Background: an optimization exercise with open tools, aiming at small area. Do not read the settings as production practice.
Where RTL was checked, it was by simulation tests only, not by an equivalence proof against the original.
The series may have gaps, and a smaller design here may also do less where the tests do not look.
No functional check of the RTL was part of run 6.
Power and IR drop assume default switching activity.

--- flow/design.v: outline only ---
// module systolic_array_3x3: 3122 lines
// module pp: 3 lines
// module fa: 4 lines
// module ha: 4 lines
// module an: 3 lines
// module xr: 3 lines
module systolic_array_3x3(
    input clk,
    input rst,
    input [71:0] a,
    input [71:0] b,
    output [143:0] c
);
  // ...
==> flow/flow/run.sh <==
#!/bin/bash
# Own layout flow: the standard ORFS flow (standard.sh, unchanged synthesis),
# with the port buffers made from the smallest buffer cell instead of the
# default, and the clock tree built without dummy loads. Each tool's output goes
# to a log file in this work folder (ORFS also keeps its per-step logs under
# orfs/logs/).
set -euo pipefail
cat >> config.mk <<'EOM'
export BUFFER_PORTS_ARGS = -buffer_cell sky130_fd_sc_hd__buf_1
EOM
bash standard.sh > standard_flow.log 2>&1
==> flow/standard.sh <==
#!/bin/bash
# synth_recipe.tcl (not shown) runs the flow's synth.tcl, then flattens the netlist and writes it again
# the make line also repeats each setting of config.mk as NAME=value (left out here)
make -C /OpenROAD-flow-scripts/flow DESIGN_CONFIG=/design/flow/config.mk WORK_HOME=/design/flow/orfs CLKGATE_MAP_FILE= SYNTH_SCRIPT=/design/flow/synth_recipe.tcl "${@:-finish}"
==> flow/config.mk <==
export PLATFORM = sky130hd
export DESIGN_NAME = systolic_array_3x3
export DESIGN_NICKNAME = systolic_array_3x3
export VERILOG_FILES = /design/flow/design.v
export SDC_FILE = /design/flow/constraint.sdc
export NUM_CORES = 4
export LEC_CHECK = 0
export CAP_MARGIN = 20
export CORE_MARGIN = 2
export CORE_UTILIZATION = 40
export PLACE_DENSITY = 0.6
export SLEW_MARGIN = 20
export SYNTH_HIERARCHICAL = 1
export BUFFER_PORTS_ARGS = -buffer_cell sky130_fd_sc_hd__buf_1
==> flow/constraint.sdc <==
create_clock -name core_clock -period 8.0 [get_ports {clk}]
set_input_delay 1.6000 -clock core_clock [delete_from_list [all_inputs] [get_ports {clk}]]
set_output_delay 1.6000 -clock core_clock [all_outputs]
set_load 0.01 [all_outputs]
### Wiring by layer, run 1

(1.5 px per um) Two of the layers only.
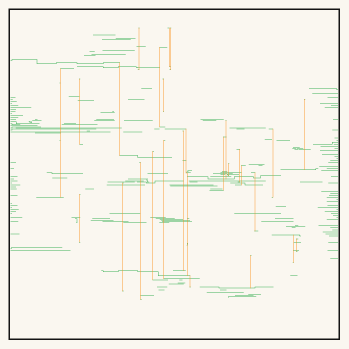
| layer | colour | wire length |
|---|---|---|
| met4 | orange | 1,220 um |
| met3 | green | 2,450 um |
Vias: 11,400
final WL: 43.1 mm
post-DR wirelength/cell: 19.0 um
overall routing resource usage: 19.5%

### Supply network, run 1

(1.5 px per um) Pins as bars on the die edge.
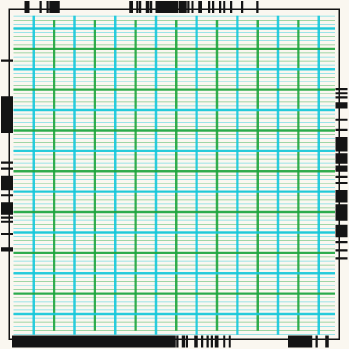
| net | colour |
|---|---|
| VSS | cyan |
| VDD | green |
rows: 78
met4 straps: 15
signal pins: 290
met5 straps: 15
Peak VDD IR: 222 uV
die width: 219 um

### Nets reached from selected ports, run 1

(3 px per um)
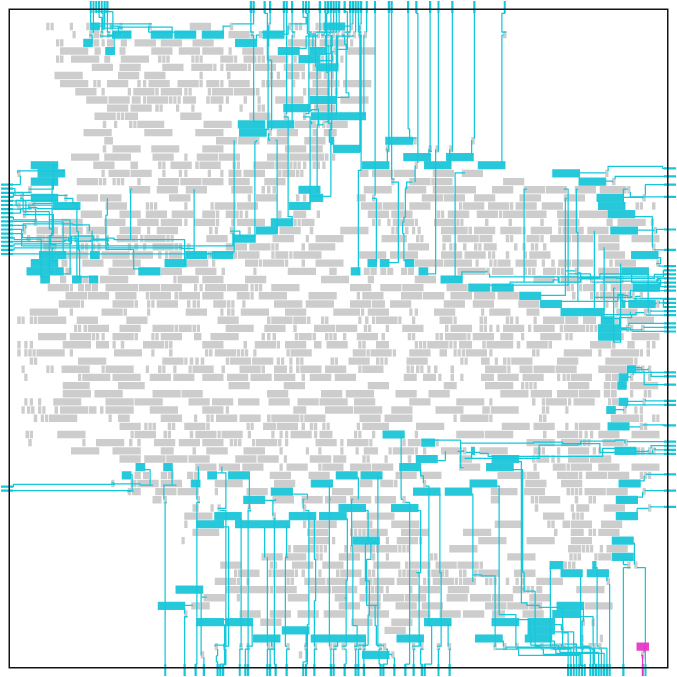
| port | colour | direction | edge | end cells | buffers | wire |
|---|---|---|---|---|---|---|
| c | cyan | output | 49 bottom, 41 top, 34 right, 20 left | 144 | 144 | 6,190 um |
| rst | magenta | input | bottom | 1 | 1 | 6.10 um |

==> impl_metrics.yaml, run 1 <==
outcome:
  status: "no timing/DRC/antenna violations"
critical_path:
  critPathArrivalTime_ns: 5.96
  crit_buf_inv: 1
  crit_family: "adder cells"
  cp.depth: 14
  reg2reg_slack_ns: 0.82
  crit_slowest_cell: "dfstp_2"
  cp_common_cell: "fa_1"
  critPathRequiredTime_ns: 6.40
  path_class: "reg -> out"
  path_max_fanout: 17
  start_kind: "register"
  crit_chain: "nor2_1 -> ha_1 -> fa_1 -> fa_1 -> fa_1 -> fa_1 -> fa_1 -> fa_1 -> fa_1 -> fa_1 -> fa_1 -> and2_1 -> xor2_1 -> buf_1"
  reg2reg_depth: 17
  cpPeakStageDelay_ns: 0.76
  endpoint_kind: "output pin"
drt:
  first_pass_iters: 5
  drt.antenna.violating_nets: 0
  drc: 0
  drt_iter0_drc: 773
  routed_via_density: 5.02
synth:
  yosys.cell_types.count: 9
  ys_warn_count: 7
  syn_inst: 1488
  avgSynthCellArea_um2: 12.4
  yosysSeqAreaShare_pct: 24.6
  syn_nets: 2198
  syn-cell-area_um2: 18500
  synth-seq-cells: 176
timing:
  setup_ws_ns: 0.437
  tns_ns: 0
  min_period_ns: 7.56
  slew_viol_final: 0
  setup_viol: 0
  fin_crit_sh_pct: 94.5
  rsz0062_at_grt: "no"
  maxSlewHeadroom_pct: 43.4
  hold_violations: 0
  max_freq_mhz: 132
  tightest_slew_ns: 0.849
  clock-skew-final_ns: 0.0130
power_and_ir_drop:
  p_total_mw: 6.06
  power.leakage_nw: 9.29
  power_density_nw_per_um2: 300
placement:
  pre_cts_ws_ns: 0.728
  place_congestion: 0.842
  placedCellCount: 2235
  port_buffers: 193
  hpwl_mm: 34.2
clock_tree:
  cts_resized: 0
  clk_pin_slew_worst_paths_ns: 0.08
  cts_buffers: 17
  post_cts_buffers: 0
  clk_latency_ns: 0.49
  root_buffer: "clkbuf_16"
  cts_tree: "yes"
  cts_sinks: 176
  clockBufferDepth: 2
  hold_buffers: 0
  htreeDepth: 4
global_route:
  antenna_found_initial: 0
  grt_pass1_vias: 13100
  grt_pass1_wl_mm: 70.3
  grt_overflow: 0
  grt_max_degree: 110
final_layout:
  nets: 2364
  antennaDiodeCount: 0
  syn_to_final_growth_pct: 9.22
  drive_gt1_share_pct: 9.18
  fin_cells: 2267
die:
  ioPinCount: 290
  rows: 78
  core_area_um2: 45500
  initial_core_util_pct: 40.7
  die_area_um2: 48000
worst_hold_path:
  hp-class: "reg -> reg"
  hold_depth: 0
job:
  drv_cap: 0
[run 1: synth_stat cells]
| cell type | n | area (um^2) |
|---|---|---|
| dfstp_2 | 112 | 2940 |
| nor2_1 | 576 | 2160 |
| fa_1 | 483 | 9670 |
| inv_1 | 49 | 184 |
| dfrtp_1 | 64 | 1600 |
| buf_4 | 55 | 413 |
| ha_1 | 81 | 1010 |
| xor2_1 | 33 | 289 |
| and2_1 | 35 | 219 |
[run 1: area by class of cell]
class | instances | area (um^2)
Inverter | 49 | 191
Fill cell | 4285 | 25300
Tap cell | 600 | 751
Sequential cell | 176 | 4540
Clock inverter | 13 | 125
Clock buffer | 19 | 443
Timing Repair Buffer | 202 | 792
Multi-Input combinational cell | 1208 | 13400
[run 1: through the flow]
step	area (um^2)	utilization, %	hold slack, ns
after floorplan	18500	-	0.396
after global placement	19600	43.2	0.430
after detailed placement	19600	43.2	0.428
after CTS	20200	44.4	0.425
after global routing	20200	44.4	0.433
final	20200	44.4	0.433
[run 1: power breakdown]
part | switching [mW] | internal, mW | total (mW)
Sequential | 0.192 | 1.20 | 1.39
Clock | 0.397 | 0.441 | 0.838
Combinational | 2.16 | 1.68 | 3.83
Total | 2.75 | 3.32 | 6.06
[run 1: layer usage]
layer	vias to the layer above	global-route usage (%)	wire [um]	share of wire, %
li1	4798	-	-	-
met1	6143	25.0	17200	40
met2	381	32.7	22300	52
met3	62	3.92	2450	5.7
met4	0	7.41	1220	2.8
met5	-	0	0	0
[run 1: logic make-up after synthesis]
kind of cell,share of synthesized area [%]
AND/OR/NAND/NOR,12.9
adder cells (fa/ha/maj),57.8
flip-flops,24.6
buffers and inverters,3.23
XOR/XNOR,1.56
[run 1: cells in the final DEF (no fill, tap or decap)]
master | Yosys | layout
inv_6 | 0 | 3
buf_4 | 55 | 9
buf_1 | 0 | 193
clkinvlp_4 | 0 | 1
nor2_1 | 576 | 576
dfrtp_1 | 64 | 64
xor2_1 | 33 | 33
inv_8 | 0 | 2
clkinv_4 | 0 | 3
clkinv_2 | 0 | 1
bufinv_16 | 0 | 1
fa_1 | 483 | 483
clkbuf_8 | 0 | 1
ha_1 | 81 | 81
and2_1 | 35 | 35
dfstp_2 | 112 | 112
inv_4 | 0 | 3
clkbuf_16 | 0 | 17
inv_1 | 49 | 48
clkbuf_1 | 0 | 1
[run 1: worst register-to-register path: stages, from the launching register on]
cell	delay (ns)
dfstp_2	0.75
nor2_1	0.11
ha_1	0.32
fa_1	0.40
fa_1	0.42
fa_1	0.38
fa_1	0.38
fa_1	0.39
fa_1	0.52
fa_1	0.48
fa_1	0.40
fa_1	0.39
fa_1	0.40
fa_1	0.39
fa_1	0.39
fa_1	0.39
fa_1	0.38
xor2_1	0.17
### The worst timing path, run 1

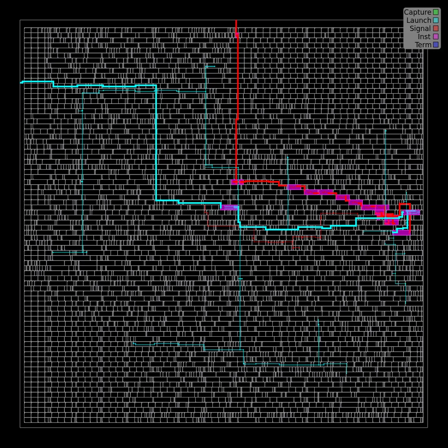

==> run 1 -> run 2 <==
--- a/flow/config.mk
+++ b/flow/config.mk
@@ -10,2 +10,3 @@
 export CORE_UTILIZATION = 40
+export CTS_BUF_LIST = sky130_fd_sc_hd__clkbuf_8
 export PLACE_DENSITY = 0.6
### The worst timing path, run 2

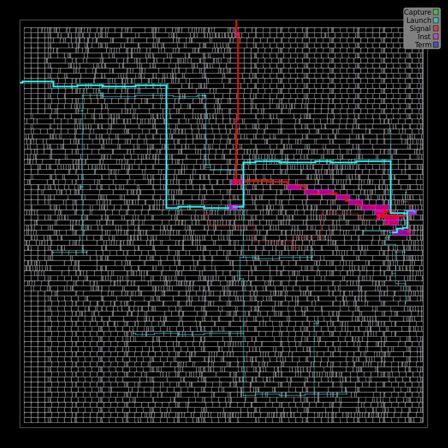
final core utilization: 44.0%
Fin Setup TNS: 0 ns

==> run 2 against run 1 <==
  * Critical endpoint unchanged
  * Largest cell class unchanged
  * Power fell by 3.5%
  * Highest routed layer unchanged
  * Sequential power barely moved
  * Critical path type unchanged
  * Core utilization fell by 0.42 points
  * Flip-flop and latch count did not move
  * Worst setup slack got worse by 0.071 ns
  * Still clean on timing, DRC and antenna
  * Global-route usage barely moved
  * Combinational power barely moved
  * Synthesized cell count did not move
  * Via count fell by 0.29%
  * Sequential share of layout area rose by 0.22 points
==> impl_metrics.yaml, run 2 <==
outcome:
  status: "no timing/DRC/antenna violations"
power_and_ir_drop:
  power_frac_seq_pct: 23.7
  power.leakage_nw: 9.20
  combinationalPowerShare_pct: 65.5
  p_int_mw: 3.13
  sw_frac_of_total_pct: 46.5
  switchingPower_mw: 2.72
  clkPwrFrac_pct: 10.7
  power_density_nw_per_um2: 292
  vdd_drop_max_uv: 228
critical_path:
  critPathArrivalTime_ns: 6.03
  crit_slowest_cell: "dfstp_2"
  crit_chain: "nor2_1 -> ha_1 -> fa_1 -> fa_1 -> fa_1 -> fa_1 -> fa_1 -> fa_1 -> fa_1 -> fa_1 -> fa_1 -> and2_1 -> xor2_1 -> buf_1"
  critPathRequiredTime_ns: 6.40
  start_kind: "register"
  path_class: "reg -> out"
  path_max_fanout: 17
  cp_common_cell: "fa_1"
  endpoint_kind: "output pin"
  reg2reg_depth: 17
  reg2reg_slack_ns: 0.83
  cpPeakStageDelay_ns: 0.77
final_layout:
  layout_common_cells: "nor2_1, fa_1, buf_1"
  fin_cells: 2267
  drive_gt1_share_pct: 9.18
  syn_to_final_growth_pct: 8.19
  nets: 2364
  antennaDiodeCount: 0
  final_common_cell: "nor2_1"
clock_tree:
  hold_buffers: 0
  cts_tree: "yes"
  root_buffer: "clkbuf_8"
  htreeDepth: 4
  cts_sinks: 176
  clk_pin_slew_worst_paths_ns: 0.11
  clockBufferDepth: 2
  post_cts_buffers: 0
  cts_resized: 0
  cts_buffers: 17
  clk_latency_ns: 0.56
die:
  ioPinCount: 290
  rows: 78
  die-height_um: 219
  die_area_um2: 48000
  die_x_um: 219
global_route:
  busiest_layer: "met2"
  use_met1_pct: 25.0
  grt_pass1_vias: 13100
  gr-usage-met2_pct: 32.6
  grtUsageMet3_pct: 4.31
  grt_pass1_wl_mm: 70.0
  gr-usage-all-layers_pct: 19.5
  grt_max_degree: 110
  antenna_found_initial: 0
  grt_overflow: 0
synth:
  synth_edf_count: 0
  yosys-top-cells-count: "nor2_1, fa_1, dfstp_2"
  ys_warn_count: 7
  yosys.cell_types.count: 9
  syn-cell-area_um2: 18500
  async_flop_share_pct: 100
  synth_top_area_share_pct: 52.3
  synth_area_leaders: "fa_1, dfstp_2, nor2_1"
  synth.most_common_cell: "nor2_1"
  synth_top_cell_by_area: "fa_1"
  avgSynthCellArea_um2: 12.4
  syn_inst: 1488
  syn_nets: 2198
  synth-seq-cells: 176
  synth_ff_type: "dfstp_2"
  yosysSeqAreaShare_pct: 24.6
timing:
  setup_viol: 0
  min_period_ns: 7.63
  maxSlewHeadroom_pct: 43.2
  slew_viol_final: 0
  tightest_slew_ns: 0.853
  max_freq_mhz: 131
  clock-skew-final_ns: 0.0188
  rsz0062_at_grt: "no"
  hold_violations: 0
  fin_crit_sh_pct: 95.4
drt:
  routed_via_density: 5.01
  drc: 0
  drt_iter0_drc: 861
  drt.antenna.violating_nets: 0
  routed_wl_mm: 43.0
  first_pass_iters: 5
  wl_per_cell_um: 19.0
  via_count: 11400
worst_hold_path:
  hp-class: "reg -> reg"
  hold_depth: 0
placement:
  hpwl_mm: 34.2
  place_congestion: 0.842
  port_buffers: 193
  placedCellCount: 2235
job:
  drv_cap: 0
### Cell density map, run 2

(1.5 px per um) 22 x 22 tiles, from white (low) to dark blue (high), 0 to 100% covered.
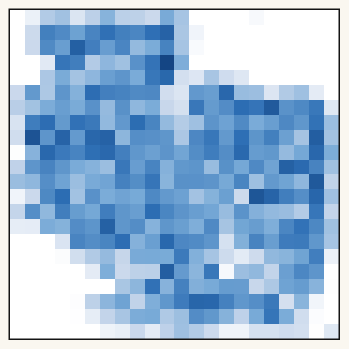
tiles over 75% full: 6.8%
nearly empty tiles: 19%
fullest tile: 92%
emptiest ninth of the die: lower left
mean over tiles: 40%
CORE AREA: 45,500 um^2
Starting Density: 40.7%

[run 2: changes by cell type in the layout (fill, tap and decap cells not counted), sizes merged]
cell,previous run,this run
clkbuf,19,18
inv,56,57
[run 2: critical path: cells and delay by family (launching register included)]
| family | cells | cell delay [ns] |
|---|---|---|
| buf+inv | 1 | 0.20 |
| simple gates | 2 | 0.28 |
| xor+xnor | 1 | 0.34 |
| fa+ha+maj | 10 | 3.89 |
| flops | 1 | 0.77 |
[run 2: layer usage]
layer	share of wire, %	routed length, um	up-vias
li1	-	-	4792
met1	40	17100	6115
met2	52	22200	389
met3	5.8	2480	55
met4	2.7	1150	0
met5	0	0	-
[run 2: kinds of logic (layout without fill, tap and decap cells)]
group	count (synthesis)	after routing	synth area share, %
simple gates	611	611	12.9
fa+ha+maj	564	564	57.8
flops	176	176	24.6
buf+inv	104	283	3.23
xor+xnor	33	33	1.56
[run 2: metrics by stage]
stage | worst slack (ns) | utilization (%) | total power [mW] | hold slack (ns) | cell area (um^2)
3_5_place_dp | 0.728 | 43.2 | 5.37 | 0.428 | 19600
6_report | 0.366 | 44.0 | 5.85 | 0.423 | 20000
5_1_grt | 0.0383 | 44.0 | 6.60 | 0.418 | 20000
2_1_floorplan | 1.19 | - | 4.31 | 0.396 | 18500
4_1_cts | 0.215 | 44.0 | 6.07 | 0.418 | 20000
3_3_place_gp | 0.839 | 43.2 | 5.29 | 0.430 | 19600
[run 2: area by class of cell]
type	instances	area, um^2
fill	4301	25500
multi-input combinational	1208	13400
sequential	176	4540
timing repair buffer	202	792
tap	600	751
clock buffer	18	248
inverter	49	191
clock inverter	14	129
[run 2: power groups by stage]
| stage | clock network (mW) | registers, mW | logic (mW) |
|---|---|---|---|
| 3_5_place_dp | 0 | 1.41 | 3.96 |
| 6_report | 0.628 | 1.39 | 3.83 |
| 3_3_place_gp | 0 | 1.41 | 3.88 |
| 2_1_floorplan | 0 | 1.41 | 2.91 |
| 5_1_grt | 0.701 | 1.41 | 4.49 |
| 4_1_cts | 0.667 | 1.40 | 4.01 |
### Wiring by layer, run 2

(1.5 px per um) Two of the layers only.
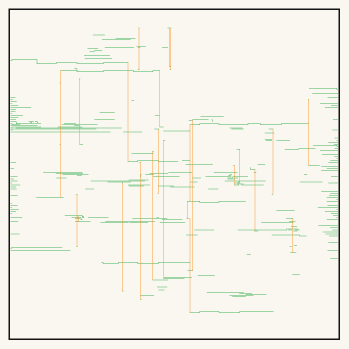

==> run 2 -> run 3 <==
--- a/flow/config.mk
+++ b/flow/config.mk
@@ -9,5 +9,5 @@
 export CORE_MARGIN = 2
-export CORE_UTILIZATION = 40
+export CORE_UTILIZATION = 55
 export CTS_BUF_LIST = sky130_fd_sc_hd__clkbuf_8
-export PLACE_DENSITY = 0.6
+export PLACE_DENSITY = 0.75
 export SLEW_MARGIN = 20
### Wiring by layer, run 3

(2 px per um) Two of the layers only.
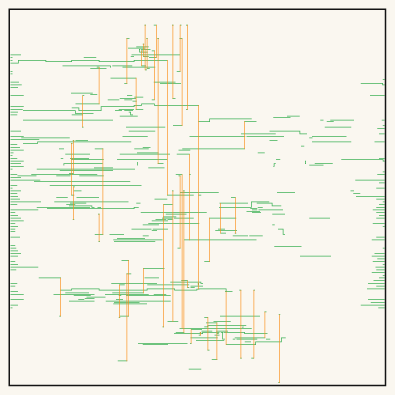
| layer | colour | wire length |
|---|---|---|
| met4 | orange | 1,370 um |
| met3 | green | 3,160 um |

==> run 3 against run 2 <==
  * Sequential power barely moved
  * Clock power rose by 9.6%
  * Non-clock buffer count fell by 2
  * Final cell count is 6.8% lower
  * Wire length fell by 2.3%
  * Clock skew up 0.0061 ns
  * Flip-flop and latch count unchanged
  * Combinational power grew 2%
  * Design area down 0.81%
  * Critical path type unchanged
  * Largest cell class unchanged
==> impl_metrics.yaml, run 3 <==
die:
  die-height_um: 187
  die_x_um: 187
  ioPinCount: 290
  initial_core_util_pct: 55.6
  die_area_um2: 35100
  rows: 67
  core_area_um2: 33300
synth:
  yosys-top-cells-count: "nor2_1, fa_1, dfstp_2"
  syn_nets: 2198
  ys_warn_count: 7
  yosys.cell_types.count: 9
  synth_area_leaders: "fa_1, dfstp_2, nor2_1"
  syn_inst: 1488
  synth_top_area_share_pct: 52.3
  avgSynthCellArea_um2: 12.4
  synth.most_common_cell: "nor2_1"
  synth-seq-cells: 176
  syn-cell-area_um2: 18500
  async_flop_share_pct: 100
  synth_top_cell_by_area: "fa_1"
  synth_edf_count: 0
power_and_ir_drop:
  sw_frac_of_total_pct: 46.2
  power_frac_seq_pct: 23.1
  p_int_mw: 3.21
  vdd_drop_max_uv: 385
  switchingPower_mw: 2.75
  power.leakage_nw: 9.20
  power_density_nw_per_um2: 301
  combinationalPowerShare_pct: 65.3
  clkPwrFrac_pct: 11.5
drt:
  wl_per_cell_um: 19.9
  via_count: 11700
  drt_iter0_drc: 717
  first_pass_iters: 5
  routed_via_density: 5.53
  drt.antenna.violating_nets: 0
  routed_wl_mm: 42.0
final_layout:
  nets: 2362
  multi_input_area_um2: 13400
  fin_util_pct: 59.6
  antennaDiodeCount: 0
  drive_gt1_share_pct: 9.13
  layout_common_cells: "nor2_1, fa_1, buf_1"
  regArea_um2: 4550
  fill_cells: 2670
  fin_cells: 2113
  final_common_cell: "nor2_1"
  syn_to_final_growth_pct: 7.31
placement:
  port_buffers: 193
  placedCellCount: 2081
  hpwl_mm: 32.1
critical_path:
  reg2reg_depth: 17
  path_class: "reg -> out"
  critPathRequiredTime_ns: 6.40
  start_kind: "register"
  reg2reg_slack_ns: 0.61
  path_max_fanout: 17
  endpoint_kind: "output pin"
  critPathArrivalTime_ns: 6.10
clock_tree:
  cts_tree: "yes"
  clk_pin_slew_worst_paths_ns: 0.12
  cts_buffers: 17
  root_buffer: "clkbuf_8"
  hold_buffers: 0
  clockBufferDepth: 2
  clk_latency_ns: 0.51
  htreeDepth: 4
  cts_sinks: 176
  post_cts_buffers: 0
global_route:
  grt_pass1_vias: 13600
  grt_pass1_wl_mm: 69.8
  antenna_found_initial: 0
  grt_max_degree: 101
  grt_overflow: 0
  gr-usage-all-layers_pct: 25.9
timing:
  tns_ns: 0
  slew_viol_final: 0
  hold_violations: 0
  fin_crit_sh_pct: 96.3
  tightest_slew_ns: 0.944
  clock-skew-final_ns: 0.0249
  rsz0062_at_grt: "no"
  maxSlewHeadroom_pct: 37.1
  setup_viol: 0
  max_freq_mhz: 130
worst_hold_path:
  hold_depth: 0
  hp-class: "reg -> reg"
outcome:
  status: "no timing/DRC/antenna violations"
job:
  drv_cap: 0
### The worst timing path, run 3

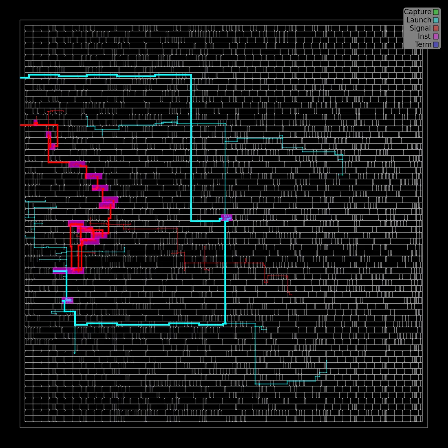
post-route setup slack: 0.295 ns
Tmin final: 7.70 ns

run 3: power groups by stage:
| stage | registers (mW) | logic [mW] | clock network (mW) |
|---|---|---|---|
| floorplan | 1.41 | 2.91 | 0 |
| global placement | 1.39 | 3.84 | 0 |
| detailed placement | 1.39 | 4.00 | 0 |
| CTS | 1.38 | 4.04 | 0.706 |
| global route | 1.40 | 4.47 | 0.738 |
| finish | 1.38 | 3.90 | 0.688 |
run 3: final cells by class:
class                      instances  area share (%)
clock inverter                    14           0.864
sequential                       176            22.9
timing repair buffer             200            3.92
clock buffer                      18            1.25
tap                              448            2.82
inverter                          49           0.952
multi-input combinational       1208            67.3
run 3: logic make-up (layout without fill, tap and decap cells):
family        count (synthesis)  count (layout)  synth area share (%)
flops                       176             176                  24.6
buf+inv                     104             281                  3.23
fa+ha+maj                   564             564                  57.8
xor+xnor                     33              33                  1.56
simple gates                611             611                  12.9
run 3: per-layer routing:
metal	global-route usage [%]	up-vias	wire length, um
li1	-	4783	-
met1	33.1	6211	15700
met2	43.6	591	21800
met3	5.42	103	3160
met4	10.5	0	1370
met5	0	-	0
run 3: worst max-delay path: stages, from the launching register on:
cell and delay (ns):
dfstp_2 0.79, nor2_1 0.11, ha_1 0.32, fa_1 0.42, fa_1 0.43, fa_1 0.41, fa_1 0.42, fa_1 0.40
fa_1 0.39, fa_1 0.39, fa_1 0.39, fa_1 0.46, and2_1 0.20, xor2_1 0.28, buf_1 0.19
run 3: timing repair:
| item | in CTS | in global routing |
|---|---|---|
| endpoints found under the setup margin | 0 | 1 |
| gates resized for setup | 0 | 1 |
| endpoints found under the hold margin | 0 | 0 |
run 3: per-stage QoR:
stage	setup slack, ns	hold slack (ns)	area [um^2]	total power, mW
floorplan	1.19	0.396	18500	4.31
global placement	0.748	0.422	19400	5.23
detailed placement	0.670	0.421	19400	5.40
CTS	0.237	0.428	19800	6.13
global route	0.0359	0.435	19800	6.61
finish	0.295	0.417	19800	5.97
### Cell density map, run 3

(2 px per um) 19 x 19 tiles, from white (low) to dark blue (high), 0 to 100% covered.
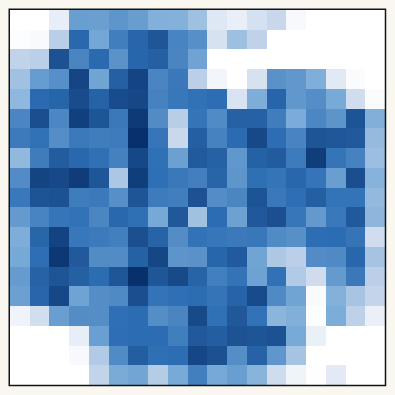

==> run 3 -> run 4 <==
==> flow/flow/run.sh (replaced) <==
#!/bin/bash
# Own layout flow: the standard ORFS flow (standard.sh, unchanged synthesis),
# with the port buffers made from the smallest buffer cell instead of the
# default, and the clock tree built without dummy loads. ORFS keeps each
# step's log under orfs/logs/; make's own output goes to standard_flow.log.
set -euo pipefail
cat >> config.mk <<'EOM'
export BUFFER_PORTS_ARGS = -buffer_cell sky130_fd_sc_hd__buf_1
export CTS_ARGS = -sink_clustering_enable -repair_clock_nets -buf_list "sky130_fd_sc_hd__clkbuf_4 sky130_fd_sc_hd__clkbuf_8" -dont_use_dummy_load
EOM
bash standard.sh > standard_flow.log 2>&1
--- a/flow/config.mk
+++ b/flow/config.mk
@@ -9,5 +9,5 @@
 export CORE_MARGIN = 2
-export CORE_UTILIZATION = 55
+export CORE_UTILIZATION = 40
 export CTS_BUF_LIST = sky130_fd_sc_hd__clkbuf_8
-export PLACE_DENSITY = 0.75
+export PLACE_DENSITY = 0.6
 export SLEW_MARGIN = 20
@@ -15 +15,2 @@
 export BUFFER_PORTS_ARGS = -buffer_cell sky130_fd_sc_hd__buf_1
+export CTS_ARGS = -sink_clustering_enable -repair_clock_nets -buf_list "sky130_fd_sc_hd__clkbuf_4 sky130_fd_sc_hd__clkbuf_8" -dont_use_dummy_load
### Cell density map, run 4

(1.5 px per um) 22 x 22 tiles, from white (low) to dark blue (high), 0 to 100% covered.
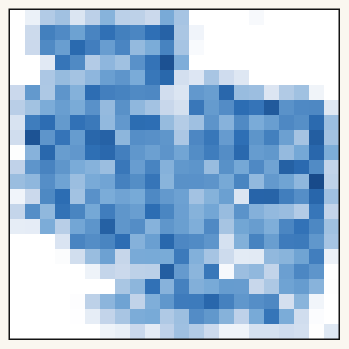
nearly empty tiles: 19%
tiles over 75% full: 6.8%
fullest tile: 89%

### Wiring by layer, run 4

(1.5 px per um) Two of the layers only.
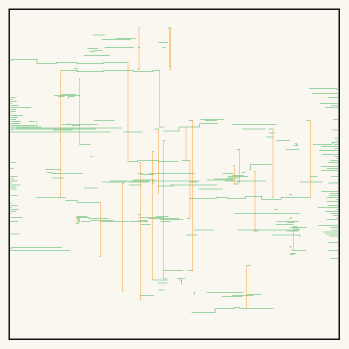
| layer | colour | wire length |
|---|---|---|
| met4 | orange | 1,110 um |
| met3 | green | 2,430 um |
overall routing resource usage: 19.4%
post-DR wirelength/cell: 19.1 um
Vias: 11,300

==> run 4 against run 3 <==
  * Critical path depth unchanged
  * Area after synthesis unchanged
  * Combinational power down 2%
  * Global-route usage down 6.5 points
  * Core utilization down 16 points
  * First-iteration DRC count up 4.7%
  * Largest cell class unchanged
  * Register-to-register slack better by 0.21 ns
  * Non-clock buffer count up 2
  * Hold slack worse by 0.013 ns
  * Largest power group unchanged
  * Sequential share of layout area about the same
  * Clock skew up 0.010 ns
  * Fmax up 1.1%
==> impl_metrics.yaml, run 4 <==
timing:
  clock-skew-final_ns: 0.0352
  min_period_ns: 7.62
  max_freq_mhz: 131
  maxSlewHeadroom_pct: 42.6
  setup_viol: 0
critical_path:
  reg2reg_slack_ns: 0.82
  path_max_fanout: 13
  cp_common_cell: "fa_1"
  crit_slowest_cell: "dfstp_2"
  crit_buf_inv: 1
  crit_family: "adder cells"
clock_tree:
  cts_sinks: 176
  cts_buffers: 17
  hold_buffers: 0
  cts_resized: 0
  clockBufferDepth: 2
  root_buffer: "clkbuf_8"
  clk_pin_slew_worst_paths_ns: 0.10
synth:
  synth_compound_area_share_pct: 0
  synth-seq-cells: 176
  synth_top_area_share_pct: 52.3
  synth_top_family_by_area: "adder cells"
  syn_inst: 1488
  yosys.cell_types.count: 9
  synth-xor-area-share_pct: 1.56
  synth.most_common_cell: "nor2_1"
  synth-simple-area-share_pct: 12.9
  synthMuxAreaShare_pct: 0
die:
  rows: 78
  die-height_um: 219
  core_area_um2: 45500
outcome:
  status: "no timing/DRC/antenna violations"
final_layout:
  fill_cells: 4314
  syn_to_final_growth_pct: 7.41
  antennaDiodeCount: 0
  nets: 2364
  layout_common_cells: "nor2_1, fa_1, buf_1"
drt:
  drt_iter0_drc: 751
  routed_via_density: 5.00
worst_hold_path:
  hp-class: "reg -> reg"
run 4: per-stage QoR:
step / area [um^2] / utilization, % / cells / hold WS, ns
3_3_place_gp: 19600 / 43.2 / 2235 / 0.430
5_1_grt: 19900 / 43.7 / 2252 / 0.403
4_1_cts: 19900 / 43.7 / 2252 / 0.398
3_5_place_dp: 19600 / 43.2 / 2235 / 0.428
2_1_floorplan: 18500 / - / 1488 / 0.396
6_report: 19900 / 43.7 / 2252 / 0.404
run 4: layer usage:
metal | vias up | GRT usage [%] | share of wire, %
met2 | 377 | 32.5 | 52
met1 | 6058 | 24.9 | 40
met3 | 55 | 3.73 | 5.7
met4 | 0 | 7.52 | 2.6
met5 | - | 0 | 0
li1 | 4776 | - | -
run 4: kinds of logic (layout without fill, tap and decap cells):
| logic type | Yosys count | count (layout) |
|---|---|---|
| flops | 176 | 176 |
| fa+ha+maj | 564 | 564 |
| simple gates | 611 | 611 |
| xor+xnor | 33 | 33 |
| buf+inv | 104 | 268 |
run 4: cell type report:
| class | count | area [um^2] | share of cell area [%] |
|---|---|---|---|
| multi-input combinational | 1208 | 13400 | 67.2 |
| sequential | 176 | 4540 | 22.9 |
| timing repair buffer | 202 | 792 | 3.99 |
| tap | 600 | 751 | 3.78 |
| clock buffer | 17 | 234 | 1.18 |
| inverter | 49 | 191 | 0.964 |
run 4: report_power, final:
group          switching (mW)  internal [mW]
combinational            2.15           1.67
clock                   0.307          0.187
sequential              0.191           1.20
run 4: worst register-to-register path, cell delays in order (launching register included):
cell	delay, ns
dfstp_2	0.76
nor2_1	0.11
ha_1	0.32
fa_1	0.40
fa_1	0.42
fa_1	0.38
fa_1	0.38
fa_1	0.39
fa_1	0.52
fa_1	0.48
fa_1	0.41
fa_1	0.40
fa_1	0.40
fa_1	0.39
fa_1	0.39
fa_1	0.39
fa_1	0.38
xor2_1	0.17
==> run 4 -> run 5 <==
--- a/flow/flow/run.sh
+++ b/flow/flow/run.sh
@@ -8,3 +8,3 @@
 export BUFFER_PORTS_ARGS = -buffer_cell sky130_fd_sc_hd__buf_1
-export CTS_ARGS = -sink_clustering_enable -repair_clock_nets -buf_list "sky130_fd_sc_hd__clkbuf_4 sky130_fd_sc_hd__clkbuf_8" -dont_use_dummy_load
+export CTS_ARGS = -sink_clustering_enable -repair_clock_nets -buf_list sky130_fd_sc_hd__clkbuf_8 -dont_use_dummy_load
 EOM
--- a/flow/config.mk
+++ b/flow/config.mk
@@ -15,2 +15,2 @@
 export BUFFER_PORTS_ARGS = -buffer_cell sky130_fd_sc_hd__buf_1
-export CTS_ARGS = -sink_clustering_enable -repair_clock_nets -buf_list "sky130_fd_sc_hd__clkbuf_4 sky130_fd_sc_hd__clkbuf_8" -dont_use_dummy_load
+export CTS_ARGS = -sink_clustering_enable -repair_clock_nets -buf_list sky130_fd_sc_hd__clkbuf_8 -dont_use_dummy_load
### The worst timing path, run 5

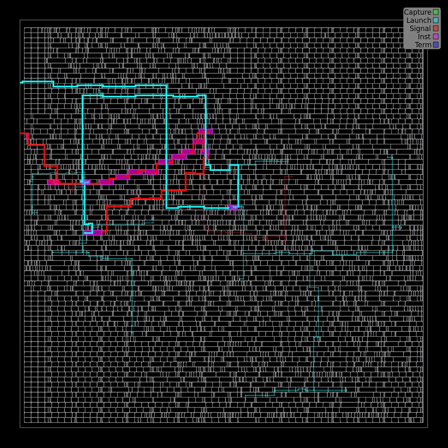
Tmin final: 7.62 ns
final core utilization: 43.7%
final instance count without filler cells: 2,252
post-route setup slack: 0.377 ns

### Clock tree branches, run 5

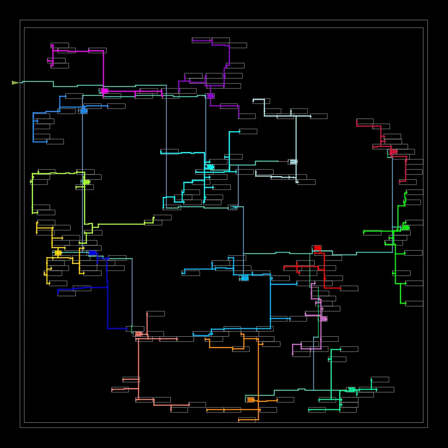
clk sink count: 176
Num CTS Buffers: 17
H-tree Lvls: 4
CTS Root Cell: clkbuf_8
sequential cell count: 176

==> run 5 against run 4 <==
  * Power unchanged
  * Register-to-register slack about the same
  * Flip-flop and latch count unchanged
  * Clock power about the same
  * First-iteration DRC count unchanged
  * Non-clock buffer count unchanged
  * Worst setup slack unchanged
  * Final cell count unchanged
  * Hold slack unchanged
  * Largest cell class unchanged
==> impl_metrics.yaml, run 5 <==
outcome:
  status: "no timing/DRC/antenna violations"
critical_path:
  critPathArrivalTime_ns: 6.02
  reg2reg_slack_ns: 0.82
  start_kind: "register"
  critPathRequiredTime_ns: 6.40
  path_max_fanout: 13
  reg2reg_depth: 17
  endpoint_kind: "output pin"
synth:
  yosys-top-cells-count: "nor2_1, fa_1, dfstp_2"
  synth.most_common_cell: "nor2_1"
  yosysSeqAreaShare_pct: 24.6
  synth-seq-cells: 176
  syn_inst: 1488
  avgSynthCellArea_um2: 12.4
  synth_edf_count: 0
  synth_ff_type: "dfstp_2"
  yosys.cell_types.count: 9
  synth_top_area_share_pct: 52.3
  ys_warn_count: 7
  syn_nets: 2198
  async_flop_share_pct: 100
  synth_top_cell_by_area: "fa_1"
  synth_area_leaders: "fa_1, dfstp_2, nor2_1"
timing:
  maxSlewHeadroom_pct: 42.6
  slew_viol_final: 0
  rsz0062_at_grt: "no"
  setup_viol: 0
  clock-skew-final_ns: 0.0352
  tns_ns: 0
  tightest_slew_ns: 0.861
  max_freq_mhz: 131
  fin_crit_sh_pct: 95.3
die:
  die-height_um: 219
  die_area_um2: 48000
  rows: 78
  core_area_um2: 45500
  initial_core_util_pct: 40.7
  die_x_um: 219
  ioPinCount: 290
worst_hold_path:
  hold_depth: 0
  hp-class: "reg -> reg"
drt:
  drt.antenna.violating_nets: 0
  drc: 0
  first_pass_iters: 5
  wl_per_cell_um: 19.1
  via_count: 11300
  routed_wl_mm: 42.9
  drt_iter0_drc: 751
  routed_via_density: 5.00
clock_tree:
  cts_tree: "yes"
  clk_latency_ns: 0.55
  cts_resized: 0
  hold_buffers: 0
  post_cts_buffers: 0
  clk_pin_slew_worst_paths_ns: 0.10
  clockBufferDepth: 2
final_layout:
  layout_common_cells: "nor2_1, fa_1, buf_1"
  final_cell_area_um2: 19900
  nets: 2364
  drive_gt1_share_pct: 8.41
  final_common_cell: "nor2_1"
  syn_to_final_growth_pct: 7.41
  antennaDiodeCount: 0
placement:
  placedCellCount: 2235
  place_area_um2: 19600
  place_congestion: 0.842
  port_buffers: 193
  hpwl_mm: 34.2
  pre_cts_ws_ns: 0.728
global_route:
  grt_pass1_wl_mm: 69.8
  grt_pass1_vias: 13100
  antenna_found_initial: 0
  gr-usage-all-layers_pct: 19.4
  grt_max_degree: 110
power_and_ir_drop:
  vdd_drop_max_uv: 222
  power.leakage_nw: 9.13
job:
  drv_cap: 0
-- run 5: cell counts in the layout (fill, tap and decap cells not counted) --
No cell type changed its count.
-- run 5: cell families (layout without fill, tap and decap cells) --
group | Yosys count | after routing | synth area share [%]
buffers and inverters | 104 | 268 | 3.23
flip-flops | 176 | 176 | 24.6
adder cells (fa/ha/maj) | 564 | 564 | 57.8
AND/OR/NAND/NOR | 611 | 611 | 12.9
XOR/XNOR | 33 | 33 | 1.56
-- run 5: report_power, final --
group | leakage, nW | internal, mW | switching (mW)
Sequential | 1.93 | 1.20 | 0.191
Clock | 0.122 | 0.187 | 0.307
Combinational | 7.08 | 1.67 | 2.15
-- run 5: area by class of cell --
type	count	area (um^2)
tap	600	751
inverter	49	191
clock buffer	17	234
fill	4314	25600
timing repair buffer	202	792
sequential	176	4540
multi-input combinational	1208	13400
-- run 5: metrics by stage --
step	hold slack, ns	utilization [%]	power [mW]
final	0.404	43.7	5.71
after global routing	0.403	43.7	6.46
after CTS	0.398	43.7	5.94
after detailed placement	0.428	43.2	5.37
after global placement	0.430	43.2	5.29
after floorplan	0.396	-	4.31
-- run 5: worst max-delay path, stage by stage, from the launching register on --
cell     delay (ns)
dfstp_2        0.76
nor2_1         0.10
ha_1           0.32
fa_1           0.40
fa_1           0.42
fa_1           0.38
fa_1           0.38
fa_1           0.39
fa_1           0.39
fa_1           0.38
fa_1           0.39
fa_1           0.46
and2_1         0.21
xor2_1         0.30
buf_1          0.19
-- run 5: routing by layer --
metal	GRT usage, %	share of wire [%]	vias up
li1	-	-	4776
met1	24.9	40	6058
met2	32.5	52	377
met3	3.73	5.7	55
met4	7.52	2.6	0
met5	0	0	-
### Nets reached from selected ports, run 5

(3 px per um)
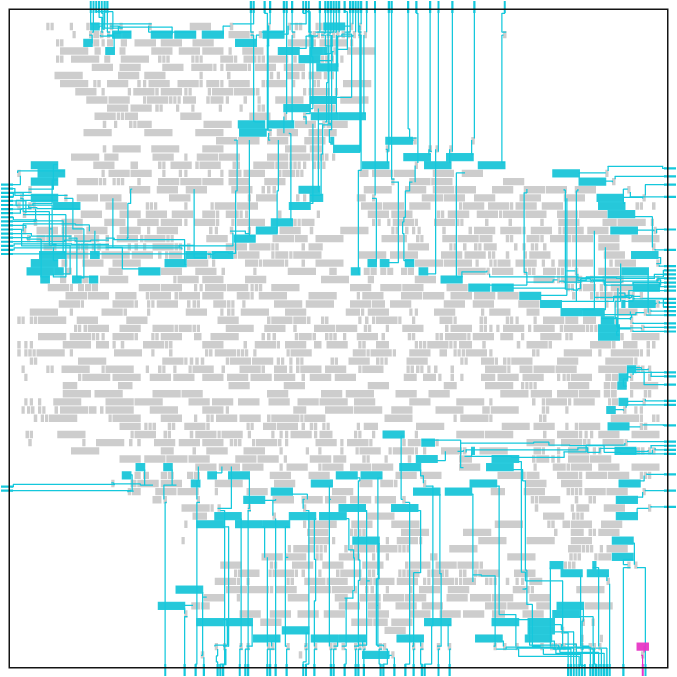

--- run 6: outline of the changes from run 5 ---
flow/design.v: 3139 -> 3119 lines; modules unchanged: 5
  systolic_array_3x3: edited, 3122 -> 3102 lines
==> flow/flow/run.sh (replaced) <==
#!/bin/bash
# Own layout flow: the standard ORFS flow (standard.sh, unchanged synthesis),
# with the port buffers made from the smallest buffer cell instead of the
# default, and the clock tree built without dummy loads. Each tool's output goes
# to a log file in this work folder (ORFS also keeps its per-step logs under
# orfs/logs/).
set -euo pipefail
cat >> config.mk <<'EOM'
export BUFFER_PORTS_ARGS = -buffer_cell sky130_fd_sc_hd__buf_1
EOM
bash standard.sh > standard_flow.log 2>&1
--- a/flow/config.mk
+++ b/flow/config.mk
@@ -14,3 +14,2 @@
 export SYNTH_HIERARCHICAL = 1
 export BUFFER_PORTS_ARGS = -buffer_cell sky130_fd_sc_hd__buf_1
-export CTS_ARGS = -sink_clustering_enable -repair_clock_nets -buf_list sky130_fd_sc_hd__clkbuf_8 -dont_use_dummy_load
### Nets reached from selected ports, run 6

(3 px per um)
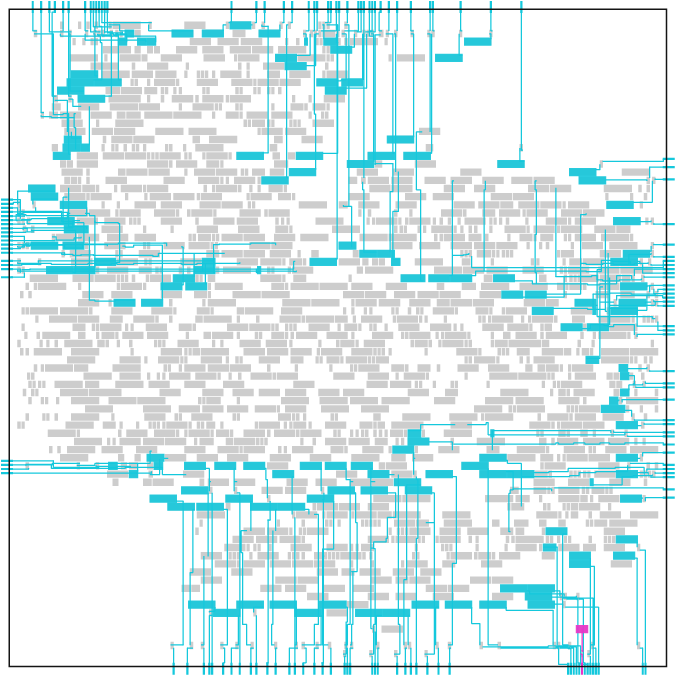
| port | colour | direction | edge | end cells | buffers | wire |
|---|---|---|---|---|---|---|
| rst | magenta | input | bottom | 1 | 1 | 12.0 um |
| c | cyan | output | 44 bottom, 42 top, 36 right, 22 left | 144 | 144 | 6,530 um |
number of port buffers: 193
IO Count: 290

==> run 6 against run 5 <==
  * Final cell count increased by 1.4%
  * Global-route usage rose by 0.61 points
  * Clock power grew 47%
  * Via count grew 1.9%
  * Largest cell class unchanged
==> impl_metrics.yaml, run 6 <==
power_and_ir_drop:
  combinationalPowerShare_pct: 64.7
  sw_frac_of_total_pct: 45.5
  switchingPower_mw: 2.70
  power_frac_seq_pct: 23.1
  p_int_mw: 3.24
  power.leakage_nw: 9.33
  power_density_nw_per_um2: 293
  clkPwrFrac_pct: 12.2
  vdd_drop_max_uv: 340
synth:
  synth-seq-cells: 176
  synth_ff_type: "dfstp_2"
  synth_top_area_share_pct: 52.5
  synthAdderAreaFrac_pct: 58.0
  syn_nets: 2188
  yosys-top-cells-count: "nor2_1, fa_1, dfstp_2"
  async_flop_share_pct: 100
  synth_compound_area_share_pct: 0
  synth_area_leaders: "fa_1, dfstp_2, nor2_1"
  synth_edf_count: 0
  synth-xor-area-share_pct: 1.33
  synth_top_family_by_area: "adder cells"
  syn_inst: 1478
  yosysSeqAreaShare_pct: 24.7
  synth-simple-area-share_pct: 12.6
  yosys.cell_types.count: 9
  syn-cell-area_um2: 18400
  synthMuxAreaShare_pct: 0
  avgSynthCellArea_um2: 12.5
  ys_warn_count: 7
  synth_top_cell_by_area: "fa_1"
  synth.most_common_cell: "nor2_1"
timing:
  clock-skew-final_ns: 0.0216
  hold_violations: 0
  setup_ws_ns: 0.217
  slew_viol_final: 0
  tns_ns: 0
  setup_viol: 0
  tightest_slew_ns: 0.846
  maxSlewHeadroom_pct: 43.6
  min_period_ns: 7.78
  max_freq_mhz: 128
  fin_crit_sh_pct: 97.3
critical_path:
  critPathRequiredTime_ns: 6.40
  reg2reg_slack_ns: 0.78
  start_kind: "register"
  reg2reg_depth: 18
  path_max_fanout: 8
  endpoint_kind: "output pin"
  path_class: "reg -> out"
  critPathArrivalTime_ns: 6.18
drt:
  via_count: 11500
  drt.antenna.violating_nets: 0
  routed_via_density: 5.03
  wirelength_met1_mm: 17.8
  highest_layer: "met5"
  first_pass_iters: 5
  met3_length_mm: 3.07
  drt_iter0_drc: 785
  drc: 0
  routed_wl_mm: 44.4
  wl_per_cell_um: 19.4
  wl_met2_mm: 22.3
worst_hold_path:
  hold_depth: 0
  hp-class: "reg -> reg"
job:
  drv_cap: 0
die:
  die_x_um: 219
  die_area_um2: 47800
  rows: 78
  core_area_um2: 45400
  die-height_um: 219
  initial_core_util_pct: 40.6
final_layout:
  drive_gt1_share_pct: 11.8
  fill_cells: 4228
  regArea_um2: 4560
  nets: 2379
  multi_input_area_um2: 13300
  syn_to_final_growth_pct: 10.0
  layout_common_cells: "nor2_1, fa_1, buf_1"
  final_common_cell: "nor2_1"
global_route:
  grt_pass1_wl_mm: 71.8
  gr-usage-all-layers_pct: 20.0
  antenna_found_initial: 1
  grt_pass1_vias: 13000
  grt_max_degree: 121
  grt_overflow: 0
placement:
  place_congestion: 0.864
  pre_cts_ws_ns: 0.441
  hpwl_mm: 35.2
clock_tree:
  cts_tree: "yes"
  htreeDepth: 4
  clockBufferDepth: 2
  cts_buffers: 17
  root_buffer: "clkbuf_8"
  clk_pin_slew_worst_paths_ns: 0.10
  cts_sinks: 176
  clk_latency_ns: 0.53
outcome:
  status: "no timing/DRC/antenna violations"
### Supply network, run 6

(1.5 px per um) Pins as bars on the die edge.
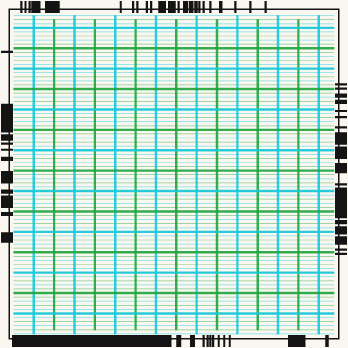
| net | colour |
|---|---|
| VSS | cyan |
| VDD | green |
met1 rails: 79
met4 straps: 15
met5 straps: 15
rows: 78

run 6: cell types whose count changed in the layout (fill, tap and decap cells not counted), moves of 4 or more:
cell,delta
buf_1,-4
xor2_1,-12
clkbuf_2,+4
xor2_2,+7
clkinv_4,+4
and2_1,-10
buf_4,+29
bufinv_16,+4
inv_6,+4
run 6: power groups by stage:
stage                     sequential, mW  combinational [mW]  clock (mW)
after global placement              1.40                3.86           0
after floorplan                     1.41                2.89           0
after detailed placement            1.40                3.93           0
final                               1.38                3.84       0.726
after global routing                1.40                4.47       0.786
after CTS                           1.39                3.98       0.754
run 6: cell families after synthesis:
group,Yosys count
and+or+nand+nor,601
adders and majority gates,564
DFF,176
buffers and inverters,109
xor gates and xnor gates,28
run 6: cell type report:
class	instances	share of cell area (%)
Multi-Input combinational cell	1193	65.6
Antenna cell	1	0.0123
Clock buffer	18	1.22
Sequential cell	176	22.5
Timing Repair Buffer	232	5.03
Clock inverter	14	0.994
Tap cell	600	3.70
Inverter	49	0.944
run 6: critical path, cell delays in order (launching register included):
cell     delay (ns)
dfstp_2        0.67
nor2_1         0.07
ha_1           0.30
fa_1           0.39
fa_1           0.42
fa_1           0.38
fa_1           0.38
fa_1           0.38
fa_1           0.39
fa_1           0.39
fa_1           0.39
fa_1           0.39
fa_1           0.44
and2_1         0.19
xor2_1         0.27
buf_1          0.21
run 6: metal layers:
| layer | track usage (%) | vias up |
|---|---|---|
| li1 | - | 4802 |
| met1 | 26.4 | 6172 |
| met2 | 32.6 | 456 |
| met3 | 4.22 | 53 |
| met4 | 6.98 | 2 |
| met5 | 1.56 | - |
run 6: through the flow:
| stage | area, um^2 | hold WS [ns] | util [%] | total power, mW | instances |
|---|---|---|---|---|---|
| final | 20300 | 0.418 | 44.7 | 5.95 | 2283 |
| after global routing | 20300 | 0.423 | 44.7 | 6.66 | 2282 |
| after CTS | 20100 | 0.433 | 44.3 | 6.13 | 2266 |
| after detailed placement | 19600 | 0.428 | 43.2 | 5.33 | 2233 |
| after global placement | 19600 | 0.428 | 43.2 | 5.26 | 2233 |
| after floorplan | 18400 | 0.396 | - | 4.30 | 1478 |
run 6: what timing repair did:
| action | in CTS | in global routing |
|---|---|---|
| endpoints found under the hold margin | 0 | 0 |
| gates resized for setup | 3 | 14 |
| buffers inserted | 1 | 16 |
| setup endpoints to repair | 5 | 14 |
| pin swaps | 0 | 3 |
| hold buffers | 0 | 0 |
### Cell density map, run 6

(1.5 px per um) 22 x 22 tiles, from white (low) to dark blue (high), 0 to 100% covered.
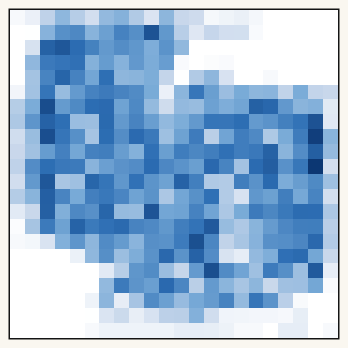

==> run 6 -> run 7 <==
--- a/flow/design.v
+++ b/flow/design.v
@@ -1905,10 +1905,9 @@
 assign c00[10] = s155;
-fa us157 (.a(p40), .b(p47), .ci(p54), .s(s157), .co(k158));
-fa us159 (.a(p61), .b(k148), .ci(s157), .s(s159), .co(k160));
-fa us161 (.a(k150), .b(s159), .ci(k152), .s(s161), .co(k162));
-fa us163 (.a(k154), .b(s161), .ci(k156), .s(s163), .co(k164));
-assign c00[11] = s163;
-ha us165 (.a(p48), .b(p55), .s(s165), .co(k166));
-fa us167 (.a(p62), .b(s165), .ci(k158), .s(s167), .co(k168));
-fa us169 (.a(k160), .b(s167), .ci(k162), .s(s169), .co(k170));
+ha us157 (.a(p40), .b(p47), .s(s157), .co(k158));
+fa us159 (.a(p54), .b(p61), .ci(s157), .s(s159), .co(k160));
+fa us161 (.a(k148), .b(s159), .ci(k150), .s(s161), .co(k162));
+fa us163 (.a(k152), .b(s161), .ci(k154), .s(s163), .co(k164));
+fa us165 (.a(p48), .b(p55), .ci(p62), .s(s165), .co(k166));
+fa us167 (.a(k158), .b(s165), .ci(k160), .s(s167), .co(k168));
+fa us169 (.a(s167), .b(k162), .ci(k164), .s(s169), .co(k170));
 fa us171 (.a(p56), .b(p63), .ci(k166), .s(s171), .co(k172));
@@ -1916,11 +1915,12 @@
 fa us175 (.a(p64), .b(k172), .ci(k174), .s(s175), .co(k176));
-xr uc00_12 (.a(s169), .b(k164), .y(c00[12]));
-an ug177 (.a(k164), .b(s169), .y(g177));
-xr uc00_13 (.a(s173), .b(g177), .y(c00[13]));
-an ug178 (.a(s169), .b(s173), .y(g178));
-an ug179 (.a(k164), .b(g178), .y(g179));
-xr uc00_14 (.a(s175), .b(g179), .y(c00[14]));
-an ug180 (.a(g178), .b(s175), .y(g180));
-an ug181 (.a(k164), .b(g180), .y(g181));
-xr uc00_15 (.a(k176), .b(g181), .y(c00[15]));
+xr uc00_11 (.a(s163), .b(k156), .y(c00[11]));
+nd2 ug177 (.a(k156), .b(s163), .y(g177));
+xn uc00_12 (.a(s169), .b(g177), .y(c00[12]));
+nd3 ug178 (.a(k156), .b(s163), .c(s169), .y(g178));
+xn uc00_13 (.a(s173), .b(g178), .y(c00[13]));
+nd4 ug179 (.a(k156), .b(s163), .c(s169), .d(s173), .y(g179));
+xn uc00_14 (.a(s175), .b(g179), .y(c00[14]));
+an4 ug180 (.a(s163), .b(s169), .c(s173), .d(s175), .y(g180));
+nd2 ug181 (.a(k156), .b(g180), .y(g181));
+xn uc00_15 (.a(k176), .b(g181), .y(c00[15]));
 pp up182 (.an(a01n[0]), .bn(b01n[0]), .p(p182));
@@ -2046,10 +2046,9 @@
 assign c01[10] = s336;
-fa us338 (.a(p221), .b(p228), .ci(p235), .s(s338), .co(k339));
-fa us340 (.a(p242), .b(k329), .ci(s338), .s(s340), .co(k341));
-fa us342 (.a(k331), .b(s340), .ci(k333), .s(s342), .co(k343));
-fa us344 (.a(k335), .b(s342), .ci(k337), .s(s344), .co(k345));
-assign c01[11] = s344;
-ha us346 (.a(p229), .b(p236), .s(s346), .co(k347));
-fa us348 (.a(p243), .b(s346), .ci(k339), .s(s348), .co(k349));
-fa us350 (.a(k341), .b(s348), .ci(k343), .s(s350), .co(k351));
+ha us338 (.a(p221), .b(p228), .s(s338), .co(k339));
+fa us340 (.a(p235), .b(p242), .ci(s338), .s(s340), .co(k341));
+fa us342 (.a(k329), .b(s340), .ci(k331), .s(s342), .co(k343));
+fa us344 (.a(k333), .b(s342), .ci(k335), .s(s344), .co(k345));
+fa us346 (.a(p229), .b(p236), .ci(p243), .s(s346), .co(k347));
+fa us348 (.a(k339), .b(s346), .ci(k341), .s(s348), .co(k349));
+fa us350 (.a(s348), .b(k343), .ci(k345), .s(s350), .co(k351));
 fa us352 (.a(p237), .b(p244), .ci(k347), .s(s352), .co(k353));
@@ -2057,11 +2056,12 @@
 fa us356 (.a(p245), .b(k353), .ci(k355), .s(s356), .co(k357));
-xr uc01_12 (.a(s350), .b(k345), .y(c01[12]));
-an ug358 (.a(k345), .b(s350), .y(g358));
-xr uc01_13 (.a(s354), .b(g358), .y(c01[13]));
-an ug359 (.a(s350), .b(s354), .y(g359));
-an ug360 (.a(k345), .b(g359), .y(g360));
-xr uc01_14 (.a(s356), .b(g360), .y(c01[14]));
-an ug361 (.a(g359), .b(s356), .y(g361));
-an ug362 (.a(k345), .b(g361), .y(g362));
-xr uc01_15 (.a(k357), .b(g362), .y(c01[15]));
+xr uc01_11 (.a(s344), .b(k337), .y(c01[11]));
+nd2 ug358 (.a(k337), .b(s344), .y(g358));
+xn uc01_12 (.a(s350), .b(g358), .y(c01[12]));
+nd3 ug359 (.a(k337), .b(s344), .c(s350), .y(g359));
+xn uc01_13 (.a(s354), .b(g359), .y(c01[13]));
+nd4 ug360 (.a(k337), .b(s344), .c(s350), .d(s354), .y(g360));
+xn uc01_14 (.a(s356), .b(g360), .y(c01[14]));
+an4 ug361 (.a(s344), .b(s350), .c(s354), .d(s356), .y(g361));
+nd2 ug362 (.a(k337), .b(g361), .y(g362));
+xn uc01_15 (.a(k357), .b(g362), .y(c01[15]));
 pp up363 (.an(a02n[0]), .bn(b02n[0]), .p(p363));
@@ -2187,10 +2187,9 @@
 assign c02[10] = s517;
-fa us519 (.a(p402), .b(p409), .ci(p416), .s(s519), .co(k520));
-fa us521 (.a(p423), .b(k510), .ci(s519), .s(s521), .co(k522));
-fa us523 (.a(k512), .b(s521), .ci(k514), .s(s523), .co(k524));
-fa us525 (.a(k516), .b(s523), .ci(k518), .s(s525), .co(k526));
-assign c02[11] = s525;
-ha us527 (.a(p410), .b(p417), .s(s527), .co(k528));
-fa us529 (.a(p424), .b(s527), .ci(k520), .s(s529), .co(k530));
-fa us531 (.a(k522), .b(s529), .ci(k524), .s(s531), .co(k532));
+ha us519 (.a(p402), .b(p409), .s(s519), .co(k520));
+fa us521 (.a(p416), .b(p423), .ci(s519), .s(s521), .co(k522));
+fa us523 (.a(k510), .b(s521), .ci(k512), .s(s523), .co(k524));
+fa us525 (.a(k514), .b(s523), .ci(k516), .s(s525), .co(k526));
+fa us527 (.a(p410), .b(p417), .ci(p424), .s(s527), .co(k528));
+fa us529 (.a(k520), .b(s527), .ci(k522), .s(s529), .co(k530));
+fa us531 (.a(s529), .b(k524), .ci(k526), .s(s531), .co(k532));
 fa us533 (.a(p418), .b(p425), .ci(k528), .s(s533), .co(k534));
@@ -2198,11 +2197,12 @@
 fa us537 (.a(p426), .b(k534), .ci(k536), .s(s537), .co(k538));
-xr uc02_12 (.a(s531), .b(k526), .y(c02[12]));
-an ug539 (.a(k526), .b(s531), .y(g539));
-xr uc02_13 (.a(s535), .b(g539), .y(c02[13]));
-an ug540 (.a(s531), .b(s535), .y(g540));
-an ug541 (.a(k526), .b(g540), .y(g541));
-xr uc02_14 (.a(s537), .b(g541), .y(c02[14]));
-an ug542 (.a(g540), .b(s537), .y(g542));
-an ug543 (.a(k526), .b(g542), .y(g543));
-xr uc02_15 (.a(k538), .b(g543), .y(c02[15]));
+xr uc02_11 (.a(s525), .b(k518), .y(c02[11]));
+nd2 ug539 (.a(k518), .b(s525), .y(g539));
+xn uc02_12 (.a(s531), .b(g539), .y(c02[12]));
+nd3 ug540 (.a(k518), .b(s525), .c(s531), .y(g540));
+xn uc02_13 (.a(s535), .b(g540), .y(c02[13]));
+nd4 ug541 (.a(k518), .b(s525), .c(s531), .d(s535), .y(g541));
+xn uc02_14 (.a(s537), .b(g541), .y(c02[14]));
+an4 ug542 (.a(s525), .b(s531), .c(s535), .d(s537), .y(g542));
+nd2 ug543 (.a(k518), .b(g542), .y(g543));
+xn uc02_15 (.a(k538), .b(g543), .y(c02[15]));
 pp up544 (.an(a10n[0]), .bn(b10n[0]), .p(p544));
@@ -2328,10 +2328,9 @@
 assign c10[10] = s698;
-fa us700 (.a(p583), .b(p590), .ci(p597), .s(s700), .co(k701));
-fa us702 (.a(p604), .b(k691), .ci(s700), .s(s702), .co(k703));
-fa us704 (.a(k693), .b(s702), .ci(k695), .s(s704), .co(k705));
-fa us706 (.a(k697), .b(s704), .ci(k699), .s(s706), .co(k707));
-assign c10[11] = s706;
-ha us708 (.a(p591), .b(p598), .s(s708), .co(k709));
-fa us710 (.a(p605), .b(s708), .ci(k701), .s(s710), .co(k711));
-fa us712 (.a(k703), .b(s710), .ci(k705), .s(s712), .co(k713));
+ha us700 (.a(p583), .b(p590), .s(s700), .co(k701));
+fa us702 (.a(p597), .b(p604), .ci(s700), .s(s702), .co(k703));
+fa us704 (.a(k691), .b(s702), .ci(k693), .s(s704), .co(k705));
+fa us706 (.a(k695), .b(s704), .ci(k697), .s(s706), .co(k707));
+fa us708 (.a(p591), .b(p598), .ci(p605), .s(s708), .co(k709));
+fa us710 (.a(k701), .b(s708), .ci(k703), .s(s710), .co(k711));
+fa us712 (.a(s710), .b(k705), .ci(k707), .s(s712), .co(k713));
 fa us714 (.a(p599), .b(p606), .ci(k709), .s(s714), .co(k715));
@@ -2339,11 +2338,12 @@
 fa us718 (.a(p607), .b(k715), .ci(k717), .s(s718), .co(k719));
-xr uc10_12 (.a(s712), .b(k707), .y(c10[12]));
-an ug720 (.a(k707), .b(s712), .y(g720));
-xr uc10_13 (.a(s716), .b(g720), .y(c10[13]));
-an ug721 (.a(s712), .b(s716), .y(g721));
-an ug722 (.a(k707), .b(g721), .y(g722));
-xr uc10_14 (.a(s718), .b(g722), .y(c10[14]));
-an ug723 (.a(g721), .b(s718), .y(g723));
-an ug724 (.a(k707), .b(g723), .y(g724));
-xr uc10_15 (.a(k719), .b(g724), .y(c10[15]));
+xr uc10_11 (.a(s706), .b(k699), .y(c10[11]));
+nd2 ug720 (.a(k699), .b(s706), .y(g720));
+xn uc10_12 (.a(s712), .b(g720), .y(c10[12]));
+nd3 ug721 (.a(k699), .b(s706), .c(s712), .y(g721));
+xn uc10_13 (.a(s716), .b(g721), .y(c10[13]));
+nd4 ug722 (.a(k699), .b(s706), .c(s712), .d(s716), .y(g722));
+xn uc10_14 (.a(s718), .b(g722), .y(c10[14]));
+an4 ug723 (.a(s706), .b(s712), .c(s716), .d(s718), .y(g723));
+nd2 ug724 (.a(k699), .b(g723), .y(g724));
+xn uc10_15 (.a(k719), .b(g724), .y(c10[15]));
 pp up725 (.an(a20n[0]), .bn(b20n[0]), .p(p725));
@@ -2469,10 +2469,9 @@
 assign c20[10] = s879;
-fa us881 (.a(p764), .b(p771), .ci(p778), .s(s881), .co(k882));
-fa us883 (.a(p785), .b(k872), .ci(s881), .s(s883), .co(k884));
-fa us885 (.a(k874), .b(s883), .ci(k876), .s(s885), .co(k886));
-fa us887 (.a(k878), .b(s885), .ci(k880), .s(s887), .co(k888));
-assign c20[11] = s887;
-ha us889 (.a(p772), .b(p779), .s(s889), .co(k890));
-fa us891 (.a(p786), .b(s889), .ci(k882), .s(s891), .co(k892));
-fa us893 (.a(k884), .b(s891), .ci(k886), .s(s893), .co(k894));
+ha us881 (.a(p764), .b(p771), .s(s881), .co(k882));
+fa us883 (.a(p778), .b(p785), .ci(s881), .s(s883), .co(k884));
+fa us885 (.a(k872), .b(s883), .ci(k874), .s(s885), .co(k886));
+fa us887 (.a(k876), .b(s885), .ci(k878), .s(s887), .co(k888));
+fa us889 (.a(p772), .b(p779), .ci(p786), .s(s889), .co(k890));
+fa us891 (.a(k882), .b(s889), .ci(k884), .s(s891), .co(k892));
+fa us893 (.a(s891), .b(k886), .ci(k888), .s(s893), .co(k894));
 fa us895 (.a(p780), .b(p787), .ci(k890), .s(s895), .co(k896));
@@ -2480,11 +2479,12 @@
 fa us899 (.a(p788), .b(k896), .ci(k898), .s(s899), .co(k900));
-xr uc20_12 (.a(s893), .b(k888), .y(c20[12]));
-an ug901 (.a(k888), .b(s893), .y(g901));
-xr uc20_13 (.a(s897), .b(g901), .y(c20[13]));
-an ug902 (.a(s893), .b(s897), .y(g902));
-an ug903 (.a(k888), .b(g902), .y(g903));
-xr uc20_14 (.a(s899), .b(g903), .y(c20[14]));
-an ug904 (.a(g902), .b(s899), .y(g904));
-an ug905 (.a(k888), .b(g904), .y(g905));
-xr uc20_15 (.a(k900), .b(g905), .y(c20[15]));
+xr uc20_11 (.a(s887), .b(k880), .y(c20[11]));
+nd2 ug901 (.a(k880), .b(s887), .y(g901));
+xn uc20_12 (.a(s893), .b(g901), .y(c20[12]));
+nd3 ug902 (.a(k880), .b(s887), .c(s893), .y(g902));
+xn uc20_13 (.a(s897), .b(g902), .y(c20[13]));
+nd4 ug903 (.a(k880), .b(s887), .c(s893), .d(s897), .y(g903));
+xn uc20_14 (.a(s899), .b(g903), .y(c20[14]));
+an4 ug904 (.a(s887), .b(s893), .c(s897), .d(s899), .y(g904));
+nd2 ug905 (.a(k880), .b(g904), .y(g905));
+xn uc20_15 (.a(k900), .b(g905), .y(c20[15]));
 pp up906 (.an(a01n[0]), .bn(b10n[0]), .p(p906));
@@ -2633,4 +2633,4 @@
 fa us1102 (.a(p961), .b(p968), .ci(k1095), .s(s1102), .co(k1103));
-fa us1104 (.a(s1102), .b(k1097), .ci(k1099), .s(s1104), .co(k1105));
-fa us1106 (.a(c00[13]), .b(s1104), .ci(k1101), .s(s1106), .co(k1107));
+fa us1104 (.a(s1102), .b(k1097), .ci(c00[13]), .s(s1104), .co(k1105));
+fa us1106 (.a(k1099), .b(s1104), .ci(k1101), .s(s1106), .co(k1107));
 assign n11[13] = s1106;
@@ -2786,4 +2786,4 @@
 fa us1310 (.a(p1169), .b(p1176), .ci(k1303), .s(s1310), .co(k1311));
-fa us1312 (.a(s1310), .b(k1305), .ci(k1307), .s(s1312), .co(k1313));
-fa us1314 (.a(c01[13]), .b(s1312), .ci(k1309), .s(s1314), .co(k1315));
+fa us1312 (.a(s1310), .b(k1305), .ci(c01[13]), .s(s1312), .co(k1313));
+fa us1314 (.a(k1307), .b(s1312), .ci(k1309), .s(s1314), .co(k1315));
 assign n12[13] = s1314;
@@ -2939,4 +2939,4 @@
 fa us1518 (.a(p1377), .b(p1384), .ci(k1511), .s(s1518), .co(k1519));
-fa us1520 (.a(s1518), .b(k1513), .ci(k1515), .s(s1520), .co(k1521));
-fa us1522 (.a(c10[13]), .b(s1520), .ci(k1517), .s(s1522), .co(k1523));
+fa us1520 (.a(s1518), .b(k1513), .ci(c10[13]), .s(s1520), .co(k1521));
+fa us1522 (.a(k1515), .b(s1520), .ci(k1517), .s(s1522), .co(k1523));
 assign n21[13] = s1522;
@@ -3119 +3119,16 @@
 endmodule
+module xn(input a, input b, output y);
+    assign y = ~(a ^ b);
+endmodule
+module nd2(input a, input b, output y);
+    assign y = ~(a & b);
+endmodule
+module nd3(input a, input b, input c, output y);
+    assign y = ~(a & b & c);
+endmodule
+module nd4(input a, input b, input c, input d, output y);
+    assign y = ~(a & b & c & d);
+endmodule
+module an4(input a, input b, input c, input d, output y);
+    assign y = a & b & c & d;
+endmodule
==> flow/flow/run.sh (replaced) <==
#!/bin/bash
# Own layout flow: the standard ORFS flow (standard.sh, unchanged synthesis),
# with the port buffers made from the smallest buffer cell instead of the
# default, and the clock tree built without dummy loads. ORFS keeps each
# step's log under orfs/logs/; make's own output goes to standard_flow.log.
set -euo pipefail
cat >> config.mk <<'EOM'
export BUFFER_PORTS_ARGS = -buffer_cell sky130_fd_sc_hd__buf_1
export CTS_ARGS = -sink_clustering_enable -repair_clock_nets -buf_list sky130_fd_sc_hd__clkbuf_8 -dont_use_dummy_load
export GPL_KEEP_OVERFLOW = 0
EOM
bash standard.sh > standard_flow.log 2>&1
--- a/flow/config.mk
+++ b/flow/config.mk
@@ -15 +15,3 @@
 export BUFFER_PORTS_ARGS = -buffer_cell sky130_fd_sc_hd__buf_1
+export CTS_ARGS = -sink_clustering_enable -repair_clock_nets -buf_list sky130_fd_sc_hd__clkbuf_8 -dont_use_dummy_load
+export GPL_KEEP_OVERFLOW = 0
### Cell density map, run 7

(1.5 px per um) 22 x 22 tiles, from white (low) to dark blue (high), 0 to 100% covered.
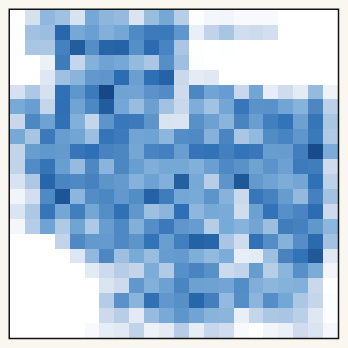
emptiest ninth of the die: lower left
fullest tile: 91%
nearly empty tiles: 17%

==> run 7 against run 6 <==
  * Flip-flop and latch count unchanged
  * Die area about the same
  * Non-clock buffer count fell by 38
  * Critical path type unchanged
==> impl_metrics.yaml, run 7 <==
final_layout:
  nets: 2346
  fin_cells: 2234
  layout_common_cells: "nor2_1, fa_1, buf_1"
  regArea_um2: 4540
  final_common_cell: "nor2_1"
  fin_util_pct: 43.5
  fill_cells: 4289
  final_cell_area_um2: 19700
  antennaDiodeCount: 0
  syn_to_final_growth_pct: 7.23
job:
  drv_cap: 0
clock_tree:
  clk_pin_slew_worst_paths_ns: 0.10
  post_cts_buffers: 0
  clockBufferDepth: 2
  root_buffer: "clkbuf_8"
  cts_resized: 0
  cts_sinks: 176
  cts_buffers: 17
drt:
  first_pass_iters: 5
  wl_per_cell_um: 19.3
  routed_wl_mm: 43.1
  drt_iter0_drc: 659
synth:
  synth_top_cell_by_area: "fa_1"
  synth.most_common_cell: "nor2_1"
  synth_top_area_share_pct: 52.5
  yosysSeqAreaShare_pct: 24.7
  synth-seq-cells: 176
  synth_area_leaders: "fa_1, dfstp_2, nor2_1"
  synth_compound_area_share_pct: 0
  synth-xor-area-share_pct: 1.57
  synthAdderAreaFrac_pct: 58.0
  avgSynthCellArea_um2: 12.5
  synth_edf_count: 0
  async_flop_share_pct: 100
  synth-simple-area-share_pct: 12.5
timing:
  fin_crit_sh_pct: 95.7
  clock-skew-final_ns: 0.0319
  tns_ns: 0
  max_freq_mhz: 131
  maxSlewHeadroom_pct: 61.3
die:
  die_area_um2: 47800
  core_area_um2: 45400
  initial_core_util_pct: 40.6
critical_path:
  reg2reg_slack_ns: 0.71
  path_class: "reg -> out"
  critPathArrivalTime_ns: 6.06
  critPathRequiredTime_ns: 6.40
  path_max_fanout: 17
  endpoint_kind: "output pin"
  start_kind: "register"
global_route:
  busiest_layer: "met2"
  use_met1_pct: 25.5
  grt_max_degree: 104
  grtUsageMet3_pct: 3.90
  grt_overflow: 0
  grt_pass1_vias: 13100
placement:
  pre_cts_ws_ns: 0.641
  place_area_um2: 19500
outcome:
  status: "no timing/DRC/antenna violations"
worst_hold_path:
  hp-class: "reg -> reg"
power_and_ir_drop:
  vdd_drop_max_uv: 304
  power_density_nw_per_um2: 295
### Clock tree branches, run 7

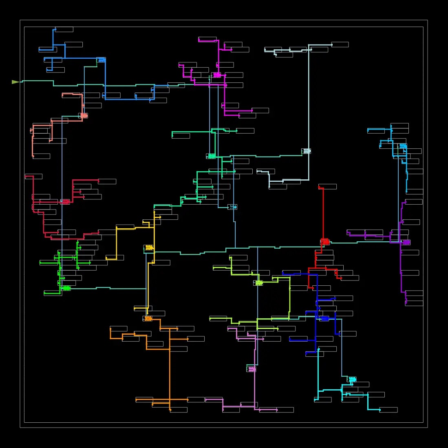

[run 7: power breakdown]
group	leakage, nW	switching [mW]	internal [mW]	total (mW)
registers	1.93	0.199	1.20	1.40
logic	6.88	2.21	1.71	3.93
clock network	0.122	0.314	0.187	0.501
[run 7: kinds of logic (layout without fill, tap and decap cells)]
kind of cell,count (synthesis),after routing
adder cells (fa/ha/maj),564,564
flip-flops,176,176
AND/OR/NAND/NOR,601,601
buffers and inverters,104,260
XOR/XNOR,33,33
[run 7: worst max-delay path, stage by stage, from the launching register on]
cell     delay (ns)
dfstp_2        0.82
nor2_1         0.10
ha_1           0.33
fa_1           0.41
fa_1           0.42
fa_1           0.40
fa_1           0.40
fa_1           0.39
fa_1           0.38
fa_1           0.40
fa_1           0.39
fa_1           0.48
xor2_1         0.37
buf_1          0.20
[run 7: layout make-up]
cell class                 instances  share of cell area, %
inverter                          49                  0.970
timing repair buffer             194                   3.81
tap                              600                   3.80
sequential                       176                   23.0
multi-input combinational       1198                   67.2
clock buffer                      17                   1.19
[run 7: metal layers]
| metal | share of wire (%) | vias up | routed length (um) |
|---|---|---|---|
| li1 | - | 4754 | - |
| met1 | 40 | 6111 | 17200 |
| met2 | 52 | 353 | 22400 |
| met3 | 5.4 | 67 | 2350 |
| met4 | 2.8 | 0 | 1210 |
| met5 | 0 | - | 0 |
### Wiring by layer, run 7

(1.5 px per um) Two of the layers only.
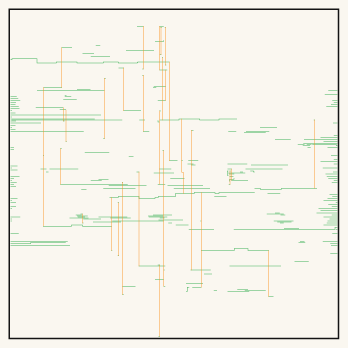

==> run 7 -> run 8 <==
--- a/flow/flow/run.sh
+++ b/flow/flow/run.sh
@@ -9,3 +9,2 @@
 export CTS_ARGS = -sink_clustering_enable -repair_clock_nets -buf_list sky130_fd_sc_hd__clkbuf_8 -dont_use_dummy_load
-export GPL_KEEP_OVERFLOW = 0
 EOM
--- a/flow/config.mk
+++ b/flow/config.mk
@@ -16,2 +16 @@
 export CTS_ARGS = -sink_clustering_enable -repair_clock_nets -buf_list sky130_fd_sc_hd__clkbuf_8 -dont_use_dummy_load
-export GPL_KEEP_OVERFLOW = 0
### Wiring by layer, run 8

(1.5 px per um) Two of the layers only.
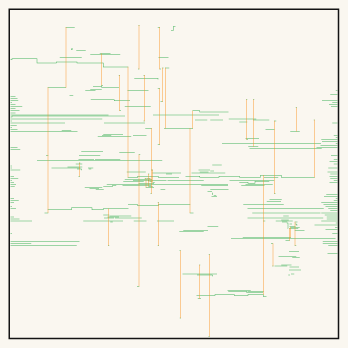
| layer | colour | wire length |
|---|---|---|
| met3 | green | 2,980 um |
| met4 | orange | 1,120 um |
final WL: 44.2 mm
overall routing resource usage: 20.1%
Vias: 11,400
post-DR wirelength/cell: 19.7 um

### Supply network, run 8

(1.5 px per um) Pins as bars on the die edge.
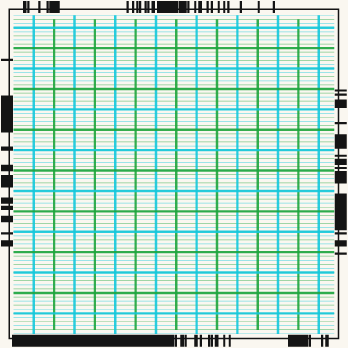
| net | colour |
|---|---|
| VSS | cyan |
| VDD | green |
met4 straps: 15
signal pins: 290

==> run 8 against run 7 <==
  * Sequential share of layout area down 0.064 points
  * Wire length up 2.5%
  * Clock power about the same
  * Fmax up 0.95%
  * Hold slack better by 0.013 ns
  * Clock-buffer cell count unchanged
  * Register-to-register slack about the same
  * Sequential power about the same
  * Critical path depth up 1
  * Flip-flop and latch count unchanged
==> impl_metrics.yaml, run 8 <==
outcome:
  status: "no timing/DRC/antenna violations"
drt:
  routed_via_density: 5.08
  drt.antenna.violating_nets: 0
  drt_iter0_drc: 724
  drc: 0
  first_pass_iters: 5
synth:
  avgSynthCellArea_um2: 12.5
  synth_area_leaders: "fa_1, dfstp_2, nor2_1"
  syn_nets: 2188
  yosysSeqAreaShare_pct: 24.7
  synth_top_area_share_pct: 52.5
  synth_edf_count: 0
  synth.most_common_cell: "nor2_1"
  syn-cell-area_um2: 18400
  syn_inst: 1478
  yosys.cell_types.count: 13
  synth-seq-cells: 176
  async_flop_share_pct: 100
  ys_warn_count: 7
  synth_ff_type: "dfstp_2"
  yosys-top-cells-count: "nor2_1, fa_1, dfstp_2"
  synth_top_cell_by_area: "fa_1"
placement:
  hpwl_mm: 34.6
  place_congestion: 0.848
  port_buffers: 193
  pre_cts_ws_ns: 0.637
critical_path:
  crit_slowest_cell: "dfstp_2"
  cp.depth: 14
  cp_common_cell: "fa_1"
  reg2reg_slack_ns: 0.71
  endpoint_kind: "output pin"
  critPathArrivalTime_ns: 5.98
  path_class: "reg -> out"
  reg2reg_depth: 17
  critPathRequiredTime_ns: 6.40
  start_kind: "register"
  crit_buf_inv: 1
  crit_chain: "nor2_1 -> ha_1 -> fa_1 -> fa_1 -> fa_1 -> fa_1 -> fa_1 -> fa_1 -> fa_1 -> fa_1 -> fa_1 -> nand3_1 -> xnor2_1 -> buf_1"
  crit_family: "adder cells"
  path_max_fanout: 17
  cpPeakStageDelay_ns: 0.82
clock_tree:
  cts_sinks: 176
  cts_tree: "yes"
  clockBufferDepth: 2
  hold_buffers: 0
  htreeDepth: 4
  clk_latency_ns: 0.55
  clk_pin_slew_worst_paths_ns: 0.10
  cts_resized: 0
  post_cts_buffers: 0
  cts_buffers: 17
  root_buffer: "clkbuf_8"
job:
  drv_cap: 0
global_route:
  grt_overflow: 0
  antenna_found_initial: 0
  grt_pass1_wl_mm: 72.1
  grt_max_degree: 130
  grt_pass1_vias: 13200
worst_hold_path:
  hp-class: "reg -> reg"
  hold_depth: 0
die:
  die_area_um2: 47800
  rows: 78
  initial_core_util_pct: 40.6
  core_area_um2: 45400
  die-height_um: 219
  ioPinCount: 290
  die_x_um: 219
power_and_ir_drop:
  p_total_mw: 5.83
  power_density_nw_per_um2: 295
  power.leakage_nw: 8.97
  vdd_drop_max_uv: 275
final_layout:
  drive_gt1_share_pct: 8.58
  layout_common_cells: "nor2_1, fa_1, buf_1"
  nets: 2356
  final_common_cell: "nor2_1"
  multi_input_area_um2: 13300
  regArea_um2: 4540
  syn_to_final_growth_pct: 7.53
  antennaDiodeCount: 0
  fill_cells: 4302
timing:
  hold_violations: 0
  max_freq_mhz: 132
  slew_viol_final: 0
  clock-skew-final_ns: 0.0280
  setup_viol: 0
  setup_ws_ns: 0.416
  rsz0062_at_grt: "no"
  min_period_ns: 7.58
  tns_ns: 0
  whs_ns: 0.437
  maxSlewHeadroom_pct: 37.4
  tightest_slew_ns: 0.938
  fin_crit_sh_pct: 94.8
==> run 8: cell types whose count changed in the layout (fill, tap and decap cells not counted) <==
cell,delta
buf_4,+11
buf_16,-1
==> run 8: stage by stage <==
stage / utilization, % / cells / area [um^2]
2_1_floorplan: - / 1478 / 18400
3_3_place_gp: 43.1 / 2227 / 19600
3_5_place_dp: 43.1 / 2227 / 19600
4_1_cts: 43.6 / 2244 / 19800
5_1_grt: 43.6 / 2244 / 19800
6_report: 43.6 / 2244 / 19800
==> run 8: metal layers <==
| metal | share of wire [%] | up-vias | global-route usage [%] |
|---|---|---|---|
| met2 | 51 | 416 | 33.4 |
| met5 | 0 | - | 0 |
| met1 | 40 | 6129 | 25.5 |
| met3 | 6.7 | 77 | 4.82 |
| li1 | - | 4775 | - |
| met4 | 2.5 | 0 | 7.60 |
==> run 8: area by class of cell <==
type                            instances  area share, %
Clock buffer                           17           1.18
Inverter                               49          0.967
Multi-Input combinational cell       1198           67.0
Sequential cell                       176           23.0
Tap cell                              600           3.79
Timing Repair Buffer                  204           4.08
==> run 8: logic make-up after synthesis <==
group | after synthesis | share of synthesized area (%)
xor gates and xnor gates | 33 | 1.57
adders and majority gates | 564 | 58.0
DFF | 176 | 24.7
buffers and inverters | 104 | 3.24
and+or+nand+nor | 601 | 12.5
==> run 8: worst reg2reg max path, stage by stage, from the launching register on <==
cell     delay, ns
dfstp_2       0.82
nor2_1        0.11
ha_1          0.32
fa_1          0.40
fa_1          0.42
fa_1          0.38
fa_1          0.51
fa_1          0.47
fa_1          0.39
fa_1          0.40
fa_1          0.41
fa_1          0.41
fa_1          0.40
fa_1          0.39
fa_1          0.40
fa_1          0.39
fa_1          0.39
xor2_1        0.17
==> run 8: report_power, final <==
group	switching, mW	internal (mW)	total (mW)
logic	2.23	1.72	3.94
clock network	0.314	0.187	0.502
registers	0.191	1.20	1.39
### The worst timing path, run 8

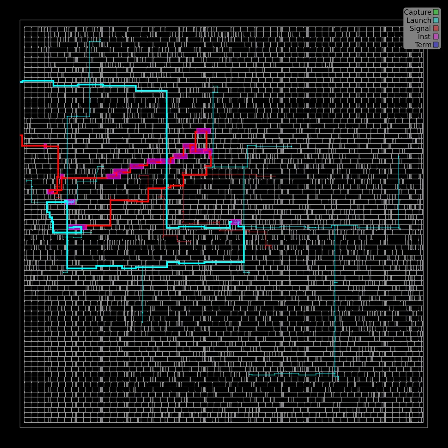

==> run 8 -> run 9 <==
==> flow/flow/run.sh (replaced) <==
#!/bin/bash
# Own layout flow: the standard ORFS flow (standard.sh, unchanged
# synthesis) with three placement/clock-tree settings changed:
#  - the port buffers use the smallest buffer cell instead of the default;
#  - the clock tree is built from clkbuf_8 cells without dummy loads;
#  - buffers that timing-driven global placement adds as a trial are not kept.
# ORFS keeps each step's full log under orfs/logs/; make's own output goes to
# standard_flow.log in this folder.
set -euo pipefail
cat >> config.mk <<'EOM'
export BUFFER_PORTS_ARGS = -buffer_cell sky130_fd_sc_hd__buf_1
export CTS_ARGS = -sink_clustering_enable -repair_clock_nets -buf_list sky130_fd_sc_hd__clkbuf_8 -dont_use_dummy_load
export GPL_KEEP_OVERFLOW = 0
EOM
bash standard.sh > standard_flow.log 2>&1
--- a/flow/config.mk
+++ b/flow/config.mk
@@ -16 +16,2 @@
 export CTS_ARGS = -sink_clustering_enable -repair_clock_nets -buf_list sky130_fd_sc_hd__clkbuf_8 -dont_use_dummy_load
+export GPL_KEEP_OVERFLOW = 0
### The worst timing path, run 9

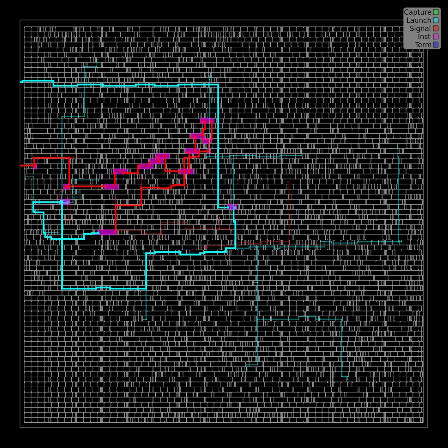
post-route setup slack: 0.344 ns
final instance count without filler cells: 2,234

==> run 9 against run 8 <==
  * Non-clock buffer count decreased by 10
  * Clock power about the same
  * Final cell count is 0.45% lower
  * First-iteration DRC count is 9.0% lower
  * Die area is the same
  * Highest routed layer unchanged
  * Largest power group unchanged
==> impl_metrics.yaml, run 9 <==
outcome:
  status: "no timing/DRC/antenna violations"
synth:
  synth_edf_count: 0
  yosys-top-cells-count: "nor2_1, fa_1, dfstp_2"
  synth_top_area_share_pct: 52.5
  avgSynthCellArea_um2: 12.5
  async_flop_share_pct: 100
  yosys.cell_types.count: 13
  yosysSeqAreaShare_pct: 24.7
  ys_warn_count: 7
  syn-cell-area_um2: 18400
  synth_top_cell_by_area: "fa_1"
  synth_ff_type: "dfstp_2"
  syn_inst: 1478
  synth_area_leaders: "fa_1, dfstp_2, nor2_1"
  syn_nets: 2188
  synth-seq-cells: 176
  synth.most_common_cell: "nor2_1"
drt:
  routed_wl_mm: 43.1
  via_count: 11300
  routed_via_density: 5.05
  drc: 0
  drt_iter0_drc: 659
  wl_per_cell_um: 19.3
  first_pass_iters: 5
  drt.antenna.violating_nets: 0
critical_path:
  path_class: "reg -> out"
  cpPeakStageDelay_ns: 0.82
  crit_chain: "nor2_1 -> ha_1 -> fa_1 -> fa_1 -> fa_1 -> fa_1 -> fa_1 -> fa_1 -> fa_1 -> fa_1 -> fa_1 -> xor2_1 -> buf_1"
  start_kind: "register"
  crit_slowest_cell: "dfstp_2"
  crit_family: "adder cells"
  cp.depth: 13
  reg2reg_depth: 17
  crit_buf_inv: 1
  reg2reg_slack_ns: 0.71
  critPathRequiredTime_ns: 6.40
  endpoint_kind: "output pin"
  path_max_fanout: 17
  cp_common_cell: "fa_1"
final_layout:
  antennaDiodeCount: 0
  layout_common_cells: "nor2_1, fa_1, buf_1"
  syn_to_final_growth_pct: 7.23
  fill_cells: 4289
  final_common_cell: "nor2_1"
  drive_gt1_share_pct: 8.02
  nets: 2346
placement:
  hpwl_mm: 34.0
  port_buffers: 193
  place_congestion: 0.855
die:
  rows: 78
  die_area_um2: 47800
  ioPinCount: 290
  initial_core_util_pct: 40.6
  core_area_um2: 45400
  die_x_um: 219
  die-height_um: 219
global_route:
  antenna_found_initial: 0
  grt_overflow: 0
  grt_max_degree: 104
  busiest_layer: "met2"
  grt_pass1_vias: 13100
  grt_pass1_wl_mm: 71.2
  gr-usage-met2_pct: 33.3
  gr-usage-all-layers_pct: 19.8
  grtUsageMet3_pct: 3.90
  use_met1_pct: 25.5
timing:
  min_period_ns: 7.66
  fin_crit_sh_pct: 95.7
  tns_ns: 0
  rsz0062_at_grt: "no"
  slew_viol_final: 0
  setup_viol: 0
  tightest_slew_ns: 0.581
  clock-skew-final_ns: 0.0319
  whs_ns: 0.425
  maxSlewHeadroom_pct: 61.3
  hold_violations: 0
power_and_ir_drop:
  vdd_drop_max_uv: 304
  power.leakage_nw: 8.93
  power_density_nw_per_um2: 295
clock_tree:
  htreeDepth: 4
  clk_pin_slew_worst_paths_ns: 0.10
  clk_latency_ns: 0.56
  cts_resized: 0
  cts_sinks: 176
  root_buffer: "clkbuf_8"
  post_cts_buffers: 0
  clockBufferDepth: 2
  cts_buffers: 17
  cts_tree: "yes"
  hold_buffers: 0
job:
  drv_cap: 0
worst_hold_path:
  hp-class: "reg -> reg"
  hold_depth: 0
### Nets reached from selected ports, run 9

(3 px per um)
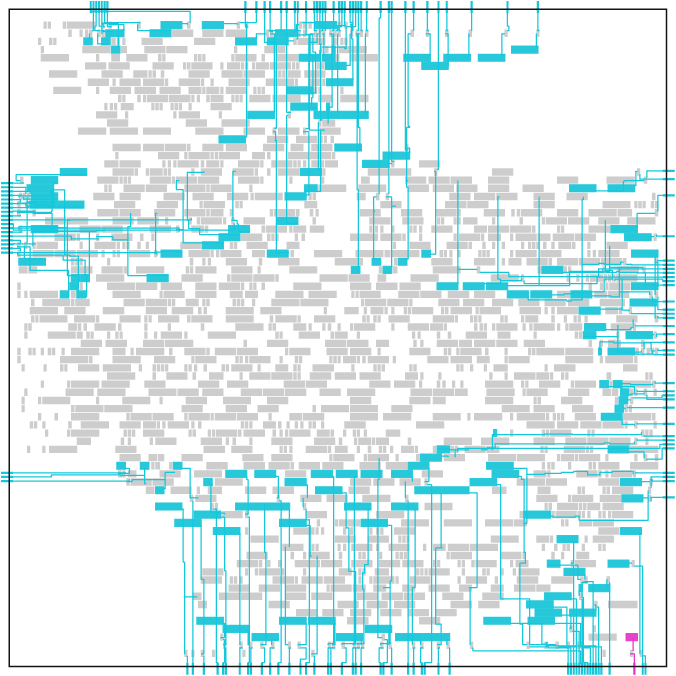
| port | colour | direction | edge | end cells | buffers | wire |
|---|---|---|---|---|---|---|
| c | cyan | output | 47 bottom, 42 top, 34 right, 21 left | 144 | 144 | 5,950 um |
| rst | magenta | input | bottom | 1 | 1 | 9.40 um |

[run 9: cell count changes in the layout (fill, tap and decap cells not counted), sizes merged]
cell,previous run,this run
buf,204,194
[run 9: cell type report]
type,count,area [um^2],area share (%)
Tap cell,600,751,3.80
Timing Repair Buffer,194,752,3.81
Sequential cell,176,4540,23.0
Inverter,49,191,0.970
Clock buffer,17,234,1.19
Multi-Input combinational cell,1198,13300,67.2
[run 9: layer usage]
layer / part of all wire (%) / vias up
met3: 5.4 / 67
met5: 0 / -
met1: 40 / 6111
li1: - / 4754
met4: 2.8 / 0
met2: 52 / 353
[run 9: power by group]
part / switching, mW / internal [mW]
Sequential: 0.199 / 1.20
Clock: 0.314 / 0.187
Combinational: 2.21 / 1.71
[run 9: through the flow]
stage                     worst slack [ns]  power, mW  instance area (um^2)  std cells
after floorplan                       1.19       4.34                 18400       1478
after global placement              -0.516       5.42                 19500       2216
after detailed placement             0.641       5.50                 19500       2217
after CTS                            0.263       6.07                 19700       2234
after global routing                 0.101       6.61                 19700       2234
final                                0.344       5.82                 19700       2234
[run 9: kinds of logic (layout without fill, tap and decap cells)]
family / count (synthesis) / in the layout / synth area share, %
xor+xnor: 33 / 33 / 1.57
fa+ha+maj: 564 / 564 / 58.0
buf+inv: 104 / 260 / 3.24
flops: 176 / 176 / 24.7
simple gates: 601 / 601 / 12.5
==> run 9 -> run 10 <==
--- a/flow/design.v
+++ b/flow/design.v
@@ -3113,5 +3113,2 @@
 endmodule
-module an(input a, input b, output y);
-    assign y = a & b;
-endmodule
 module xr(input a, input b, output y);
==> run 10 against run 9 <==
  * Still clean on timing, DRC and antenna
  * Critical path type unchanged
  * Design area stayed put
  * First-iteration DRC count stayed put
  * Register-to-register slack hardly changed
  * Sequential share of layout area stayed put
  * Highest routed layer unchanged
  * Non-clock buffer count stayed put
==> impl_metrics.yaml, run 10 <==
placement:
  pre_cts_ws_ns: 0.641
  hpwl_mm: 34.0
  place_congestion: 0.855
  placedCellCount: 2217
  place_area_um2: 19500
  port_buffers: 193
clock_tree:
  clk_pin_slew_worst_paths_ns: 0.10
  cts_tree: "yes"
  htreeDepth: 4
  post_cts_buffers: 0
  cts_resized: 0
  root_buffer: "clkbuf_8"
critical_path:
  reg2reg_slack_ns: 0.71
  endpoint_kind: "output pin"
  critPathRequiredTime_ns: 6.40
  start_kind: "register"
  path_class: "reg -> out"
  reg2reg_depth: 17
timing:
  maxSlewHeadroom_pct: 61.3
  hold_violations: 0
  fin_crit_sh_pct: 95.7
  setup_viol: 0
  clock-skew-final_ns: 0.0319
  rsz0062_at_grt: "no"
  whs_ns: 0.425
  tns_ns: 0
drt:
  first_pass_iters: 5
  drc: 0
  wl_per_cell_um: 19.3
  routed_wl_mm: 43.1
  drt_iter0_drc: 659
  routed_via_density: 5.05
  via_count: 11300
outcome:
  status: "no timing/DRC/antenna violations"
synth:
  ys_warn_count: 7
  async_flop_share_pct: 100
  synth_top_area_share_pct: 52.5
  syn_inst: 1478
  syn_nets: 2188
  yosys-top-cells-count: "nor2_1, fa_1, dfstp_2"
  synth_area_leaders: "fa_1, dfstp_2, nor2_1"
  synth.most_common_cell: "nor2_1"
  syn-cell-area_um2: 18400
  yosys.cell_types.count: 13
  synth_edf_count: 0
  synth_ff_type: "dfstp_2"
  yosysSeqAreaShare_pct: 24.7
power_and_ir_drop:
  power.leakage_nw: 8.93
  vdd_drop_max_uv: 304
worst_hold_path:
  hold_depth: 0
final_layout:
  antennaDiodeCount: 0
  drive_gt1_share_pct: 8.02
  regArea_um2: 4540
  layout_common_cells: "nor2_1, fa_1, buf_1"
  syn_to_final_growth_pct: 7.23
  final_common_cell: "nor2_1"
  nets: 2346
die:
  die_x_um: 219
  ioPinCount: 290
  initial_core_util_pct: 40.6
  die_area_um2: 47800
  core_area_um2: 45400
  rows: 78
global_route:
  grt_pass1_wl_mm: 71.2
  gr-usage-all-layers_pct: 19.8
  grt_pass1_vias: 13100
  antenna_found_initial: 0
job:
  drv_cap: 0
run 10: kinds of logic after synthesis:
group | count (synthesis) | share of synthesized area [%]
DFF | 176 | 24.7
xor gates and xnor gates | 33 | 1.57
buffers and inverters | 104 | 3.24
and+or+nand+nor | 601 | 12.5
adders and majority gates | 564 | 58.0
run 10: cell type report:
class	instances	share of cell area, %
multi-input cells	1198	67.2
repair buffers	194	3.81
clock buffers	17	1.19
inverters	49	0.970
well taps	600	3.80
flip-flops and latches	176	23.0
run 10: worst max-delay path, stage by stage (launching register included):
cell and delay [ns]:
dfstp_2 0.82, nor2_1 0.10, ha_1 0.33, fa_1 0.41, fa_1 0.42, fa_1 0.40
fa_1 0.40, fa_1 0.39, fa_1 0.38, fa_1 0.40, fa_1 0.39, fa_1 0.48
xor2_1 0.37, buf_1 0.20
run 10: layer usage:
metal  up-vias  GRT usage (%)  routed length [um]
met4         0           7.60                1210
met2       353           33.3               22400
li1       4754              -                   -
met3        67           3.90                2350
met5         -              0                   0
met1      6111           25.5               17200
run 10: metrics by stage:
step	total power, mW	utilization [%]
2_1_floorplan	4.34	-
3_5_place_dp	5.50	43.0
6_report	5.82	43.5
3_3_place_gp	5.42	42.9
5_1_grt	6.61	43.5
4_1_cts	6.07	43.5
run 10: where the power goes:
group          internal, mW  switching, mW
sequential             1.20          0.199
combinational          1.71           2.21
clock                 0.187          0.314
==> run 10 -> run 11 <==
--- a/flow/design.v
+++ b/flow/design.v
@@ -7,3 +7,5 @@
 );
-reg [7:0] a00n, a01n, a02n, a10n, a11n, a12n, a20n, b00n, b10n, b20n, b01n, b11n, b21n, b02n;
+reg [7:0] a10n, a11n, a12n, a20n, b01n, b11n, b21n, b02n;
+reg [7:0] a00, a01, a02, b00, b10, b20;
+wire [7:0] a00n = ~a00, a01n = ~a01, a02n = ~a02, b00n = ~b00, b10n = ~b10, b20n = ~b20;
 reg [15:0] c11, c12, c21, c22;
@@ -13,5 +15,5 @@
     if (rst) begin
-        a00n <= 8'hff;
-        a01n <= 8'hff;
-        a02n <= 8'hff;
+        a00 <= 8'd0;
+        a01 <= 8'd0;
+        a02 <= 8'd0;
         a10n <= 8'hff;
@@ -20,5 +22,5 @@
         a20n <= 8'hff;
-        b00n <= 8'hff;
-        b10n <= 8'hff;
-        b20n <= 8'hff;
+        b00 <= 8'd0;
+        b10 <= 8'd0;
+        b20 <= 8'd0;
         b01n <= 8'hff;
@@ -29,5 +31,5 @@
     end else begin
-        a00n <= ~a[7:0];
-        a01n <= ~a[15:8];
-        a02n <= ~a[23:16];
+        a00 <= a[7:0];
+        a01 <= a[15:8];
+        a02 <= a[23:16];
         a10n <= a00n;
@@ -36,5 +38,5 @@
         a20n <= a10n;
-        b00n <= ~b[7:0];
-        b10n <= ~b[31:24];
-        b20n <= ~b[55:48];
+        b00 <= b[7:0];
+        b10 <= b[31:24];
+        b20 <= b[55:48];
         b01n <= b00n;
### The worst timing path, run 11

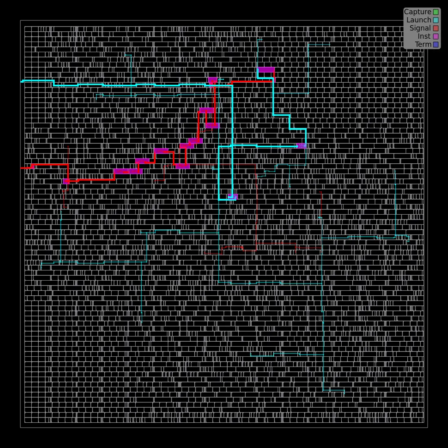
Tmin final: 7.71 ns
final instance count without filler cells: 2,235
final core utilization: 43.5%

==> run 11 against run 10 <==
  * Power fell by 0.85%
  * Via count rose by 0.99%
  * Flip-flop and latch count did not move
  * Core utilization fell by 0.055 points
  * Global-route usage rose by 0.13 points
  * Combinational power barely moved
  * Synthesized cell count did not move
  * Critical path depth rose by 1
  * Register-to-register slack got worse by 0.08 ns
  * Area after synthesis fell by 0.33%
  * Sequential share of layout area fell by 0.28 points
  * Clock-buffer cell count did not move
==> impl_metrics.yaml, run 11 <==
power_and_ir_drop:
  power_frac_seq_pct: 22.8
  p_int_mw: 3.07
  p_total_mw: 5.77
  clkPwrFrac_pct: 8.6
  power.leakage_nw: 8.99
  switchingPower_mw: 2.70
  sw_frac_of_total_pct: 46.8
  power_density_nw_per_um2: 293
  combinationalPowerShare_pct: 68.6
timing:
  hold_violations: 0
  setup_viol: 0
  whs_ns: 0.435
  maxSlewHeadroom_pct: 45.9
  max_freq_mhz: 130
  slew_viol_final: 0
  clock-skew-final_ns: 0.0316
  fin_crit_sh_pct: 96.4
  rsz0062_at_grt: "no"
global_route:
  gr-usage-all-layers_pct: 20.0
  grt_overflow: 0
  grt_pass1_wl_mm: 71.7
  antenna_found_initial: 0
  grt_pass1_vias: 13200
critical_path:
  critPathRequiredTime_ns: 6.40
  cp_common_cell: "fa_1"
  reg2reg_slack_ns: 0.63
  cp.depth: 14
  cpPeakStageDelay_ns: 0.56
  crit_buf_inv: 2
  critPathArrivalTime_ns: 6.11
  start_kind: "register"
  endpoint_kind: "output pin"
  crit_slowest_cell: "inv_1"
  path_class: "reg -> out"
  crit_chain: "inv_1 -> nor2_1 -> ha_1 -> fa_1 -> fa_1 -> fa_1 -> fa_1 -> fa_1 -> fa_1 -> fa_1 -> fa_1 -> fa_1 -> xor2_1 -> buf_1"
  crit_family: "adder cells"
  reg2reg_depth: 18
  path_max_fanout: 17
worst_hold_path:
  hold_depth: 0
  hp-class: "reg -> reg"
die:
  rows: 78
  ioPinCount: 290
  initial_core_util_pct: 40.4
  die_area_um2: 47600
placement:
  hpwl_mm: 34.6
  place_congestion: 0.849
  placedCellCount: 2218
  place_area_um2: 19500
  port_buffers: 193
final_layout:
  final_common_cell: "nor2_1"
  nets: 2347
  layout_common_cells: "nor2_1, fa_1, buf_1"
  multi_input_area_um2: 13300
  antennaDiodeCount: 0
  regArea_um2: 4480
  drive_gt1_share_pct: 5.26
  syn_to_final_growth_pct: 7.44
  fill_cells: 4292
drt:
  first_pass_iters: 8
  drt_iter0_drc: 603
  routed_via_density: 5.10
  routed_wl_mm: 43.6
  drc: 0
  via_count: 11400
  wl_per_cell_um: 19.5
  drt.antenna.violating_nets: 0
clock_tree:
  root_buffer: "clkbuf_8"
  cts_sinks: 176
  htreeDepth: 4
  cts_buffers: 17
  cts_tree: "yes"
  clk_pin_slew_worst_paths_ns: 0.10
synth:
  synth_ff_type: "dfrtp_1"
  synth_top_area_share_pct: 52.7
  synth_top_cell_by_area: "fa_1"
  synth_compound_area_share_pct: 0
  async_flop_share_pct: 100
  synth_area_leaders: "fa_1, dfrtp_1, nor2_1"
  syn_nets: 2188
  synth-simple-area-share_pct: 12.5
  synth_edf_count: 0
  synthMuxAreaShare_pct: 0
  yosys-top-cells-count: "nor2_1, fa_1, dfrtp_1"
  yosys.cell_types.count: 13
  synth_top_family_by_area: "adder cells"
  syn_inst: 1478
  yosysSeqAreaShare_pct: 24.4
  synthAdderAreaFrac_pct: 58.2
  avgSynthCellArea_um2: 12.4
  syn-cell-area_um2: 18400
  synth-xor-area-share_pct: 1.57
  synth.most_common_cell: "nor2_1"
  ys_warn_count: 7
job:
  drv_cap: 0
outcome:
  status: "no timing/DRC/antenna violations"
### Supply network, run 11

(1.5 px per um) Pins as bars on the die edge.
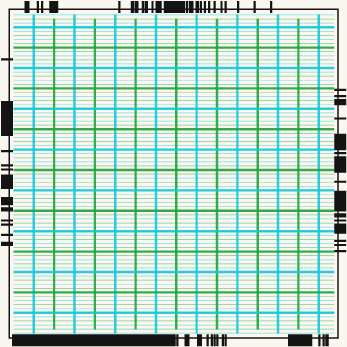
| net | colour |
|---|---|
| VDD | green |
| VSS | cyan |
rows: 78
signal pins: 290
met4 straps: 15
met1 rails: 79
met5 straps: 15
DIE HEIGHT: 218 um
CORE AREA: 45,400 um^2
die width: 218 um
Peak VDD IR: 235 uV

run 11: cell types whose count changed after synthesis:
cell / delta
dfrtp_1: +48
dfstp_2: -48
run 11: repair_timing:
| action | CTS | global route |
|---|---|---|
| resized for setup | 0 | 2 |
| setup endpoints to repair | 0 | 5 |
| setup buffers | 0 | 0 |
run 11: per-layer routing:
| metal | global-route usage (%) | share of wire [%] |
|---|---|---|
| met5 | 0 | 0 |
| met3 | 4.05 | 5.3 |
| met1 | 25.1 | 40 |
| met4 | 7.21 | 2.8 |
| met2 | 34.3 | 52 |
run 11: cell families (layout without fill, tap and decap cells):
group	count (synthesis)	count (layout)
xor gates and xnor gates	33	33
adders and majority gates	564	564
buffers and inverters	104	261
DFF	176	176
and+or+nand+nor	601	601
run 11: final cells by class:
type | count | area share, %
Inverter | 49 | 1.01
Tap cell | 600 | 3.81
Multi-Input combinational cell | 1198 | 67.3
Clock buffer | 17 | 1.19
Sequential cell | 176 | 22.7
Timing Repair Buffer | 195 | 3.95
run 11: power by group through the flow:
stage	Clock (mW)	Sequential (mW)	Combinational, mW
floorplan	0	1.36	2.96
global placement	0	1.34	4.01
detailed placement	0	1.34	4.10
CTS	0.536	1.32	4.14
global route	0.565	1.34	4.61
finish	0.498	1.31	3.96
run 11: stage by stage:
stage / TNS, ns / setup WS (ns)
final: 0 / 0.291
after global placement: -70.74 / -0.673
after floorplan: 0 / 1.20
after detailed placement: 0 / 0.487
after CTS: 0 / 0.124
after global routing: 0 / 0.0226

-- re-timing with driven ports --
No port has a modelled driver above. Below, the same layouts with a new extraction and two added sets of constraints. Step 1, drivers: a clkbuf_16 drives clk and a buf_2 each remaining input, both assumed. Step 2 adds t to the input delays and takes it off the output delays; t is the mean of the earliest and latest rising clock arrival at the registers after step 1. Input paths then give back, and output paths get back, about the clock's delay inside the block. Slacks: ideal ports / drivers / drivers and shift; pairs: ideal ports / drivers.
run	t, ns	setup WS [ns]	worst setup path after step 2	worst slew at a driven data input, ns
run 1	0.538	0.437 / 0.385 / 0.822	register to register	0.05
run 2	0.600	0.366 / 0.317 / 0.826	register to register	0.05
run 3	0.550	0.295 / 0.247 / 0.613	register to register	0.03
run 4	0.585	0.377 / 0.328 / 0.815	register to register	0.05
run 5	0.585	0.377 / 0.328 / 0.815	register to register	0.05
run 6	0.573	0.217 / 0.162 / 0.734	register to output	0.05
run 7	0.591	0.344 / 0.297 / 0.714	register to register	0.04
run 8	0.591	0.416 / 0.364 / 0.713	register to register	0.05
run 9	0.591	0.344 / 0.297 / 0.714	register to register	0.04
run 10	0.591	0.344 / 0.297 / 0.714	register to register	0.04
run 11	0.595	0.291 / 0.242 / 0.629	register to register	0.06
After both steps setup and hold are still met in every run listed.
